This design comes from an exercise in tuning for small area and a short achievable clock period on the open sky130 flow, not from production work.
RTL that was checked went through simulation tests only; none was proved equivalent to the original.
Some runs may be left out. An edit can pass the tests and still lose a function that they never use.
Only the layout flow was run in runs 2 to 4; the RTL was not checked for function there.

==> flow/design.v <==
`timescale 1ns / 1ps
module int_to_fp(
    input [7:0] int_in,
    output [31:0] fp
    );
    assign fp[31] = 1'b0;       
    wire [7:0]exponent;
    wire [22:0]mantissa;
    assign {exponent, mantissa} = (int_in[7]) ? {8'd7, {int_in[6:0], 16'd0}}: 
                                  (int_in[6]) ? {8'd6, {int_in[5:0], 17'd0}}: 
                                  (int_in[5]) ? {8'd5, {int_in[4:0], 18'd0}}: 
                                  (int_in[4]) ? {8'd4, {int_in[3:0], 19'd0}}: 
                                  (int_in[3]) ? {8'd3, {int_in[2:0], 20'd0}}: 
                                  (int_in[2]) ? {8'd2, {int_in[1:0], 21'd0}}: 
                                  (int_in[1]) ? {8'd1, {int_in[0]  , 22'd0}}: 
                                                    {8'd0, 23'd0};                   
    assign fp[30:23] = (int_in == 0) ? 8'd0 : exponent + 8'd127;
    assign fp[22:0]  =  (int_in == 0) ? 8'd0 : mantissa;
endmodule
`timescale 1ns / 1ps
module fp_to_int(
    input [31:0] fp,
    output [7:0] int_out
    );
wire unsigned [7:0] e;
wire unsigned [7:0] e_a;
assign e=fp[30:23]-8'd127;
assign e_a=2**(e);
assign int_out= (e==8'd7) ? e_a + {1'd0,fp[22:16]} : 
(e==8'd6) ? e_a + {2'd0,fp[22:17]} : 
(e==8'd5) ? e_a + {3'd0,fp[22:18]} : 
(e==8'd4) ? e_a + {4'd0,fp[22:19]} : 
(e==8'd3) ? e_a + {5'd0,fp[22:20]} : 
(e==8'd2) ? e_a + {6'd0,fp[22:21]} : 
(e==8'd1) ? e_a + {7'd0,fp[22]}:
e_a;
endmodule
module Multiplication(
		input [31:0] a_operand,
		input [31:0] b_operand,
		output Exception,Overflow,Underflow,
		output [31:0] result
		);
wire sign,product_round,normalised,zero;
wire [8:0] exponent,sum_exponent;
wire [22:0] product_mantissa;
wire [23:0] operand_a,operand_b;
wire [47:0] product,product_normalised;  
wire check_mantissa;
wire [8:0] new_exponent_a,new_exponent_b,new_exponent;
assign sign = a_operand[31] ^ b_operand[31];
assign Exception = (&a_operand[30:23]) | (&b_operand[30:23]);
assign operand_a = (|a_operand[30:23]) ? {1'b1,a_operand[22:0]} : {1'b0,a_operand[22:0]};
assign operand_b = (|b_operand[30:23]) ? {1'b1,b_operand[22:0]} : {1'b0,b_operand[22:0]};
assign product = operand_a * operand_b;			 
assign product_round = |product_normalised[22:0];   
assign normalised = product[47] ? 1'b1 : 1'b0;	
assign product_normalised = normalised ? product : product << 1;	 
assign product_mantissa = product_normalised[46:24] + (product_normalised[23] & product_round); 
assign zero = Exception ? 1'b0 : (product_mantissa == 23'd0) ? 1'b1 : 1'b0;
assign sum_exponent = a_operand[30:23] + b_operand[30:23];
assign exponent = sum_exponent - 8'd127 + normalised;
assign Overflow = ((exponent[8] & !exponent[7]) & !zero) ;  
assign Underflow = ((exponent[8] & exponent[7]) & !zero) ? 1'b1 : 1'b0; 
assign check_mantissa = ((a_operand[22:0] == 23'd0) & (b_operand [22:0] == 23'd0)) ? 1'd1 : 1'd0;
assign new_exponent_a= a_operand[30:23] - 8'd127;
assign new_exponent_b= b_operand[30:23] - 8'd127;
assign new_exponent= new_exponent_a+ new_exponent_b +8'd127;
assign result =(a_operand == 32'h3f800000) ? b_operand : (a_operand==32'hbf800000)? {~b_operand[31],b_operand[30:0]} : (b_operand==32'h3f800000) ? a_operand :(b_operand==32'hbf800000)? {~a_operand[31],a_operand[30:0]}
: (a_operand==32'd0 | a_operand==32'h80000000) ? 32'd0 : (b_operand==32'd0 | b_operand==32'h80000000) ? 32'd0: 
	(check_mantissa & sign) ? {1'd1,new_exponent[7:0],23'd0} : (check_mantissa==1'd1 & sign==1'd0) ? {1'd0,new_exponent[7:0],23'd0} :
		Exception ? 32'd0 : zero ? {sign,31'd0} : Overflow ? {sign,8'hFF,23'd0} : Underflow ? {sign,31'd0} : {sign,exponent[7:0],product_mantissa};
endmodule
module priority_encoder(
			input [24:0] significand,
			input [7:0] Exponent_a,
			output reg [24:0] Significand,
			output [7:0] Exponent_sub
			);
reg [4:0] shift;
always @(significand)
begin
	casex (significand)
		25'b1_1xxx_xxxx_xxxx_xxxx_xxxx_xxxx :	begin
													Significand = significand;
									 				shift = 5'd0;
								 			  	end
		25'b1_01xx_xxxx_xxxx_xxxx_xxxx_xxxx : 	begin						
										 			Significand = significand << 1;
									 				shift = 5'd1;
								 			  	end
		25'b1_001x_xxxx_xxxx_xxxx_xxxx_xxxx : 	begin						
										 			Significand = significand << 2;
									 				shift = 5'd2;
								 				end
		25'b1_0001_xxxx_xxxx_xxxx_xxxx_xxxx : 	begin 							
													Significand = significand << 3;
								 	 				shift = 5'd3;
								 				end
		25'b1_0000_1xxx_xxxx_xxxx_xxxx_xxxx : 	begin						
									 				Significand = significand << 4;
								 	 				shift = 5'd4;
								 				end
		25'b1_0000_01xx_xxxx_xxxx_xxxx_xxxx : 	begin						
									 				Significand = significand << 5;
								 	 				shift = 5'd5;
								 				end
		25'b1_0000_001x_xxxx_xxxx_xxxx_xxxx : 	begin						 
									 				Significand = significand << 6;
								 	 				shift = 5'd6;
								 				end
		25'b1_0000_0001_xxxx_xxxx_xxxx_xxxx : 	begin						 
									 				Significand = significand << 7;
								 	 				shift = 5'd7;
								 				end
		25'b1_0000_0000_1xxx_xxxx_xxxx_xxxx : 	begin						 
									 				Significand = significand << 8;
								 	 				shift = 5'd8;
								 				end
		25'b1_0000_0000_01xx_xxxx_xxxx_xxxx : 	begin						 
									 				Significand = significand << 9;
								 	 				shift = 5'd9;
								 				end
		25'b1_0000_0000_001x_xxxx_xxxx_xxxx : 	begin						 
									 				Significand = significand << 10;
								 	 				shift = 5'd10;
								 				end
		25'b1_0000_0000_0001_xxxx_xxxx_xxxx : 	begin						 
									 				Significand = significand << 11;
								 	 				shift = 5'd11;
								 				end
		25'b1_0000_0000_0000_1xxx_xxxx_xxxx : 	begin						 
									 				Significand = significand << 12;
								 	 				shift = 5'd12;
								 				end
		25'b1_0000_0000_0000_01xx_xxxx_xxxx : 	begin						 
									 				Significand = significand << 13;
								 	 				shift = 5'd13;
								 				end
		25'b1_0000_0000_0000_001x_xxxx_xxxx : 	begin						 
									 				Significand = significand << 14;
								 	 				shift = 5'd14;
								 				end
		25'b1_0000_0000_0000_0001_xxxx_xxxx  : 	begin						 
									 				Significand = significand << 15;
								 	 				shift = 5'd15;
								 				end
		25'b1_0000_0000_0000_0000_1xxx_xxxx : 	begin						 
									 				Significand = significand << 16;
								 	 				shift = 5'd16;
								 				end
		25'b1_0000_0000_0000_0000_01xx_xxxx : 	begin						 
											 		Significand = significand << 17;
										 	 		shift = 5'd17;
												end
		25'b1_0000_0000_0000_0000_001x_xxxx : 	begin						 
									 				Significand = significand << 18;
								 	 				shift = 5'd18;
								 				end
		25'b1_0000_0000_0000_0000_0001_xxxx : 	begin						 
									 				Significand = significand << 19;
								 	 				shift = 5'd19;
												end
		25'b1_0000_0000_0000_0000_0000_1xxx :	begin						 
									 				Significand = significand << 20;
								 					shift = 5'd20;
								 				end
		25'b1_0000_0000_0000_0000_0000_01xx : 	begin						 
									 				Significand = significand << 21;
								 	 				shift = 5'd21;
								 				end
		25'b1_0000_0000_0000_0000_0000_001x : 	begin						 
									 				Significand = significand << 22;
								 	 				shift = 5'd22;
								 				end
		25'b1_0000_0000_0000_0000_0000_0001 : 	begin						 
									 				Significand = significand << 23;
								 	 				shift = 5'd23;
								 				end
		25'b1_0000_0000_0000_0000_0000_0000 : 	begin						 
								 					Significand = significand << 24;
							 	 					shift = 5'd24;
								 				end
		default : 	begin
						Significand = (~significand) + 1'b1;
						shift = 5'd0;
					end
	endcase
end
assign Exponent_sub = Exponent_a - shift;
endmodule
module Addition_Subtraction(
input [31:0] a_operand,b_operand,  
input AddBar_Sub,	 
output Exception,
output [31:0] result  
);
wire operation_sub_addBar;
wire Comp_enable;
wire output_sign;
wire perform;
wire [31:0] operand_a,operand_b;
wire [23:0] significand_a,significand_b;
wire [7:0] exponent_diff;
wire [7:0] exp_a,exp_b;
wire [23:0] significand_b_add_sub;
wire [7:0] exponent_b_add_sub;
wire [24:0] significand_add;
wire [30:0] add_sum;
wire [23:0] significand_sub_complement;
wire [24:0] significand_sub;
wire [30:0] sub_diff;
wire [24:0] subtraction_diff; 
wire [7:0] exponent_sub;
assign {Comp_enable,operand_a,operand_b} = (a_operand[30:0] < b_operand[30:0]) ? {1'b1,b_operand,a_operand} : {1'b0,a_operand,b_operand};
assign exp_a = operand_a[30:23];
assign exp_b = operand_b[30:23];
assign Exception = (&operand_a[30:23]) | (&operand_b[30:23]);
assign output_sign = AddBar_Sub ? Comp_enable ? !operand_a[31] : operand_a[31] : operand_a[31] ;
assign operation_sub_addBar = AddBar_Sub ? operand_a[31] ^ operand_b[31] : ~(operand_a[31] ^ operand_b[31]);
assign significand_a = (|operand_a[30:23]) ? {1'b1,operand_a[22:0]} : {1'b0,operand_a[22:0]};
assign significand_b = (|operand_b[30:23]) ? {1'b1,operand_b[22:0]} : {1'b0,operand_b[22:0]};
assign exponent_diff = operand_a[30:23] - operand_b[30:23];
assign significand_b_add_sub = significand_b >> exponent_diff;
assign exponent_b_add_sub = operand_b[30:23] + exponent_diff; 
assign perform = (operand_a[30:23] == exponent_b_add_sub);
assign significand_add = (perform & operation_sub_addBar) ? (significand_a + significand_b_add_sub) : 25'd0; 
assign add_sum[22:0] = significand_add[24] ? significand_add[23:1] : significand_add[22:0];
assign add_sum[30:23] = significand_add[24] ? (1'b1 + operand_a[30:23]) : operand_a[30:23];
assign significand_sub_complement = (perform & !operation_sub_addBar) ? ~(significand_b_add_sub) + 24'd1 : 24'd0 ; 
assign significand_sub = perform ? (significand_a + significand_sub_complement) : 25'd0;
priority_encoder pe(significand_sub,operand_a[30:23],subtraction_diff,exponent_sub);
assign sub_diff[30:23] = exponent_sub;
assign sub_diff[22:0] = subtraction_diff[22:0];
assign result =((b_operand==32'd0) | (b_operand==32'h80000000)) ? a_operand 
						: ((a_operand==32'd0) | (a_operand==32'h80000000)) ? (AddBar_Sub) ? {~(b_operand[31]),b_operand[30:0]} 
							: b_operand
							: Exception ? 32'b0 : ((!operation_sub_addBar) ? {output_sign,sub_diff} : {output_sign,add_sum});
endmodule
`timescale 1ns / 1ps
module Addition(
    input [31:0] a_operand,
    input [31:0] b_operand,
    input [31:0] c_operand,
    output [31:0] result
    );
    wire [31:0] result1, result2;
    Addition_Subtraction add1(.a_operand(a_operand),.b_operand(b_operand),.AddBar_Sub(1'b0),.result(result1));
    Addition_Subtraction add2(.a_operand(result1),.b_operand(c_operand),.AddBar_Sub(1'b0),.result(result2));
    assign result = result2;
endmodule
`timescale 1ns / 1ps
module Datapath(
    input [7:0] R, G, B,
    input CLK,
    input stage0, stage1, stage2, stage3, stage4,
    output reg [7:0] Gray
    );
    reg [7:0] R_reg,G_reg,B_reg;
    always @(posedge CLK) begin
        if(stage0) begin
            R_reg<=R;
            G_reg<=G;
            B_reg<=B;
        end
    end
    wire [31:0] R_fp, G_fp, B_fp;
    reg [31:0] R_fp_reg, G_fp_reg, B_fp_reg;
    int_to_fp getR_fp(.int_in(R_reg),.fp(R_fp));
    int_to_fp getG_fp(.int_in(G_reg),.fp(G_fp));
    int_to_fp getB_fp(.int_in(B_reg),.fp(B_fp));
    always @(posedge CLK) begin
        if (stage1) begin
            R_fp_reg <= R_fp;
            G_fp_reg <= G_fp;
            B_fp_reg <= B_fp;
        end
    end
    wire [31:0] R_mul, G_mul, B_mul;
    reg [31:0] R_mul_reg, G_mul_reg, B_mul_reg;
    Multiplication getR_mul(.a_operand(R_fp_reg),.b_operand(32'h3e991687),.result(R_mul));  
    Multiplication getG_mul(.a_operand(G_fp_reg),.b_operand(32'h3f1645a2),.result(G_mul));  
    Multiplication getB_mul(.a_operand(B_fp_reg),.b_operand(32'h3de978d5),.result(B_mul));  
    always @(posedge CLK) begin
        if (stage2) begin
            R_mul_reg <= R_mul;
            G_mul_reg <= G_mul;
            B_mul_reg <= B_mul;
        end
    end
    wire [31:0] Sum;
    reg [31:0] Sum_reg;
    Addition getSum(.a_operand(R_mul_reg),.b_operand(G_mul_reg),.c_operand(B_mul_reg),.result(Sum));
    always @(posedge CLK) begin
        if (stage3) begin
            Sum_reg <= Sum;
        end
    end
    wire [7:0] Int_Gray;
    fp_to_int getInt(.fp(Sum_reg),.int_out(Int_Gray));
    always @(posedge CLK) begin
        if (stage4) begin
            Gray <= Int_Gray;
        end
    end
endmodule
`timescale 1ns / 1ps
module Controller(
    input CLK,
    input In_Valid,
    output reg stage0,
    output reg stage1,
    output reg stage2,
    output reg stage3,
    output reg stage4,
    output reg Out_Valid
    );
    reg s0_stage1, s0_stage2, s0_stage3, s0_stage4, s0_OutValid;
    always @(posedge CLK) begin 
        if(In_Valid==1'd1) begin
            stage0      <=1'd1;
            s0_stage1   <=1'd1;
            s0_stage2   <=1'd1;
            s0_stage3   <=1'd1;
            s0_stage4   <=1'd1;
            s0_OutValid <=1'd1;
        end else begin
            stage0      <=1'd0;
            s0_stage1   <=1'd0;
            s0_stage2   <=1'd0;
            s0_stage3   <=1'd0;
            s0_stage4   <=1'd0;
            s0_OutValid <=1'd0;
         end      
    end
    reg s1_stage2, s1_stage3, s1_stage4, s1_OutValid;
    always @(posedge CLK) begin 
        if(s0_stage1==1'd1) begin
            stage1      <=1'd1;
            s1_stage2   <=s0_stage2;
            s1_stage3   <=s0_stage3;
            s1_stage4   <=s0_stage4;
            s1_OutValid <=s0_OutValid;
        end else begin
            stage1      <=1'd0;
            s1_stage2   <=1'd0;
            s1_stage3   <=1'd0;
            s1_stage4   <=1'd0;
            s1_OutValid <=1'd0;
         end      
    end
    reg s2_stage3, s2_stage4, s2_OutValid;
    always @(posedge CLK) begin 
        if(s1_stage2==1'd1) begin
            stage2      <=1'd1;
            s2_stage3   <=s1_stage3;
            s2_stage4   <=s1_stage4;
            s2_OutValid <=s1_OutValid;
        end else begin
            stage2      <=1'd0;
            s2_stage3   <=1'd0;
            s2_stage4   <=1'd0;
            s2_OutValid <=1'd0;
         end      
    end
    reg s3_stage4,s3_OutValid;
    always @(posedge CLK) begin 
        if(s2_stage3==1'd1) begin
            stage3          <=1'd1;
            s3_stage4       <=s2_stage4;
            s3_OutValid     <=s2_OutValid;
        end else begin
            stage3          <=1'd0;
            s3_stage4       <=1'd0;
            s3_OutValid     <=1'd0;
         end      
    end
        reg s4_OutValid;
        always @(posedge CLK) begin
        if(s3_stage4==1'd1) begin
            stage4          <=1'd1;
            s4_OutValid     <=s3_OutValid;
        end else begin
            stage4          <=1'd0;
            s4_OutValid     <=1'd0;
        end
    end 
        always @(posedge CLK) begin
        if(s3_OutValid==1'd1) begin
            Out_Valid       <=s3_OutValid;
        end else begin
            Out_Valid       <=1'd0;
        end
    end        
endmodule
`timescale 1ns / 1ps
module RGB_to_Gray(
    input CLK,
    input [7:0] R,
    input [7:0] G,
    input [7:0] B,
    input In_Valid,
    output [7:0] Gray,
    output Out_Valid
    );
wire stage0, stage1, stage2, stage3, stage4;    
Datapath Dtp(
    .R(R), 
    .G(G), 
    .B(B),
    .CLK(CLK),
    .stage0(In_Valid), 
    .stage1(stage0), 
    .stage2(stage1), 
    .stage3(stage2), 
    .stage4(stage3),
    .Gray(Gray)
    );
Controller Ctl(
    .CLK(CLK),
    .In_Valid(In_Valid),
    .stage0(stage0),
    .stage1(stage1),
    .stage2(stage2),
    .stage3(stage3),
    .stage4(stage4),
    .Out_Valid(Out_Valid)
    );
endmodule
==> flow/run.sh <==
#!/bin/bash
# synth_recipe.tcl (not shown) runs the flow's synth.tcl, then flattens the netlist and writes it again
# the make line also repeats each setting of config.mk as NAME=value (left out here)
make -C /OpenROAD-flow-scripts/flow DESIGN_CONFIG=/design/flow/config.mk WORK_HOME=/design/flow/orfs CLKGATE_MAP_FILE= SYNTH_SCRIPT=/design/flow/synth_recipe.tcl finish
==> flow/config.mk <==
export PLATFORM = sky130hd
export DESIGN_NAME = RGB_to_Gray
export DESIGN_NICKNAME = RGB_to_Gray
export VERILOG_FILES = /design/flow/design.v
export SDC_FILE = /design/flow/constraint.sdc
export NUM_CORES = 8
export LEC_CHECK = 0
export CAP_MARGIN = 20
export CORE_MARGIN = 2
export CORE_UTILIZATION = 40
export SLEW_MARGIN = 20
==> flow/constraint.sdc <==
create_clock -name core_clock -period 16.0 [get_ports {CLK}]
set_input_delay 3.2000 -clock core_clock [delete_from_list [all_inputs] [get_ports {CLK}]]
set_output_delay 3.2000 -clock core_clock [all_outputs]
set_load 0.01 [all_outputs]
### Routed metal, one color a layer, run 1

Drawn at 2 px/um. Only two layers are drawn.
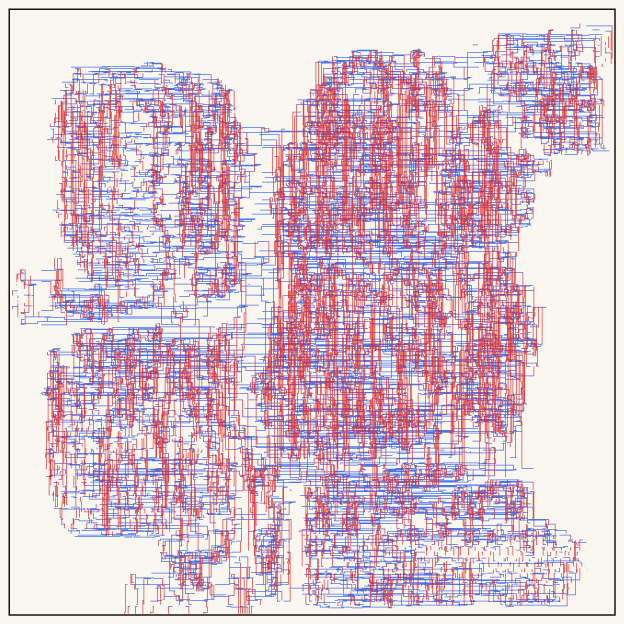
Blue stands for M1, wire length 48.4 mm. Red stands for M2, wire length 45.4 mm.
via count: 32146
Avg WL per Cell: 18.2 um
Final Routed Wirelength: 102000 um
Overall Global Routing Usage: 0.225

### Congestion heat map, run 1

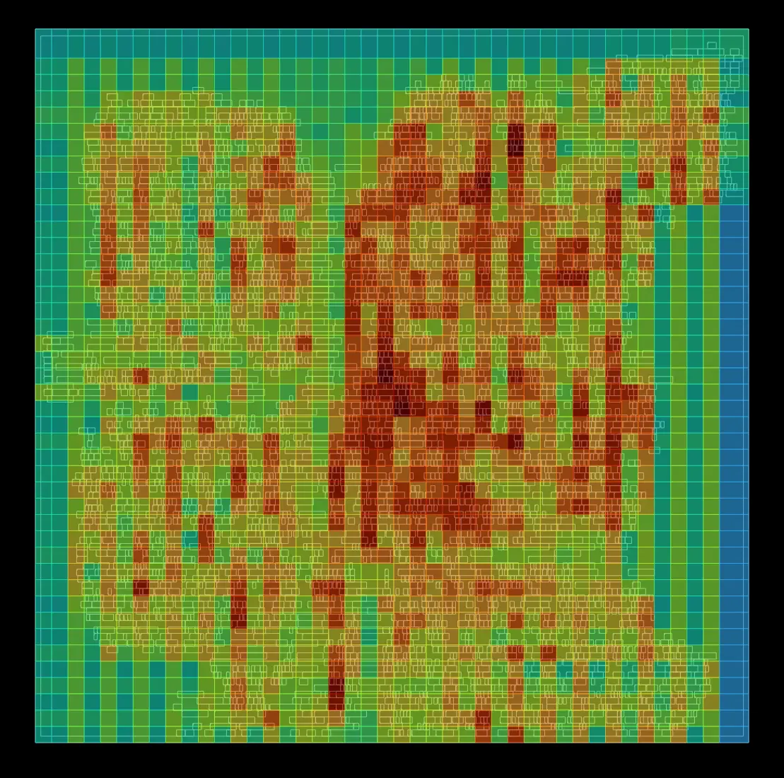
met1 usage: 0.313
met3 usage: 0.0259

==> results_dict.tcl, run 1 <==
set metrics [dict create \
    worstSetupStartpointType "flop" \
    gp_congestion 0.944 \
    clock_path_buffers 2 \
    hpwl_um 83300 \
    die_y_um 302 \
    grt_pass1_vias 30598 \
    worst_slack_ps 701 \
    drc_errors 0 \
    avgViaCountPerCell 5.75 \
    grt_pass1_wl_um 165000 \
    fin_worst_skew_ps 27.1 \
    hold_path.class "flop to flop" \
    syn_avg_cell_area_sq_um 8.06 \
    crit_path_end "Dtp.Sum_reg[20]$_DFFE_PP_" \
    yosysSeqAreaShare 0.154 \
    ys_types 109 \
    outcome "timing/DRC/antenna clean" \
    ys.flop_type "edfxtp_1" \
    num_antenna_cells 0 \
    fmax_ghz 0.0654 \
    syn-instance-count 4412 \
    ios 35 \
    clkTransAtPathRegs_ps 80 \
    die_w_um 302 \
    ys_top_cells_by_area "ha_1 23%, edfxtp_1 15%, fa_1 6.1%" \
    cp_common_cell "a21oi_1" \
    drv_cap 0 \
    crit_arrival_ps 15680 \
    ys_warn_count 3 \
    cp-startpoint "Dtp.G_mul_reg[8]$_SDFFCE_PP1P_" \
    cts_buffers 17 \
    place_ws_ps -23.2 \
    critPathKind "flop to flop" \
    worstSkewPairLatency_ps 520 \
    start_util 0.403 \
    firstDrtPassIters 6 \
    fin_tns_setup_ps 0 \
    cp_slowest_cell "a311oi_1" \
    ys_ff_latch 184 \
    seq_area_sq_mm 0.00548 \
    clock-sinks 184 \
    antenna_left 0 \
    synth_edf_count 179 \
    die-area_sq_mm 0.0913 \
    r2r-start "Dtp.G_mul_reg[8]$_SDFFCE_PP1P_" \
    cpPeakStageDelay_ps 540 \
    yosysMostFrequentCell "ha_1" \
    num-nets-final 5193 \
    crit_required_ps 16380 \
    fill_cells 8834 \
    area_growth_pct 7.90 \
    cts_root_buf "clkbuf_16" \
    finalSetupViolations 0 \
    hold_ws_ps 522 \
    finalHoldViolCount 0 \
    fin_crit_ps 15300 \
    reg2reg_setup_slack_ps 700 \
    synthTopCellsByCount "645 x ha_1, 488 x inv_1, 409 x nor2_1" \
    syn_area_sq_mm 0.0356 \
    async_flop_share 0 \
    port_buffers 34 \
    netlist.area_leader.share 0.227 \
    grt_overflow_total 0 \
    cts_tree "yes" \
    drive_above_1_share 0.0608 \
    ff2ff_path_depth 77 \
]
### Cells colored by class, run 1

Drawn at 1.5 px/um.
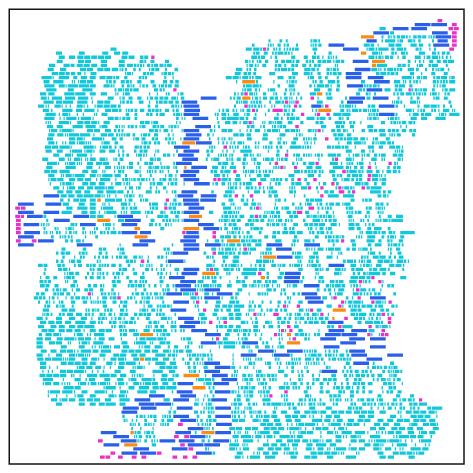
Cyan stands for remaining logic cells, cells 4070, share of their area 80%. Magenta stands for remaining buffers and delay cells, cells 140, share of their area 3.1%. Orange stands for clock drivers and dummy loads, cells 31, share of their area 1.6%. Blue stands for registers, cells 184, share of their area 15%.
core area: 0.0882 sq mm
final core utilization: 0.435
post-route cell area: 0.0384 sq mm

-- run 1: metal layers --
metal / global-route usage / part of all wire
met1: 0.313 / 0.47
met2: 0.363 / 0.45
met5: 0 / 0
met3: 0.0259 / 0.053
met4: 0.0675 / 0.027
-- run 1: placed cells by master (no fill, tap or decap), types with 64 or more instances in the layout --
cell type / Yosys / final
a21oi_1: 310 / 305
buf_4: 4 / 100
nor4_1: 65 / 65
xor2_1: 75 / 75
inv_1: 488 / 488
xnor2_1: 147 / 144
fa_1: 109 / 109
nor2_1: 409 / 406
o21ai_0: 221 / 217
a21o_1: 65 / 64
nand2_1: 314 / 313
ha_1: 645 / 644
nor3_1: 114 / 113
edfxtp_1: 179 / 179
nand3_1: 112 / 112
mux2i_1: 135 / 135
-- run 1: cell type report --
cell class | instances | area share
Timing Repair Buffer | 140 | 0.0303
Sequential cell | 184 | 0.143
Clock inverter | 13 | 0.00430
Multi-Input combinational cell | 3579 | 0.725
Clock buffer | 18 | 0.0112
Inverter | 491 | 0.0480
Tap cell | 1165 | 0.0380
-- run 1: worst min-delay path by stage --
stage,from,endpoint,slack (ps),cells past startpoint
after floorplan,Ctl.s3_OutValid$_DFF_P_,Ctl.Out_Valid$_DFF_P_,460,0
after global placement,Ctl.s3_OutValid$_DFF_P_,Ctl.Out_Valid$_DFF_P_,520,0
after detailed placement,Ctl.s3_OutValid$_DFF_P_,Ctl.Out_Valid$_DFF_P_,520,0
after CTS,Ctl.s3_OutValid$_DFF_P_,Ctl.Out_Valid$_DFF_P_,530,0
after global routing,Ctl.s3_OutValid$_DFF_P_,Ctl.Out_Valid$_DFF_P_,560,0
final,Ctl.s3_OutValid$_DFF_P_,Ctl.Out_Valid$_DFF_P_,520,0
-- run 1: kinds of logic (layout without fill, tap and decap cells) --
group / after synthesis / in the layout / synth area share
AO/OA/AOI/OAI: 1054 / 1054 / 0.192
buffers and inverters: 649 / 662 / 0.0695
AND/OR/NAND/NOR: 1375 / 1375 / 0.188
multiplexers: 170 / 170 / 0.0515
XOR/XNOR: 226 / 226 / 0.0567
adder cells (fa/ha/maj): 754 / 754 / 0.288
flip-flops: 184 / 184 / 0.154
-- run 1: through the flow --
step / cells / area [sq um]
3_5_place_dp: 5546 / 37500
3_3_place_gp: 5546 / 37500
4_1_cts: 5577 / 38100
5_1_grt: 5590 / 38400
2_1_floorplan: 4412 / 35600
6_report: 5590 / 38400
-- run 1: critical path: cells and delay by family, from the launching register on --
| kind | cells | cell delay, ps |
|---|---|---|
| adders and majority gates | 6 | 1850 |
| xor gates and xnor gates | 1 | 230 |
| buffers and inverters | 7 | 1030 |
| AOI/OAI and AO/OA | 39 | 7660 |
| DFF | 1 | 400 |
| and+or+nand+nor | 24 | 3910 |
-- run 1: repair_timing --
item	4_1_cts	5_1_grt
setup buffers	0	12
gates cloned	0	0
pin swaps	0	6
setup endpoints to repair	8	15
gates resized for setup	3	41
### Close-up of the layout, run 1

Region (131, 131) to (171, 171) um. Cells in gray, sequential cells in the stronger gray; small squares are vias.
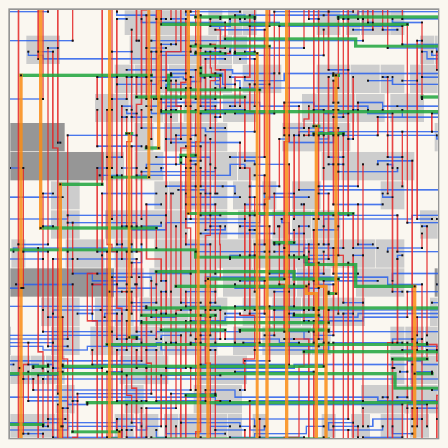

==> run 2: a larger rewrite; changed files in full <==
==> flow/design.v <==
module RGB_to_Gray(input CLK, input [7:0] R, input [7:0] G, input [7:0] B, input In_Valid, output reg [7:0] Gray, output reg Out_Valid);
    reg [7:0] r, g, b; reg v;
    always @(posedge CLK) begin r <= R; g <= G; b <= B; v <= In_Valid; end
    reg [3:0] kR;
    always @* begin
        if (r[7]) kR = ((r >= 8'd215) ? 4'd8 : 4'd7);
        else if (r[6]) kR = ((r >= 8'd108) ? 4'd7 : 4'd6);
        else if (r[5]) kR = ((r >= 8'd54) ? 4'd6 : 4'd5);
        else if (r[4]) kR = ((r >= 8'd27) ? 4'd5 : 4'd4);
        else if (r[3]) kR = ((r >= 8'd14) ? 4'd4 : 4'd3);
        else if (r[2]) kR = ((r >= 8'd7) ? 4'd3 : 4'd2);
        else if (r[1]) kR = 4'd1;
        else if (r[0]) kR = 4'd0;
        else kR = 4'd0;
    end
    reg [3:0] kG;
    always @* begin
        if (g[7]) kG = ((g >= 8'd219) ? 4'd8 : 4'd7);
        else if (g[6]) kG = ((g >= 8'd110) ? 4'd7 : 4'd6);
        else if (g[5]) kG = ((g >= 8'd55) ? 4'd6 : 4'd5);
        else if (g[4]) kG = ((g >= 8'd28) ? 4'd5 : 4'd4);
        else if (g[3]) kG = ((g >= 8'd14) ? 4'd4 : 4'd3);
        else if (g[2]) kG = ((g >= 8'd7) ? 4'd3 : 4'd2);
        else if (g[1]) kG = 4'd1;
        else if (g[0]) kG = 4'd0;
        else kG = 4'd0;
    end
    reg [3:0] kB;
    always @* begin
        if (b[7]) kB = ((b >= 8'd141) ? 4'd8 : 4'd7);
        else if (b[6]) kB = ((b >= 8'd71) ? 4'd7 : 4'd6);
        else if (b[5]) kB = ((b >= 8'd36) ? 4'd6 : 4'd5);
        else if (b[4]) kB = ((b >= 8'd18) ? 4'd5 : 4'd4);
        else if (b[3]) kB = ((b >= 8'd9) ? 4'd4 : 4'd3);
        else if (b[2]) kB = ((b >= 8'd5) ? 4'd3 : 4'd2);
        else if (b[1]) kB = ((b >= 8'd3) ? 4'd2 : 4'd1);
        else if (b[0]) kB = 4'd0;
        else kB = 4'd0;
    end
    wire n0 = ~r[7] ^ r[4];
    wire n1 = ~r[7] & r[4];
    wire n2 = r[5] ^ r[1];
    wire n3 = r[5] & r[1];
    wire n4 = ~r[0] ^ (kR > 4'd1);
    wire n5 = ~r[0] & (kR > 4'd1);
    wire n6 = ~r[1] ^ (kR > 4'd2);
    wire n7 = ~r[1] & (kR > 4'd2);
    wire n8 = ~r[2] ^ (kR > 4'd3);
    wire n9 = ~r[2] & (kR > 4'd3);
    wire n10 = ~r[3] ^ r[0] ^ (kR > 4'd4);
    wire n11 = (~r[3] & r[0]) | (~r[3] & (kR > 4'd4)) | (r[0] & (kR > 4'd4));
    wire n12 = ~r[4] ^ r[1] ^ (kR > 4'd5);
    wire n13 = (~r[4] & r[1]) | (~r[4] & (kR > 4'd5)) | (r[1] & (kR > 4'd5));
    wire n14 = ~r[5] ^ r[2] ^ (kR > 4'd6);
    wire n15 = (~r[5] & r[2]) | (~r[5] & (kR > 4'd6)) | (r[2] & (kR > 4'd6));
    wire n16 = ~r[6] ^ r[3] ^ (kR > 4'd7);
    wire n17 = (~r[6] & r[3]) | (~r[6] & (kR > 4'd7)) | (r[3] & (kR > 4'd7));
    wire n18 = n0 ^ r[0] ^ (kR > 4'd8);
    wire n19 = (n0 & r[0]) | (n0 & (kR > 4'd8)) | (r[0] & (kR > 4'd8));
    wire n20 = ~(n1 ^ n2);
    wire n21 = n1 | n2;
    wire [13:0] n22 = {1'b0, 1'b0, 1'b0, 1'b0, n21, n19, n17, n15, n13, n11, n9, n7, n5, n4} + {1'b0, 1'b0, 1'b0, 1'b0, n3, n20, n18, n16, n14, n12, n10, n8, n6, 1'b1};
    wire n23 = g[6] ^ g[2];
    wire n24 = g[6] & g[2];
    wire n25 = n23 ^ ~g[0];
    wire n26 = n23 & ~g[0];
    wire n27 = n24 ^ g[7] ^ g[3];
    wire n28 = (n24 & g[7]) | (n24 & g[3]) | (g[7] & g[3]);
    wire n29 = g[4] ^ g[0];
    wire n30 = g[4] & g[0];
    wire n31 = g[5] ^ g[1] ^ (kG > 4'd7);
    wire n32 = (g[5] & g[1]) | (g[5] & (kG > 4'd7)) | (g[1] & (kG > 4'd7));
    wire n33 = ~(n25 ^ (kG > 4'd8));
    wire n34 = n25 | (kG > 4'd8);
    wire n35 = n26 ^ n27 ^ ~g[1];
    wire n36 = (n26 & n27) | (n26 & ~g[1]) | (n27 & ~g[1]);
    wire [13:0] n37 = {1'b0, 1'b0, 1'b0, 1'b0, n36, n34, n32, n30, n29, g[3], g[2], g[1], g[0], (kG > 4'd1)} + {1'b0, 1'b0, 1'b0, 1'b0, n28, n35, n33, n31, (kG > 4'd6), (kG > 4'd5), (kG > 4'd4), (kG > 4'd3), (kG > 4'd2), 1'b0};
    wire n38 = r[6] ^ ~r[4];
    wire n39 = r[6] & ~r[4];
    wire n40 = r[7] ^ r[3] ^ ~r[1];
    wire n41 = (r[7] & r[3]) | (r[7] & ~r[1]) | (r[3] & ~r[1]);
    wire n42 = g[4] ^ ~g[2];
    wire n43 = g[4] & ~g[2];
    wire n44 = r[4] ^ ~r[2] ^ ~r[0];
    wire n45 = (r[4] & ~r[2]) | (r[4] & ~r[0]) | (~r[2] & ~r[0]);
    wire n46 = g[5] ^ ~g[3] ^ ~g[1];
    wire n47 = (g[5] & ~g[3]) | (g[5] & ~g[1]) | (~g[3] & ~g[1]);
    wire n48 = n22[11] ^ n37[10];
    wire n49 = n22[11] & n37[10];
    wire n50 = r[5] ^ ~r[3] ^ ~r[1];
    wire n51 = (r[5] & ~r[3]) | (r[5] & ~r[1]) | (~r[3] & ~r[1]);
    wire n52 = g[6] ^ ~g[4] ^ ~g[2];
    wire n53 = (g[6] & ~g[4]) | (g[6] & ~g[2]) | (~g[4] & ~g[2]);
    wire n54 = g[0] ^ n22[12] ^ n37[11];
    wire n55 = (g[0] & n22[12]) | (g[0] & n37[11]) | (n22[12] & n37[11]);
    wire n56 = n38 ^ ~r[2] ^ r[0];
    wire n57 = (n38 & ~r[2]) | (n38 & r[0]) | (~r[2] & r[0]);
    wire n58 = g[7] ^ ~g[5] ^ ~g[3];
    wire n59 = (g[7] & ~g[5]) | (g[7] & ~g[3]) | (~g[5] & ~g[3]);
    wire n60 = g[1] ^ n22[13] ^ n37[12];
    wire n61 = (g[1] & n22[13]) | (g[1] & n37[12]) | (n22[13] & n37[12]);
    wire n62 = n39 ^ r[7] ^ ~r[5];
    wire n63 = (n39 & r[7]) | (n39 & ~r[5]) | (r[7] & ~r[5]);
    wire n64 = ~r[3] ^ r[1] ^ ~g[6];
    wire n65 = (~r[3] & r[1]) | (~r[3] & ~g[6]) | (r[1] & ~g[6]);
    wire n66 = ~g[4] ^ g[2] ^ n37[13];
    wire n67 = (~g[4] & g[2]) | (~g[4] & n37[13]) | (g[2] & n37[13]);
    wire n68 = ~r[6] ^ ~r[4] ^ r[2];
    wire n69 = (~r[6] & ~r[4]) | (~r[6] & r[2]) | (~r[4] & r[2]);
    wire n70 = ~g[7] ^ ~g[5] ^ g[3];
    wire n71 = (~g[7] & ~g[5]) | (~g[7] & g[3]) | (~g[5] & g[3]);
    wire n72 = ~r[7] ^ ~r[5] ^ r[3];
    wire n73 = (~r[7] & ~r[5]) | (~r[7] & r[3]) | (~r[5] & r[3]);
    wire n74 = r[0] ^ ~g[6] ^ g[4];
    wire n75 = (r[0] & ~g[6]) | (r[0] & g[4]) | (~g[6] & g[4]);
    wire n76 = ~r[6] ^ r[4] ^ r[1];
    wire n77 = (~r[6] & r[4]) | (~r[6] & r[1]) | (r[4] & r[1]);
    wire n78 = ~r[7] ^ r[5] ^ r[2];
    wire n79 = (~r[7] & r[5]) | (~r[7] & r[2]) | (r[5] & r[2]);
    wire n80 = r[6] ^ r[3] ^ ~r[0];
    wire n81 = (r[6] & r[3]) | (r[6] & ~r[0]) | (r[3] & ~r[0]);
    wire n82 = r[7] ^ r[4];
    wire n83 = r[7] & r[4];
    wire n84 = r[5] ^ ~r[2];
    wire n85 = r[5] & ~r[2];
    wire n86 = r[6] ^ ~r[3] ^ r[1];
    wire n87 = (r[6] & ~r[3]) | (r[6] & r[1]) | (~r[3] & r[1]);
    wire n88 = r[7] ^ ~r[4] ^ r[2];
    wire n89 = (r[7] & ~r[4]) | (r[7] & r[2]) | (~r[4] & r[2]);
    wire n90 = ~r[5] ^ r[3] ^ r[1];
    wire n91 = (~r[5] & r[3]) | (~r[5] & r[1]) | (r[3] & r[1]);
    wire n92 = ~r[6] ^ r[4] ^ r[2];
    wire n93 = (~r[6] & r[4]) | (~r[6] & r[2]) | (r[4] & r[2]);
    wire n94 = ~r[7] ^ r[5] ^ r[3];
    wire n95 = (~r[7] & r[5]) | (~r[7] & r[3]) | (r[5] & r[3]);
    wire n96 = r[6] ^ r[2];
    wire n97 = r[6] & r[2];
    wire n98 = n40 ^ n42 ^ ~g[0];
    wire n99 = (n40 & n42) | (n40 & ~g[0]) | (n42 & ~g[0]);
    wire n100 = n22[10] ^ n37[9];
    wire n101 = n22[10] & n37[9];
    wire n102 = n41 ^ n43 ^ n44;
    wire n103 = (n41 & n43) | (n41 & n44) | (n43 & n44);
    wire n104 = ~(n46 ^ n48);
    wire n105 = n46 | n48;
    wire n106 = n45 ^ n47 ^ n49;
    wire n107 = (n45 & n47) | (n45 & n49) | (n47 & n49);
    wire n108 = n50 ^ n52 ^ n54;
    wire n109 = (n50 & n52) | (n50 & n54) | (n52 & n54);
    wire n110 = n51 ^ n53 ^ n55;
    wire n111 = (n51 & n53) | (n51 & n55) | (n53 & n55);
    wire n112 = n56 ^ n58 ^ n60;
    wire n113 = (n56 & n58) | (n56 & n60) | (n58 & n60);
    wire n114 = n57 ^ n59 ^ n61;
    wire n115 = (n57 & n59) | (n57 & n61) | (n59 & n61);
    wire n116 = n62 ^ n64 ^ n66;
    wire n117 = (n62 & n64) | (n62 & n66) | (n64 & n66);
    wire n118 = n63 ^ n65 ^ n67;
    wire n119 = (n63 & n65) | (n63 & n67) | (n65 & n67);
    wire n120 = n68 ^ n70 ^ g[0];
    wire n121 = (n68 & n70) | (n68 & g[0]) | (n70 & g[0]);
    wire n122 = n69 ^ n71 ^ n72;
    wire n123 = (n69 & n71) | (n69 & n72) | (n71 & n72);
    wire n124 = ~(n74 ^ g[1]);
    wire n125 = n74 | g[1];
    wire n126 = n73 ^ n75 ^ n76;
    wire n127 = (n73 & n75) | (n73 & n76) | (n75 & n76);
    wire n128 = ~g[7] ^ g[5] ^ g[2];
    wire n129 = (~g[7] & g[5]) | (~g[7] & g[2]) | (g[5] & g[2]);
    wire n130 = n77 ^ n78 ^ g[6];
    wire n131 = (n77 & n78) | (n77 & g[6]) | (n78 & g[6]);
    wire n132 = ~(g[3] ^ ~g[0]);
    wire n133 = g[3] | ~g[0];
    wire n134 = n79 ^ n80 ^ g[7];
    wire n135 = (n79 & n80) | (n79 & g[7]) | (n80 & g[7]);
    wire n136 = ~(g[4] ^ ~g[1]);
    wire n137 = g[4] | ~g[1];
    wire n138 = n81 ^ n82 ^ ~r[1];
    wire n139 = (n81 & n82) | (n81 & ~r[1]) | (n82 & ~r[1]);
    wire n140 = g[5] ^ ~g[2] ^ ~g[0];
    wire n141 = (g[5] & ~g[2]) | (g[5] & ~g[0]) | (~g[2] & ~g[0]);
    wire n142 = n83 ^ n84 ^ r[0];
    wire n143 = (n83 & n84) | (n83 & r[0]) | (n84 & r[0]);
    wire n144 = g[6] ^ ~g[3] ^ ~g[1];
    wire n145 = (g[6] & ~g[3]) | (g[6] & ~g[1]) | (~g[3] & ~g[1]);
    wire n146 = n85 ^ n86 ^ g[7];
    wire n147 = (n85 & n86) | (n85 & g[7]) | (n86 & g[7]);
    wire n148 = ~g[4] ^ ~g[2] ^ g[0];
    wire n149 = (~g[4] & ~g[2]) | (~g[4] & g[0]) | (~g[2] & g[0]);
    wire n150 = n87 ^ n88 ^ r[0];
    wire n151 = (n87 & n88) | (n87 & r[0]) | (n88 & r[0]);
    wire n152 = ~g[5] ^ ~g[3] ^ g[1];
    wire n153 = (~g[5] & ~g[3]) | (~g[5] & g[1]) | (~g[3] & g[1]);
    wire n154 = n89 ^ n90 ^ ~g[6];
    wire n155 = (n89 & n90) | (n89 & ~g[6]) | (n90 & ~g[6]);
    wire n156 = ~g[4] ^ g[2] ^ g[0];
    wire n157 = (~g[4] & g[2]) | (~g[4] & g[0]) | (g[2] & g[0]);
    wire n158 = n91 ^ n92 ^ ~g[7];
    wire n159 = (n91 & n92) | (n91 & ~g[7]) | (n92 & ~g[7]);
    wire n160 = ~g[5] ^ g[3] ^ g[1];
    wire n161 = (~g[5] & g[3]) | (~g[5] & g[1]) | (g[3] & g[1]);
    wire n162 = n93 ^ n94 ^ ~g[6];
    wire n163 = (n93 & n94) | (n93 & ~g[6]) | (n94 & ~g[6]);
    wire n164 = ~(g[4] ^ g[2]);
    wire n165 = g[4] | g[2];
    wire n166 = n95 ^ r[6] ^ r[4];
    wire n167 = (n95 & r[6]) | (n95 & r[4]) | (r[6] & r[4]);
    wire n168 = ~g[7] ^ g[5] ^ g[3];
    wire n169 = (~g[7] & g[5]) | (~g[7] & g[3]) | (g[5] & g[3]);
    wire n170 = r[7] ^ r[5] ^ g[6];
    wire n171 = (r[7] & r[5]) | (r[7] & g[6]) | (r[5] & g[6]);
    wire n172 = r[6] ^ g[7];
    wire n173 = r[6] & g[7];
    wire n174 = n96 ^ ~r[0];
    wire n175 = n96 & ~r[0];
    wire n176 = n97 ^ n98 ^ n100;
    wire n177 = (n97 & n98) | (n97 & n100) | (n98 & n100);
    wire n178 = n99 ^ n101 ^ n102;
    wire n179 = (n99 & n101) | (n99 & n102) | (n101 & n102);
    wire n180 = n103 ^ n105 ^ n106;
    wire n181 = (n103 & n105) | (n103 & n106) | (n105 & n106);
    wire n182 = n107 ^ n109 ^ n110;
    wire n183 = (n107 & n109) | (n107 & n110) | (n109 & n110);
    wire n184 = n111 ^ n113 ^ n114;
    wire n185 = (n111 & n113) | (n111 & n114) | (n113 & n114);
    wire n186 = n115 ^ n117 ^ n118;
    wire n187 = (n115 & n117) | (n115 & n118) | (n117 & n118);
    wire n188 = n119 ^ n121 ^ n122;
    wire n189 = (n119 & n121) | (n119 & n122) | (n121 & n122);
    wire n190 = n123 ^ n125 ^ n126;
    wire n191 = (n123 & n125) | (n123 & n126) | (n125 & n126);
    wire n192 = n127 ^ n129 ^ n130;
    wire n193 = (n127 & n129) | (n127 & n130) | (n129 & n130);
    wire n194 = n131 ^ n133 ^ n134;
    wire n195 = (n131 & n133) | (n131 & n134) | (n133 & n134);
    wire n196 = n135 ^ n137 ^ n138;
    wire n197 = (n135 & n137) | (n135 & n138) | (n137 & n138);
    wire n198 = n139 ^ n141 ^ n142;
    wire n199 = (n139 & n141) | (n139 & n142) | (n141 & n142);
    wire n200 = n143 ^ n145 ^ n146;
    wire n201 = (n143 & n145) | (n143 & n146) | (n145 & n146);
    wire n202 = n147 ^ n149 ^ n150;
    wire n203 = (n147 & n149) | (n147 & n150) | (n149 & n150);
    wire n204 = n151 ^ n153 ^ n154;
    wire n205 = (n151 & n153) | (n151 & n154) | (n153 & n154);
    wire n206 = n155 ^ n157 ^ n158;
    wire n207 = (n155 & n157) | (n155 & n158) | (n157 & n158);
    wire n208 = n159 ^ n161 ^ n162;
    wire n209 = (n159 & n161) | (n159 & n162) | (n161 & n162);
    wire n210 = n163 ^ n165 ^ n166;
    wire n211 = (n163 & n165) | (n163 & n166) | (n165 & n166);
    wire n212 = n167 ^ n169 ^ n170;
    wire n213 = (n167 & n169) | (n167 & n170) | (n169 & n170);
    wire n214 = n171 ^ n172 ^ g[5];
    wire n215 = (n171 & n172) | (n171 & g[5]) | (n172 & g[5]);
    wire n216 = n173 ^ r[7] ^ g[6];
    wire n217 = (n173 & r[7]) | (n173 & g[6]) | (r[7] & g[6]);
    wire n218 = n174 ^ n22[9];
    wire n219 = n174 & n22[9];
    wire n220 = ~(n175 ^ n176);
    wire n221 = n175 | n176;
    wire n222 = n177 ^ n178 ^ n104;
    wire n223 = (n177 & n178) | (n177 & n104) | (n178 & n104);
    wire n224 = n179 ^ n180 ^ n108;
    wire n225 = (n179 & n180) | (n179 & n108) | (n180 & n108);
    wire n226 = n181 ^ n182 ^ n112;
    wire n227 = (n181 & n182) | (n181 & n112) | (n182 & n112);
    wire n228 = n183 ^ n184 ^ n116;
    wire n229 = (n183 & n184) | (n183 & n116) | (n184 & n116);
    wire n230 = n185 ^ n186 ^ n120;
    wire n231 = (n185 & n186) | (n185 & n120) | (n186 & n120);
    wire n232 = n187 ^ n188 ^ n124;
    wire n233 = (n187 & n188) | (n187 & n124) | (n188 & n124);
    wire n234 = n189 ^ n190 ^ n128;
    wire n235 = (n189 & n190) | (n189 & n128) | (n190 & n128);
    wire n236 = n191 ^ n192 ^ n132;
    wire n237 = (n191 & n192) | (n191 & n132) | (n192 & n132);
    wire n238 = n193 ^ n194 ^ n136;
    wire n239 = (n193 & n194) | (n193 & n136) | (n194 & n136);
    wire n240 = n195 ^ n196 ^ n140;
    wire n241 = (n195 & n196) | (n195 & n140) | (n196 & n140);
    wire n242 = n197 ^ n198 ^ n144;
    wire n243 = (n197 & n198) | (n197 & n144) | (n198 & n144);
    wire n244 = n199 ^ n200 ^ n148;
    wire n245 = (n199 & n200) | (n199 & n148) | (n200 & n148);
    wire n246 = n201 ^ n202 ^ n152;
    wire n247 = (n201 & n202) | (n201 & n152) | (n202 & n152);
    wire n248 = n203 ^ n204 ^ n156;
    wire n249 = (n203 & n204) | (n203 & n156) | (n204 & n156);
    wire n250 = n205 ^ n206 ^ n160;
    wire n251 = (n205 & n206) | (n205 & n160) | (n206 & n160);
    wire n252 = n207 ^ n208 ^ n164;
    wire n253 = (n207 & n208) | (n207 & n164) | (n208 & n164);
    wire n254 = n209 ^ n210 ^ n168;
    wire n255 = (n209 & n210) | (n209 & n168) | (n210 & n168);
    wire n256 = n211 ^ n212 ^ g[4];
    wire n257 = (n211 & n212) | (n211 & g[4]) | (n212 & g[4]);
    wire n258 = ~(n213 ^ n214);
    wire n259 = n213 | n214;
    wire n260 = ~(n215 ^ n216);
    wire n261 = n215 | n216;
    wire n262 = ~(n217 ^ g[7]);
    wire n263 = n217 | g[7];
    wire [33:0] n264 = {1'b1, n263, n261, n259, n257, n255, n253, n251, n249, n247, n245, n243, n241, n239, n237, n235, n233, n231, n229, n227, n225, n223, n221, n219, n218, (n22[8] & (kR <= 4'd8)), (n22[7] & (kR <= 4'd7)), (n22[6] & (kR <= 4'd6)), (n22[5] & (kR <= 4'd5)), (n22[4] & (kR <= 4'd4)), (n22[3] & (kR <= 4'd3)), (n22[2] & (kR <= 4'd2)), (n22[1] & (kR <= 4'd1)), (n22[0] & (kR <= 4'd0))} + {1'b0, 1'b1, n262, n260, n258, n256, n254, n252, n250, n248, n246, n244, n242, n240, n238, n236, n234, n232, n230, n228, n226, n224, n222, n220, (n37[8] & (kG <= 4'd8)), (n37[7] & (kG <= 4'd7)), (n37[6] & (kG <= 4'd6)), (n37[5] & (kG <= 4'd5)), (n37[4] & (kG <= 4'd4)), (n37[3] & (kG <= 4'd3)), (n37[2] & (kG <= 4'd2)), (n37[1] & (kG <= 4'd1)), (n37[0] & (kG <= 4'd0)), 1'b0};
    reg [3:0] s;
    always @* begin
        casez (n264[32:24])
            9'b1????????: s = 4'd9;
            9'b01???????: s = 4'd8;
            9'b001??????: s = 4'd7;
            9'b0001?????: s = 4'd6;
            9'b00001????: s = 4'd5;
            9'b000001???: s = 4'd4;
            9'b0000001??: s = 4'd3;
            9'b00000001?: s = 4'd2;
            9'b000000001: s = 4'd1;
            default: s = 4'd0;
        endcase
    end
    wire n265 = b[6] ^ b[4] ^ b[2];
    wire n266 = (b[6] & b[4]) | (b[6] & b[2]) | (b[4] & b[2]);
    wire n267 = b[7] ^ b[5] ^ b[3];
    wire n268 = (b[7] & b[5]) | (b[7] & b[3]) | (b[5] & b[3]);
    wire n269 = b[6] ^ b[4];
    wire n270 = b[6] & b[4];
    wire n271 = b[7] ^ b[5];
    wire n272 = b[7] & b[5];
    wire n273 = b[4] ^ b[2];
    wire n274 = b[4] & b[2];
    wire n275 = b[5] ^ b[3] ^ b[1];
    wire n276 = (b[5] & b[3]) | (b[5] & b[1]) | (b[3] & b[1]);
    wire n277 = n265 ^ ~b[0] ^ (kB > 4'd7);
    wire n278 = (n265 & ~b[0]) | (n265 & (kB > 4'd7)) | (~b[0] & (kB > 4'd7));
    wire n279 = n266 ^ n267 ^ ~b[1];
    wire n280 = (n266 & n267) | (n266 & ~b[1]) | (n267 & ~b[1]);
    wire n281 = n268 ^ n269 ^ ~b[2];
    wire n282 = (n268 & n269) | (n268 & ~b[2]) | (n269 & ~b[2]);
    wire n283 = n270 ^ n271 ^ ~b[3];
    wire n284 = (n270 & n271) | (n270 & ~b[3]) | (n271 & ~b[3]);
    wire n285 = n272 ^ b[6] ^ ~b[4];
    wire n286 = (n272 & b[6]) | (n272 & ~b[4]) | (b[6] & ~b[4]);
    wire n287 = b[2] ^ b[0];
    wire n288 = b[2] & b[0];
    wire n289 = b[3] ^ b[1] ^ (kB > 4'd4);
    wire n290 = (b[3] & b[1]) | (b[3] & (kB > 4'd4)) | (b[1] & (kB > 4'd4));
    wire n291 = n273 ^ b[0] ^ (kB > 4'd5);
    wire n292 = (n273 & b[0]) | (n273 & (kB > 4'd5)) | (b[0] & (kB > 4'd5));
    wire n293 = n274 ^ n275 ^ (kB > 4'd6);
    wire n294 = (n274 & n275) | (n274 & (kB > 4'd6)) | (n275 & (kB > 4'd6));
    wire n295 = ~(n276 ^ n277);
    wire n296 = n276 | n277;
    wire n297 = n278 ^ n279 ^ (kB > 4'd8);
    wire n298 = (n278 & n279) | (n278 & (kB > 4'd8)) | (n279 & (kB > 4'd8));
    wire n299 = n280 ^ n281 ^ b[0];
    wire n300 = (n280 & n281) | (n280 & b[0]) | (n281 & b[0]);
    wire n301 = n282 ^ n283 ^ b[1];
    wire n302 = (n282 & n283) | (n282 & b[1]) | (n283 & b[1]);
    wire n303 = n284 ^ n285 ^ b[2];
    wire n304 = (n284 & n285) | (n284 & b[2]) | (n285 & b[2]);
    wire [15:0] n305 = {1'b0, 1'b0, 1'b0, 1'b0, n304, n302, n300, n298, n296, n294, n292, n290, n288, n287, b[1], b[0]} + {1'b0, 1'b0, 1'b0, 1'b0, n286, n303, n301, n299, n297, n295, n293, n291, n289, (kB > 4'd3), (kB > 4'd2), (kB > 4'd1)};
    wire n306 = n264[9] ^ b[7];
    wire n307 = n264[9] & b[7];
    wire n308 = n306 ^ ~b[5] ^ b[3];
    wire n309 = (n306 & ~b[5]) | (n306 & b[3]) | (~b[5] & b[3]);
    wire n310 = n307 ^ n264[10] ^ ~b[6];
    wire n311 = (n307 & n264[10]) | (n307 & ~b[6]) | (n264[10] & ~b[6]);
    wire n312 = b[4] ^ ~b[1];
    wire n313 = b[4] & ~b[1];
    wire n314 = n264[11] ^ ~b[7] ^ b[5];
    wire n315 = (n264[11] & ~b[7]) | (n264[11] & b[5]) | (~b[7] & b[5]);
    wire n316 = ~b[2] ^ n305[13];
    wire n317 = ~b[2] & n305[13];
    wire n318 = n264[12] ^ b[6] ^ ~b[3];
    wire n319 = (n264[12] & b[6]) | (n264[12] & ~b[3]) | (b[6] & ~b[3]);
    wire n320 = ~n305[14];
    wire n321 = n264[13] ^ b[7] ^ ~b[4];
    wire n322 = (n264[13] & b[7]) | (n264[13] & ~b[4]) | (b[7] & ~b[4]);
    wire n323 = ~b[0] ^ n305[15];
    wire n324 = ~b[0] & n305[15];
    wire n325 = n264[14] ^ ~b[5];
    wire n326 = n264[14] & ~b[5];
    wire n327 = n264[15] ^ ~b[6];
    wire n328 = n264[15] & ~b[6];
    wire n329 = n264[16] ^ ~b[7];
    wire n330 = n264[16] & ~b[7];
    wire n331 = n264[17] ^ ~b[4] ^ b[2];
    wire n332 = (n264[17] & ~b[4]) | (n264[17] & b[2]) | (~b[4] & b[2]);
    wire n333 = n264[18] ^ ~b[5] ^ b[3];
    wire n334 = (n264[18] & ~b[5]) | (n264[18] & b[3]) | (~b[5] & b[3]);
    wire n335 = n264[19] ^ ~b[6] ^ b[4];
    wire n336 = (n264[19] & ~b[6]) | (n264[19] & b[4]) | (~b[6] & b[4]);
    wire n337 = n264[20] ^ ~b[7] ^ b[5];
    wire n338 = (n264[20] & ~b[7]) | (n264[20] & b[5]) | (~b[7] & b[5]);
    wire n339 = n264[21] ^ b[6] ^ b[4];
    wire n340 = (n264[21] & b[6]) | (n264[21] & b[4]) | (b[6] & b[4]);
    wire n341 = n264[22] ^ b[7] ^ b[5];
    wire n342 = (n264[22] & b[7]) | (n264[22] & b[5]) | (b[7] & b[5]);
    wire n343 = ~b[3] ^ b[0];
    wire n344 = ~b[3] & b[0];
    wire n345 = n264[23] ^ b[6] ^ ~b[4];
    wire n346 = (n264[23] & b[6]) | (n264[23] & ~b[4]) | (b[6] & ~b[4]);
    wire n347 = ~b[1];
    wire n348 = n264[24] ^ b[7] ^ ~b[5];
    wire n349 = (n264[24] & b[7]) | (n264[24] & ~b[5]) | (b[7] & ~b[5]);
    wire n350 = ~b[2];
    wire n351 = n264[25] ^ ~b[6] ^ b[3];
    wire n352 = (n264[25] & ~b[6]) | (n264[25] & b[3]) | (~b[6] & b[3]);
    wire n353 = n264[26] ^ ~b[7];
    wire n354 = n264[26] & ~b[7];
    wire n355 = n308 ^ ~b[0];
    wire n356 = n308 & ~b[0];
    wire n357 = n309 ^ n310 ^ n312;
    wire n358 = (n309 & n310) | (n309 & n312) | (n310 & n312);
    wire n359 = n311 ^ n313 ^ n314;
    wire n360 = (n311 & n313) | (n311 & n314) | (n313 & n314);
    wire n361 = n315 ^ n317 ^ n318;
    wire n362 = (n315 & n317) | (n315 & n318) | (n317 & n318);
    wire n363 = n319 ^ n305[14] ^ n321;
    wire n364 = (n319 & n305[14]) | (n319 & n321) | (n305[14] & n321);
    wire n365 = n322 ^ n324 ^ n325;
    wire n366 = (n322 & n324) | (n322 & n325) | (n324 & n325);
    wire n367 = n326 ^ n327 ^ ~b[2];
    wire n368 = (n326 & n327) | (n326 & ~b[2]) | (n327 & ~b[2]);
    wire n369 = n328 ^ n329 ^ ~b[3];
    wire n370 = (n328 & n329) | (n328 & ~b[3]) | (n329 & ~b[3]);
    wire n371 = n330 ^ n331 ^ b[0];
    wire n372 = (n330 & n331) | (n330 & b[0]) | (n331 & b[0]);
    wire n373 = n332 ^ n333 ^ b[1];
    wire n374 = (n332 & n333) | (n332 & b[1]) | (n333 & b[1]);
    wire n375 = n334 ^ n335 ^ b[2];
    wire n376 = (n334 & n335) | (n334 & b[2]) | (n335 & b[2]);
    wire n377 = n336 ^ n337 ^ b[3];
    wire n378 = (n336 & n337) | (n336 & b[3]) | (n337 & b[3]);
    wire n379 = n338 ^ n339 ^ ~b[2];
    wire n380 = (n338 & n339) | (n338 & ~b[2]) | (n339 & ~b[2]);
    wire n381 = n340 ^ n341 ^ n343;
    wire n382 = (n340 & n341) | (n340 & n343) | (n341 & n343);
    wire n383 = n342 ^ n344 ^ n345;
    wire n384 = (n342 & n344) | (n342 & n345) | (n344 & n345);
    wire n385 = n346 ^ b[1] ^ n348;
    wire n386 = (n346 & b[1]) | (n346 & n348) | (b[1] & n348);
    wire n387 = n349 ^ b[2] ^ n351;
    wire n388 = (n349 & b[2]) | (n349 & n351) | (b[2] & n351);
    wire n389 = n352 ^ n353 ^ b[4];
    wire n390 = (n352 & n353) | (n352 & b[4]) | (n353 & b[4]);
    wire n391 = n354 ^ n264[27];
    wire n392 = n354 & n264[27];
    wire n393 = n264[28] ^ b[6];
    wire n394 = n264[28] & b[6];
    wire n395 = n264[29] ^ b[7];
    wire n396 = n264[29] & b[7];
    wire n397 = n355 ^ n305[11];
    wire n398 = n355 & n305[11];
    wire n399 = n356 ^ n357 ^ n305[12];
    wire n400 = (n356 & n357) | (n356 & n305[12]) | (n357 & n305[12]);
    wire n401 = n358 ^ n359 ^ n316;
    wire n402 = (n358 & n359) | (n358 & n316) | (n359 & n316);
    wire n403 = n360 ^ n361 ^ n320;
    wire n404 = (n360 & n361) | (n360 & n320) | (n361 & n320);
    wire n405 = n362 ^ n363 ^ n323;
    wire n406 = (n362 & n363) | (n362 & n323) | (n363 & n323);
    wire n407 = n364 ^ n365 ^ ~b[1];
    wire n408 = (n364 & n365) | (n364 & ~b[1]) | (n365 & ~b[1]);
    wire n409 = n366 ^ n367 ^ b[0];
    wire n410 = (n366 & n367) | (n366 & b[0]) | (n367 & b[0]);
    wire n411 = n368 ^ n369 ^ b[1];
    wire n412 = (n368 & n369) | (n368 & b[1]) | (n369 & b[1]);
    wire n413 = ~(n370 ^ n371);
    wire n414 = n370 | n371;
    wire n415 = ~(n372 ^ n373);
    wire n416 = n372 | n373;
    wire n417 = n374 ^ n375 ^ ~b[0];
    wire n418 = (n374 & n375) | (n374 & ~b[0]) | (n375 & ~b[0]);
    wire n419 = n376 ^ n377 ^ ~b[1];
    wire n420 = (n376 & n377) | (n376 & ~b[1]) | (n377 & ~b[1]);
    wire n421 = ~(n378 ^ n379);
    wire n422 = n378 | n379;
    wire n423 = ~(n380 ^ n381);
    wire n424 = n380 | n381;
    wire n425 = n382 ^ n383 ^ n347;
    wire n426 = (n382 & n383) | (n382 & n347) | (n383 & n347);
    wire n427 = n384 ^ n385 ^ n350;
    wire n428 = (n384 & n385) | (n384 & n350) | (n385 & n350);
    wire n429 = ~(n386 ^ n387);
    wire n430 = n386 | n387;
    wire n431 = ~(n388 ^ n389);
    wire n432 = n388 | n389;
    wire n433 = n390 ^ n391 ^ b[5];
    wire n434 = (n390 & n391) | (n390 & b[5]) | (n391 & b[5]);
    wire n435 = ~(n392 ^ n393);
    wire n436 = n392 | n393;
    wire n437 = ~(n394 ^ n395);
    wire n438 = n394 | n395;
    wire n439 = ~(n396 ^ n264[30]);
    wire n440 = n396 | n264[30];
    wire n441 = ~n264[31];
    wire n442 = ~n264[32];
    wire [32:0] n443 = {n264[31], n440, n438, n436, n434, n432, n430, n428, n426, n424, n422, n420, n418, n416, n414, n412, n410, n408, n406, n404, n402, n400, n398, n397, n264[8], n264[7], n264[6], n264[5], n264[4], n264[3], n264[2], n264[1], n264[0]} + {n442, n441, n439, n437, n435, n433, n431, n429, n427, n425, n423, n421, n419, n417, n415, n413, n411, n409, n407, n405, n403, n401, n399, 1'b1, (n305[10] & (kB <= 4'd10) & (s + 4'd2 <= 4'd10)), (n305[9] & (kB <= 4'd9) & (s + 4'd2 <= 4'd9)), (n305[8] & (kB <= 4'd8) & (s + 4'd2 <= 4'd8)), (n305[7] & (kB <= 4'd7) & (s + 4'd2 <= 4'd7)), (n305[6] & (kB <= 4'd6) & (s + 4'd2 <= 4'd6)), (n305[5] & (kB <= 4'd5) & (s + 4'd2 <= 4'd5)), (n305[4] & (kB <= 4'd4) & (s + 4'd2 <= 4'd4)), (n305[3] & (kB <= 4'd3) & (s + 4'd2 <= 4'd3)), (n305[2] & (kB <= 4'd2) & (s + 4'd2 <= 4'd2))};
    always @(posedge CLK) begin Gray <= n443[32:25]; Out_Valid <= v; end
endmodule
### Close-up of the layout, run 2

Region (60, 60) to (100, 100) um. Cells in gray, sequential cells in the stronger gray; small squares are vias.
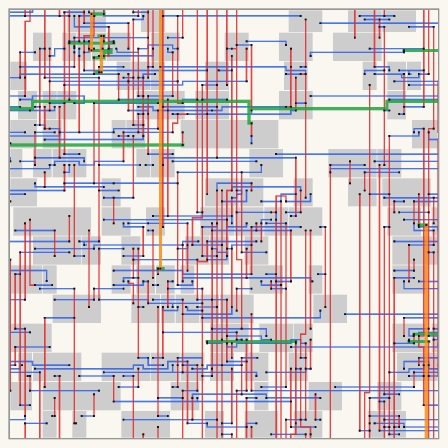
Orange stands for M4. Blue stands for M1. Red stands for M2. Green stands for M3.
Most frequent: ha_1 (11), a21oi_1 (10). 110 logic cells have their middle in the window. Sequential cells in the window: 0.

### Cells colored by class, run 2

Drawn at 3 px/um.
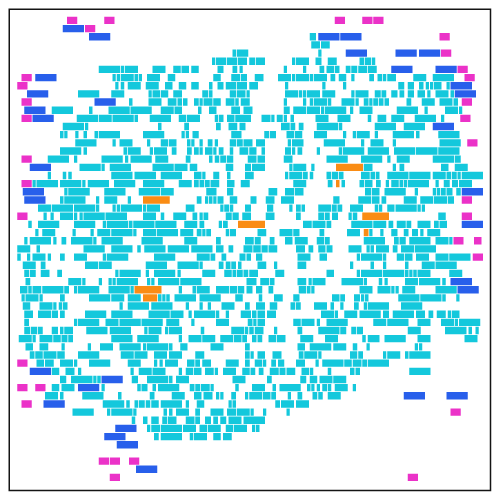
Cyan stands for remaining logic cells, cells 1029, share of their area 88%. Blue stands for registers, cells 34, share of their area 6.7%. Magenta stands for remaining buffers and delay cells, cells 35, share of their area 3.4%. Orange stands for clock drivers and dummy loads, cells 8, share of their area 1.5%.
core area: 0.0241 sq mm
final core utilization: 0.439
row cnt: 57
Seq area share: 0.0643
post-route cell area: 0.0106 sq mm

### Congestion heat map, run 2

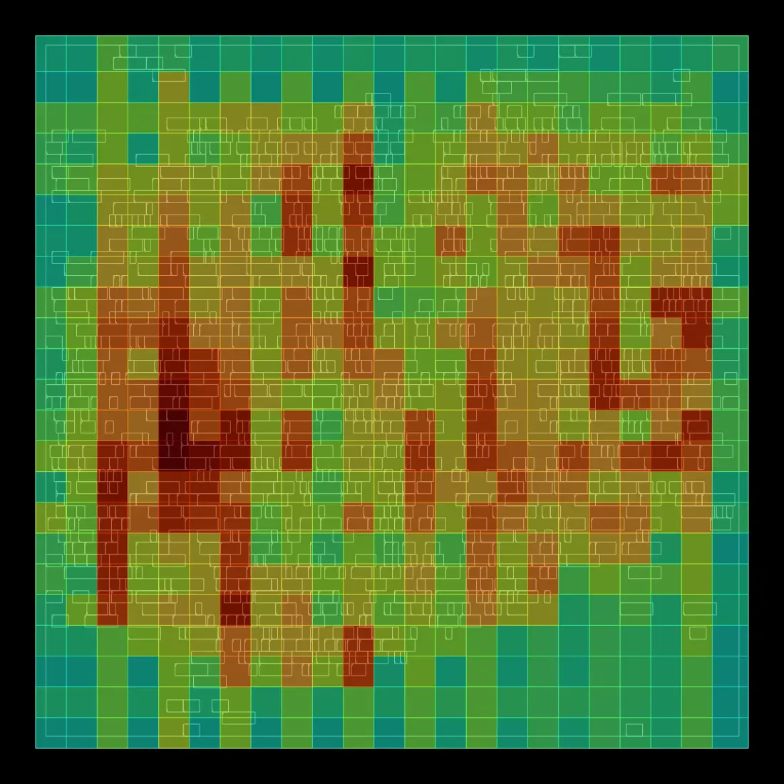
Overall Global Routing Usage: 0.211
met1 usage: 0.275
Avg WL per Cell: 18.1 um
most crowded layer after global routing: met2

==> results_dict.tcl, run 2 <==
set metrics [dict create \
    critPathKind "flop to flop" \
    hold_ws_ps 332 \
    finalCritPeriodShare 0.676 \
    r2r-start "r[4]$_DFF_P_" \
    netlist.area_leader.share 0.309 \
    ys.flop_type "dfxtp_1" \
    syn_area_sq_mm 0.00972 \
    clock_path_buffers 2 \
    ys_ff_latch 34 \
    cts_buffers 5 \
    ios 35 \
    grt_setup_unrepaired "no" \
    synth_edf_count 0 \
    avgViaCountPerCell 5.21 \
    grt_max_degree 15 \
    fmax_ghz 0.0925 \
    yosysMostFrequentCell "inv_1" \
    num-nets-final 1447 \
    finalHoldViolCount 0 \
    gp_congestion 0.905 \
    path_delay_family "compound AO/OA/AOI/OAI gates" \
    worstSetupStartpointType "flop" \
    cts_hold_buf 0 \
    worstSkewPairLatency_ps 290 \
    die_y_um 160 \
    die-area_sq_mm 0.0256 \
    cts_root_buf "clkbuf_16" \
    ys_top_cells_by_area "fa_1 31%, ha_1 21%, inv_1 8.4%" \
    path_depth 46 \
    fin_worst_skew_ps 6.23 \
    area_growth_pct 8.83 \
    syn-instance-count 1073 \
    cp_common_cell "ha_1" \
    synth_top_area_cell "fa_1" \
    slew_headroom 0.419 \
    drv_cap 0 \
    tightestPinTransition_ps 870 \
    cts_resized 0 \
    hold_path.class "flop to flop" \
    finalSetupViolations 0 \
    clock-sinks 34 \
    port_buffers 34 \
    synthTopCellsByCount "218 x inv_1, 166 x ha_1, 150 x fa_1" \
    clkTransAtPathRegs_ps 60 \
    die_w_um 160 \
    drv_slew 0 \
    outcome "timing/DRC/antenna clean" \
    postPlaceCellArea_sq_mm 0.0104 \
    fin_crit_ps 10810 \
    firstDrtPassIters 6 \
    ys_types 69 \
    cts_htree_levels 2 \
    cp-startpoint "r[4]$_DFF_P_" \
    fin_tns_setup_ps 0 \
    reg2reg_to "Gray[7]$_DFF_P_" \
    grt_overflow_total 0 \
    hpwl_um 22400 \
    crit_path_end_kind "flop" \
    ff2ff_path_depth 46 \
    crit_path_end "Gray[7]$_DFF_P_" \
    reg2reg_setup_slack_ps 5190 \
    ys_warn_count 1 \
    drc_errors 0 \
    layout_common_cells "218 x inv_1, 166 x ha_1, 150 x fa_1" \
    yosysSeqAreaShare 0.0700 \
    num_antenna_cells 0 \
    syn_avg_cell_area_sq_um 9.06 \
    antenna_found_initial 0 \
    cp_num_buf_inv 4 \
    async_flop_share 0 \
    grt_pass1_vias 7898 \
    crit_fanout 12 \
    crit_arrival_ps 11030 \
    drt_iter0_markers 388 \
    antenna_left 0 \
    cpPeakStageDelay_ps 730 \
    crit_required_ps 16220 \
    drt_wl_total_um 25900 \
    final_common_cell "inv_1" \
    start_util 0.403 \
    cp_slowest_cell "o311ai_0" \
    post_cts_buffers 0 \
    drive_above_1_share 0.0208 \
    cts_tree "yes" \
    num_vias 7444 \
    grt_pass1_wl_um 42200 \
]
==> run 2: routing by layer <==
| metal | GRT usage | up-vias | share of wire |
|---|---|---|---|
| met5 | 0 | - | 0 |
| met1 | 0.275 | 3595 | 0.45 |
| met2 | 0.360 | 162 | 0.47 |
| met3 | 0.0231 | 52 | 0.032 |
| li1 | - | 3635 | - |
| met4 | 0.0864 | 0 | 0.044 |
==> run 2: worst min-delay path by stage <==
stage | from | end | slack, ps | depth (start not counted)
2_1_floorplan | v$_DFF_P_ | Out_Valid$_DFF_P_ | 310 | 0
3_3_place_gp | v$_DFF_P_ | Out_Valid$_DFF_P_ | 310 | 0
3_5_place_dp | v$_DFF_P_ | Out_Valid$_DFF_P_ | 320 | 0
4_1_cts | v$_DFF_P_ | Out_Valid$_DFF_P_ | 330 | 0
5_1_grt | v$_DFF_P_ | Out_Valid$_DFF_P_ | 350 | 0
6_report | v$_DFF_P_ | Out_Valid$_DFF_P_ | 330 | 0
==> run 2: cells by family after synthesis <==
family	count (synthesis)	share of synthesized area
compound gates	236	0.162
xor+xnor	50	0.0451
fa+ha+maj	316	0.523
buf+inv	231	0.0897
flops	34	0.0700
mux	3	0.00322
other cells	2	0.000773
simple gates	201	0.107
==> run 2: cell type report <==
class	count	area [sq um]
multi-input combinational	810	8170
sequential	34	681
clock buffer	7	143
clock inverter	1	5.00
inverter	219	822
fill	2457	13500
tap	324	405
timing repair buffer	35	348
==> run 2: worst register-to-register path, delay by kind of cell, from the launching register on <==
family	cells	cell delay [ps]
adder cells (fa/ha/maj)	9	3270
flip-flops	1	510
XOR/XNOR	3	710
AO/OA/AOI/OAI	22	4450
AND/OR/NAND/NOR	8	1190
buffers and inverters	4	620
==> run 2: stage by stage <==
step           std cells  setup WS (ps)  utilization
2_1_floorplan       1075           6360            -
4_1_cts             1430           5190        0.439
5_1_grt             1430           4150        0.439
3_5_place_dp        1422           5250        0.433
3_3_place_gp        1422           5580        0.433
6_report            1430           5190        0.439
### Routed metal, one color a layer, run 2

Drawn at 4 px/um. Only two layers are drawn.
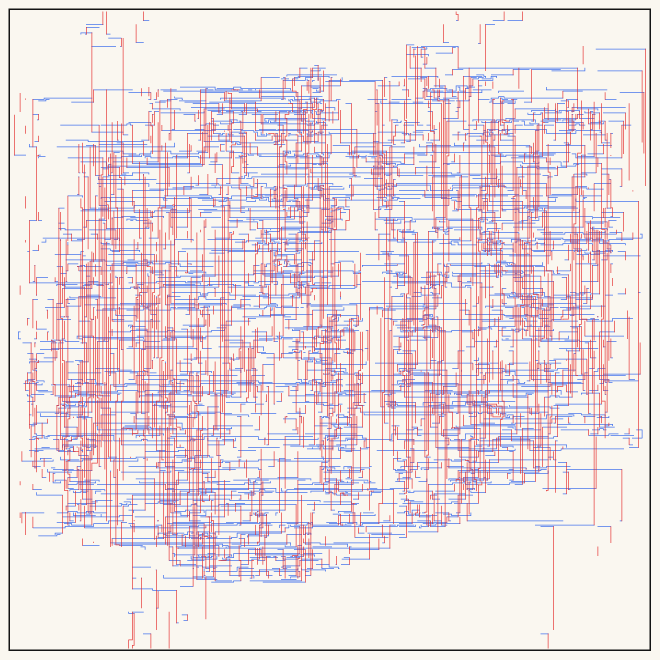

==> run 3: too many edits to list; what changed since run 2 <==
flow/design.v: 500 -> 747 lines; modules unchanged: 0
  RGB_to_Gray: edited, 500 -> 724 lines
  fa: new, 4 lines
  ha: new, 4 lines
  xr: new, 3 lines
  xn: new, 3 lines
  ao: new, 3 lines
  an2: new, 3 lines
  or2: new, 3 lines
==> module an2 as of run 3 <==
module an2(input a, input b, output y);
    assign y = a & b;
endmodule
==> module or2 as of run 3 <==
module or2(input a, input b, output y);
    assign y = a | b;
endmodule
==> module xn as of run 3 <==
module xn(input a, input b, output y);
    assign y = ~(a ^ b);
endmodule
==> module xr as of run 3 <==
module xr(input a, input b, output y);
    assign y = a ^ b;
endmodule
==> module ao as of run 3 <==
module ao(input g1, input p1, input g0, output y);
    assign y = g1 | (p1 & g0);
endmodule
==> module fa as of run 3 <==
module fa(input a, input b, input c, output s, output co);
    assign s = a ^ b ^ c;
    assign co = (a & b) | (a & c) | (b & c);
endmodule
==> module ha as of run 3 <==
module ha(input a, input b, output s, output co);
    assign s = a ^ b;
    assign co = a & b;
endmodule
--- a/flow/config.mk
+++ b/flow/config.mk
@@ -10,2 +10,4 @@
 export CORE_UTILIZATION = 40
 export SLEW_MARGIN = 20
+export SYNTH_HIERARCHICAL = 1
+export SYNTH_MINIMUM_KEEP_SIZE = 0
### Routed metal, one color a layer, run 3

Drawn at 4 px/um. Only two layers are drawn.
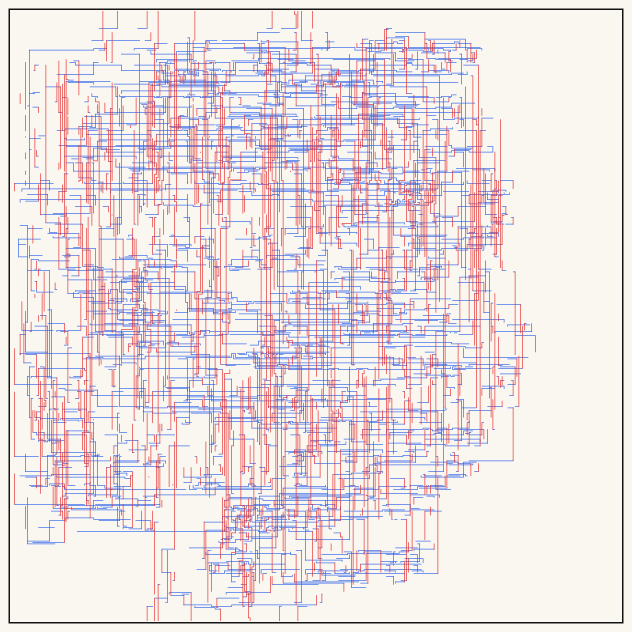
Blue stands for M1, wire length 9400 um. Red stands for M2, wire length 10400 um.

### Cells colored by class, run 3

Drawn at 3 px/um.
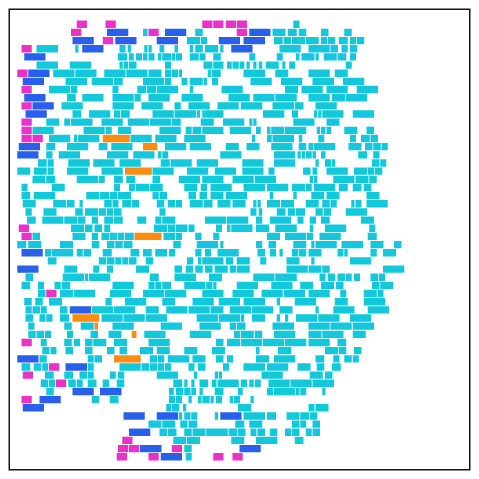
Cyan stands for remaining logic cells, cells 751, share of their area 88%. Magenta stands for remaining buffers and delay cells, cells 34, share of their area 3.6%. Orange stands for clock drivers and dummy loads, cells 8, share of their area 1.6%. Blue stands for registers, cells 34, share of their area 7.3%.

==> results_dict.tcl, run 3 <==
set metrics [dict create \
    drt_wl_total_um 20900 \
    syn-instance-count 785 \
    ys_ff_latch 34 \
    grt_setup_unrepaired "no" \
    finalHoldViolCount 0 \
    crit_path_end_kind "flop" \
    drv_slew 0 \
    cts_hold_buf 0 \
    rows 54 \
    crit_fanout 18 \
    port_buffers 34 \
    cpPeakStageDelay_ps 970 \
    grt_overflow_total 0 \
    final_common_cell "fa_1" \
    cp_cell_sequence "fa_1 -> or2_1 -> fa_1 -> fa_1 -> ha_1 -> and2_1 -> a21o_1 -> a21o_1 -> a21o_1 -> xor2_1 -> or3_4 -> or4_4 -> or3_4 -> and2_1 -> inv_1 -> fa_1 -> ha_1 -> a21o_1 -> a21o_1 -> a21o_1 -> a21o_1 -> a21o_1 -> xor2_1" \
    ios 35 \
    drc_errors 0 \
    finalSetupViolations 0 \
    cts_resized 0 \
    reg2reg_setup_slack_ps 8560 \
    fin_crit_ps 7440 \
    cts_tree "yes" \
    finalCritPeriodShare 0.465 \
    grtUsageTotal 0.188 \
    wl_per_cell_um 18.9 \
    ys_types 36 \
    drv_cap 0 \
    die_w_um 153 \
    place_inst 1099 \
    ys.flop_type "dfxtp_1" \
    cp_common_cell "a21o_1" \
    cts_htree_levels 2 \
    start_util 0.407 \
    num-nets-final 1157 \
    grt_pass1_wl_um 34200 \
    area_growth_pct 9.44 \
    layoutNonFillerInstCount 1107 \
    place_ws_ps 8560 \
    core_area_sq_mm 0.0218 \
    synth_top_area_cell "fa_1" \
    fin_tns_setup_ps 0 \
    post_cts_buffers 0 \
    hpwl_um 18000 \
    netlist.area_leader.share 0.437 \
    avgViaCountPerCell 5.21 \
    synthTopCellsByCount "194 x fa_1, 117 x a21o_1, 111 x ha_1" \
    worstSetupStartpointType "flop" \
    worstSkewPairLatency_ps 290 \
    grt_pass1_vias 6273 \
    clkTransAtPathRegs_ps 60 \
    firstDrtPassIters 4 \
    antenna_left 0 \
    crit_required_ps 16160 \
    yosysMostFrequentCell "fa_1" \
    synth_edf_count 0 \
    cts_root_buf "clkbuf_16" \
    layout_common_cells "194 x fa_1, 117 x a21o_1, 111 x ha_1" \
    die_y_um 153 \
    yosysSeqAreaShare 0.0767 \
    hold_path.class "flop to flop" \
    syn_area_sq_mm 0.00888 \
    num_antenna_cells 0 \
    fmax_ghz 0.134 \
    cp_slowest_cell "dfxtp_1" \
    crit_arrival_ps 7610 \
    async_flop_share 0 \
    ys_top_cells_by_area "fa_1 44%, ha_1 16%, a21o_1 9.9%" \
    outcome "timing/DRC/antenna clean" \
    critPathKind "flop to flop" \
    syn_avg_cell_area_sq_um 11.3 \
    antenna_found_initial 0 \
    grt_max_degree 21 \
    tightestPinTransition_ps 1000 \
    fin_worst_skew_ps 6.51 \
    worst_slack_ps 8560 \
    num_vias 5769 \
    drive_above_1_share 0.0193 \
    drt_iter0_markers 212 \
    die-area_sq_mm 0.0234 \
    gp_congestion 0.877 \
    fill_cells 2057 \
    clock_path_buffers 2 \
    ys_warn_count 7 \
    cts_buffers 5 \
    slew_headroom 0.333 \
    clock-sinks 34 \
]
### Close-up of the layout, run 3

Region (56, 56) to (96, 96) um. Cells in gray, sequential cells in the stronger gray; small squares are vias.
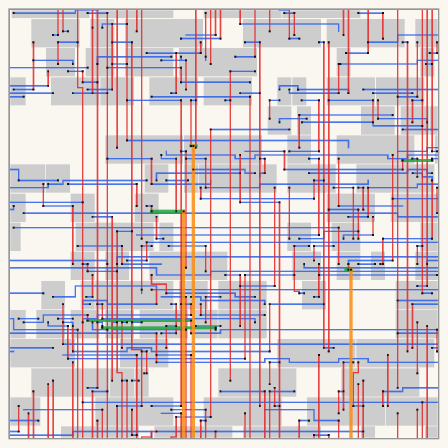
Green stands for M3. Blue stands for M1. Orange stands for M4. Red stands for M2.
79 logic cells have their middle in the window. Sequential cells in the window: 0. Most frequent: fa_1 (24), and2_1 (14), ha_1 (14).

[run 3: cell count changes in the layout (fill, tap and decap cells not counted), moves of 29 or more]
cell and change:
o21ai_0 -32, xor2_1 +29, ha_1 -55, fa_1 +44, and2_1 +96, a21oi_1 -59
a21o_1 +81, inv_1 -171
[run 3: through the flow]
stage	hold slack (ps)	utilization	cell area, sq um
2_1_floorplan	310	-	8890
3_3_place_gp	321	0.439	9570
3_5_place_dp	316	0.439	9570
4_1_cts	339	0.445	9720
5_1_grt	345	0.445	9720
6_report	340	0.445	9720
[run 3: per-module statistics from Yosys, one instance, submodules excluded]
| module | flip-flops and latches | copies in the design | cell area, sq um |
|---|---|---|---|
| xr | 0 | 39 | 8.76 |
| ha | 0 | 111 | 12.5 |
| or2 | 0 | 27 | 6.26 |
| RGB_to_Gray | 34 | 1 | 1340 |
| an2 | 0 | 102 | 6.26 |
| xn | 0 | 27 | 8.76 |
| fa | 0 | 194 | 20.0 |
| ao | 0 | 117 | 7.51 |
[run 3: per-layer routing]
metal,GRT usage,wire (um),vias to the layer above
met4,0.0534,537,0
met2,0.325,10400,106
met3,0.0159,553,27
li1,-,-,2703
met5,0,0,-
met1,0.254,9400,2933
[run 3: final cells by class]
class,count,area [sq um],share of cell area
inverter,47,176,0.0182
timing repair buffer,34,340,0.0350
multi-input combinational,704,8020,0.826
sequential,34,681,0.0700
tap,280,350,0.0360
clock inverter,1,5.00,0.000515
clock buffer,7,143,0.0147
[run 3: worst paths after layout]
check / start / end / cells after the start
setup / recovery: g[4]$_DFF_P_ / Gray[3]$_DFF_P_ / 23
hold / removal: v$_DFF_P_ / Out_Valid$_DFF_P_ / 0
setup reg to reg: g[4]$_DFF_P_ / Gray[3]$_DFF_P_ / 23
hold reg to reg: v$_DFF_P_ / Out_Valid$_DFF_P_ / 0
[run 3: logic make-up (layout without fill, tap and decap cells)]
family / Yosys count / in the layout / synth area share
adders and majority gates: 305 / 305 / 0.594
and+or+nand+nor: 186 / 186 / 0.124
AOI/OAI and AO/OA: 144 / 144 / 0.119
xor gates and xnor gates: 66 / 66 / 0.0651
buffers and inverters: 49 / 89 / 0.0207
DFF: 34 / 34 / 0.0767
other: 1 / 3 / 0.000422
[run 3: worst max-delay path: cells and delay by family, from the launching register on]
| family | cells | cell delay (ps) |
|---|---|---|
| adder cells (fa/ha/maj) | 6 | 2680 |
| AND/OR/NAND/NOR | 6 | 1740 |
| AO/OA/AOI/OAI | 8 | 1520 |
| flip-flops | 1 | 970 |
| XOR/XNOR | 2 | 320 |
| buffers and inverters | 1 | 60 |
### Congestion heat map, run 3

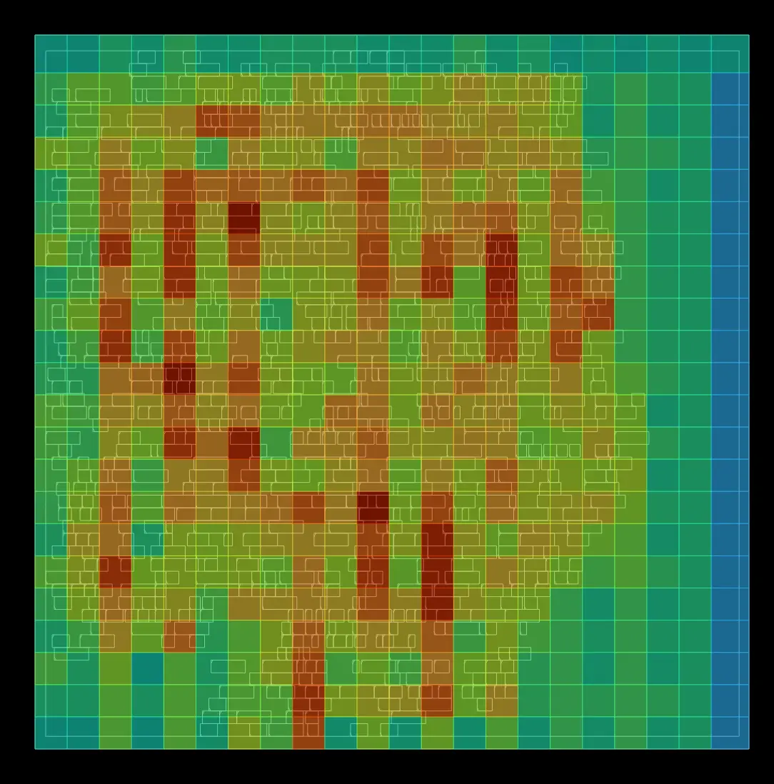

==> run 4: too many edits to list; what changed since run 3 <==
flow/design.v: 747 -> 927 lines; modules unchanged: 7
  RGB_to_Gray: edited, 724 -> 904 lines
### Congestion heat map, run 4

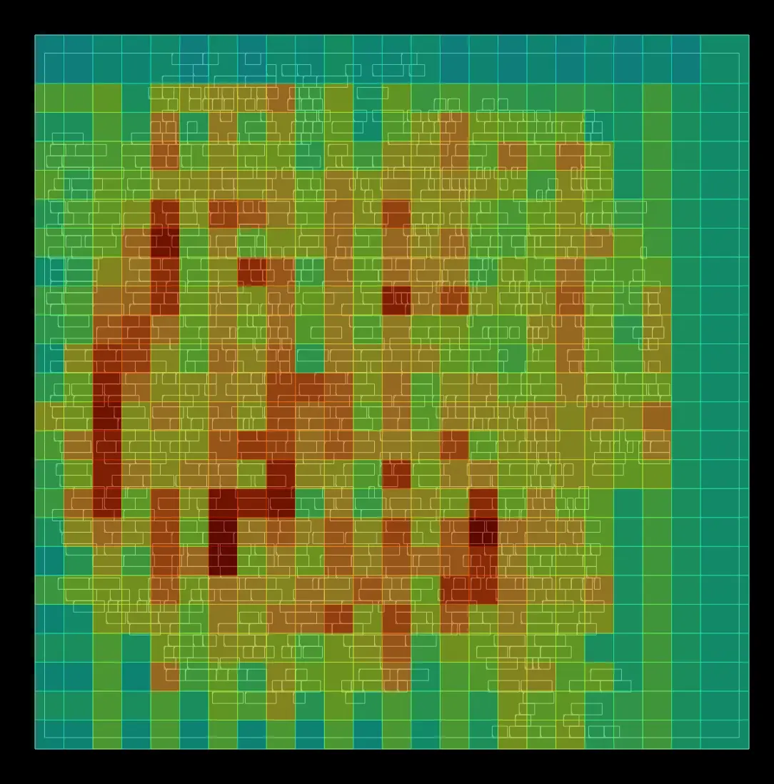
M2 GR Usage: 0.293
Avg WL per Cell: 18.3 um
final core utilization: 0.461
Overall Global Routing Usage: 0.178

### Close-up of the layout, run 4

Region (65, 65) to (105, 105) um. Cells in gray, sequential cells in the stronger gray; small squares are vias.
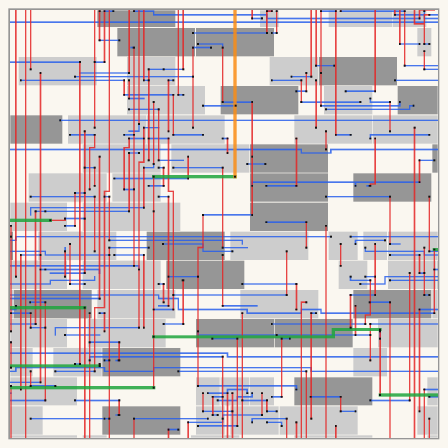
Green stands for M3. Blue stands for M1. Orange stands for M4. Red stands for M2.
63 logic cells have their middle in the window. Sequential cells in the window: 20. Most frequent: fa_1 (21), dfxtp_1 (20), ha_1 (7).

### Routed metal, one color a layer, run 4

Drawn at 4 px/um. Only two layers are drawn.
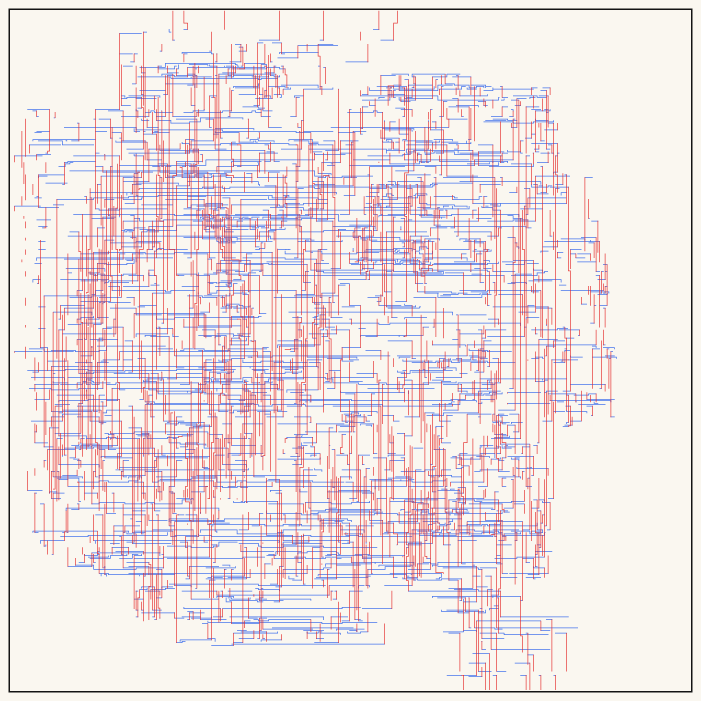
Red stands for M2, wire length 11100 um. Blue stands for M1, wire length 10600 um.
Final Routed Wirelength: 23000 um
via count: 6314

==> results_dict.tcl, run 4 <==
set metrics [dict create \
    core_area_sq_mm 0.0270 \
    grt_setup_unrepaired "no" \
    clock_path_buffers 2 \
    drc_errors 0 \
    outcome "timing/DRC/antenna clean" \
    critPathKind "flop to primary output" \
    synth_top_area_cell "fa_1" \
    fin_crit_ps 4490 \
    r2r-start "p35_0_1$_DFF_P_" \
    syn_avg_cell_area_sq_um 13.0 \
    ios 35 \
    min_to "v1$_DFF_P_" \
    grt_overflow_total 0 \
    cp_slowest_cell "clkdlybuf4s50_1" \
    worstSetupStartpointType "flop" \
    hpwl_um 18400 \
    ys.flop_type "dfxtp_1" \
    finalSetupViolations 0 \
    ys_ff_latch 156 \
    fill_cells 2473 \
    synth_edf_count 0 \
    cp_num_buf_inv 1 \
    async_flop_share 0 \
    post_cts_buffers 0 \
    layout_common_cells "198 x fa_1, 156 x dfxtp_1, 118 x a21o_1" \
    ff2ff_path_depth 11 \
    finalCritPeriodShare 0.281 \
    grt_pass1_vias 7100 \
    cts_root_buf "clkbuf_16" \
    die-area_sq_mm 0.0290 \
    cts_htree_levels 4 \
    cts_resized 0 \
    die_w_um 170 \
    netlist.area_leader.share 0.359 \
    synthTopCellsByCount "198 x fa_1, 156 x dfxtp_1, 118 x a21o_1" \
    clock-sinks 156 \
    grt_pass1_wl_um 38200 \
    die_y_um 170 \
    tightestPinTransition_ps 926 \
    rows 60 \
    num_antenna_cells 0 \
    ys_types 38 \
    drive_above_1_share 0.0502 \
    port_buffers 34 \
    num-nets-final 1238 \
    start_util 0.409 \
    slew_headroom 0.382 \
    yosysMostFrequentCell "fa_1" \
    hp-start "v0$_DFF_P_" \
    crit_required_ps 12800 \
    antenna_left 0 \
    reg2reg_to "p564_0_1$_DFF_P_" \
    path_depth 1 \
    min_path_cells 0 \
    path_delay_family "buffers and inverters" \
    fin_tns_setup_ps 0 \
    fin_worst_skew_ps 13.1 \
    antenna_found_initial 3 \
    cts_buffers 17 \
    drv_slew 0 \
    worstSkewPairLatency_ps 430 \
    area_growth_pct 12.6 \
    syn-instance-count 851 \
    reg2reg_setup_slack_ps 11990 \
    cpPeakStageDelay_ps 530 \
    ys_warn_count 7 \
    cts_tree "yes" \
    firstDrtPassIters 4 \
    cts_hold_buf 0 \
    gp_congestion 0.817 \
    clkTransAtPathRegs_ps 80 \
    grt_max_degree 21 \
    finalHoldViolCount 0 \
    drv_cap 0 \
    cp_cell_sequence "clkdlybuf4s50_1" \
    final_common_cell "fa_1" \
    hold_path.class "flop to flop" \
    syn_area_sq_mm 0.0111 \
    crit_arrival_ps 1290 \
    crit_fanout 1 \
    avgViaCountPerCell 5.02 \
    drt_iter0_markers 269 \
    crit_path_end_kind "primary output" \
    yosysSeqAreaShare 0.282 \
    ys_top_cells_by_area "fa_1 36%, dfxtp_1 28%, ha_1 12%" \
    fmax_ghz 0.223 \
]
run 4: cell count changes in the layout (fill, tap and decap cells not counted), sizes merged, moves of 7 or more:
cell,previous run,this run
dfxtp,34,156
or2,32,16
xnor2,27,12
clkbuf,7,17
xor2,39,30
clkinv,1,8
run 4: worst max path at each step:
stage                                  from               end
after floorplan             p35_0_1$_DFF_P_  p564_0_1$_DFF_P_
after global placement      Gray[0]$_DFF_P_           Gray[0]
after detailed placement    p35_0_1$_DFF_P_  p564_0_1$_DFF_P_
after CTS                 Out_Valid$_DFF_P_         Out_Valid
after global routing        Gray[0]$_DFF_P_           Gray[0]
final                       Gray[0]$_DFF_P_           Gray[0]
run 4: layout make-up:
| type | count | area, sq um | area share |
|---|---|---|---|
| flip-flops and latches | 156 | 3120 | 0.251 |
| multi-input cells | 660 | 7790 | 0.626 |
| well taps | 341 | 427 | 0.0343 |
| clock buffers | 17 | 425 | 0.0342 |
| inverters | 34 | 128 | 0.0102 |
| repair buffers | 35 | 348 | 0.0279 |
| clock inverters | 15 | 209 | 0.0168 |
run 4: per-stage QoR:
step | area (sq um) | setup WS (ps) | cells | hold WS, ps
floorplan | 11100 | 12320 | 851 | 310
global placement | 11800 | 11980 | 1226 | 311
detailed placement | 11800 | 11960 | 1226 | 313
CTS | 12500 | 11490 | 1258 | 333
global route | 12500 | 11460 | 1258 | 340
finish | 12500 | 11510 | 1258 | 330
run 4: cell families (layout without fill, tap and decap cells):
kind of cell    count (synthesis)  in the layout  share of synthesized area
fa+ha+maj                     308            308                      0.483
simple gates                  171            171                     0.0950
flops                         156            156                      0.282
compound gates                139            139                     0.0937
xor+xnor                       42             42                     0.0333
buf+inv                        35            101                     0.0126
run 4: worst register-to-register path, stage by stage (launching register included):
cell     delay [ps]
dfxtp_1         800
inv_1           330
nand4_1         220
a21o_1          160
fa_1            420
ha_1            320
a21o_1          220
a21o_1          160
xor2_1          150
and2_1          190
fa_1            510
fa_1            410
run 4: metal layers:
layer  wire (um)  part of all wire  GRT usage  up-vias
li1            -                 -          -     2954
met5           0                 0          0        -
met4         618             0.027     0.0632        0
met3         636             0.028     0.0284       35
met2       11100              0.48      0.293      103
met1       10600              0.46      0.239     3222
run 4: per-module statistics from Yosys, one instance, submodules excluded:
module	cells	area [sq um]	copies in the design	flops+latches
ao	1	7.51	117	0
an2	1	6.26	102	0
xr	1	8.76	30	0
or2	1	6.26	12	0
fa	1	20.0	198	0
ha	1	12.5	110	0
RGB_to_Gray	270	3760	1	156
xn	1	8.76	12	0

==> layout pictures side by side <==
Ports around the boundary.
Drawn at 3 px/um. Pins as bars across the die edge, other pins in gray.
Plate I
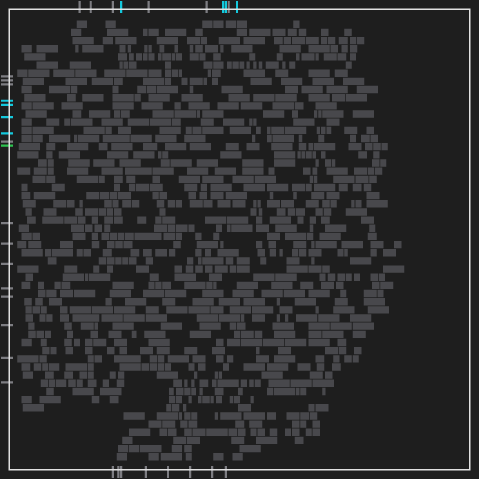
Plate II
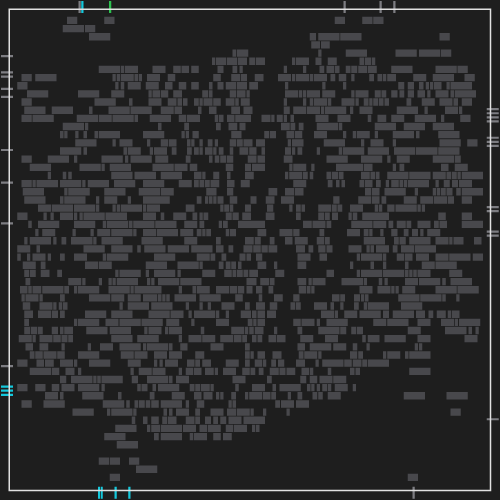
Plate III
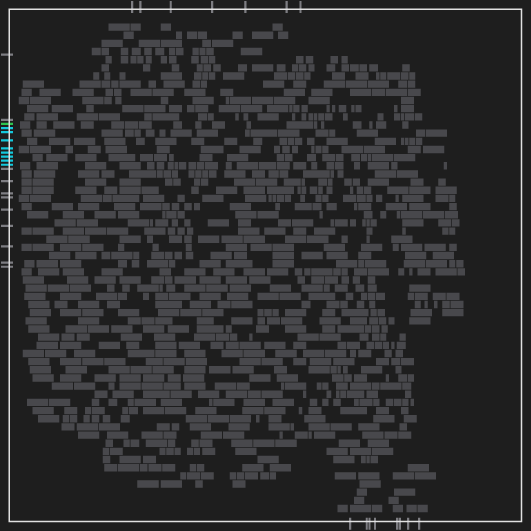
| picture | from |
|---|---|
| Plate I | run 3 |
| Plate II | run 2 |
| Plate III | run 4 |

Key to Plate II:
Cyan stands for `R`, pins 8, direction input, edge 4 south, 3 west, 1 north. Green stands for `Out_Valid`, pins 1, direction output, edge north.
All pins by edge: 12 east, 12 west, 6 north, 5 south.

==> static timing again, ports no longer ideal <==
Ports are ideal in the flow. The routed layouts listed here were re-timed in OpenROAD.
Step 1 sets driving cells, clkbuf_16 on the clock port and buf_2 on the other inputs (assumed; they add their load-dependent delay and slew).
Step 2 times the ports against the registers' clock, not the clock port: input delays grow and output delays shrink by t, the midpoint of the rising clock arrivals with the driver on.
a / b / c = ideal ports / drivers / drivers and shift; a / b = the first two.
run	shift t [ns]	setup WS [ns]	slew at the worst register clock pin (ns)	worst slew at a driven data input, ns
run 1	0.569	0.701 / 0.701 / 0.701	0.09 / 0.09	0.04
run 2	0.337	5.188 / 5.188 / 5.188	0.06 / 0.06	0.03
run 3	0.324	8.557 / 8.557 / 8.557	0.06 / 0.06	0.03
run 4	0.476	11.511 / 11.463 / 11.939	0.08 / 0.08	0.03
After both steps every run listed still meets setup and hold.
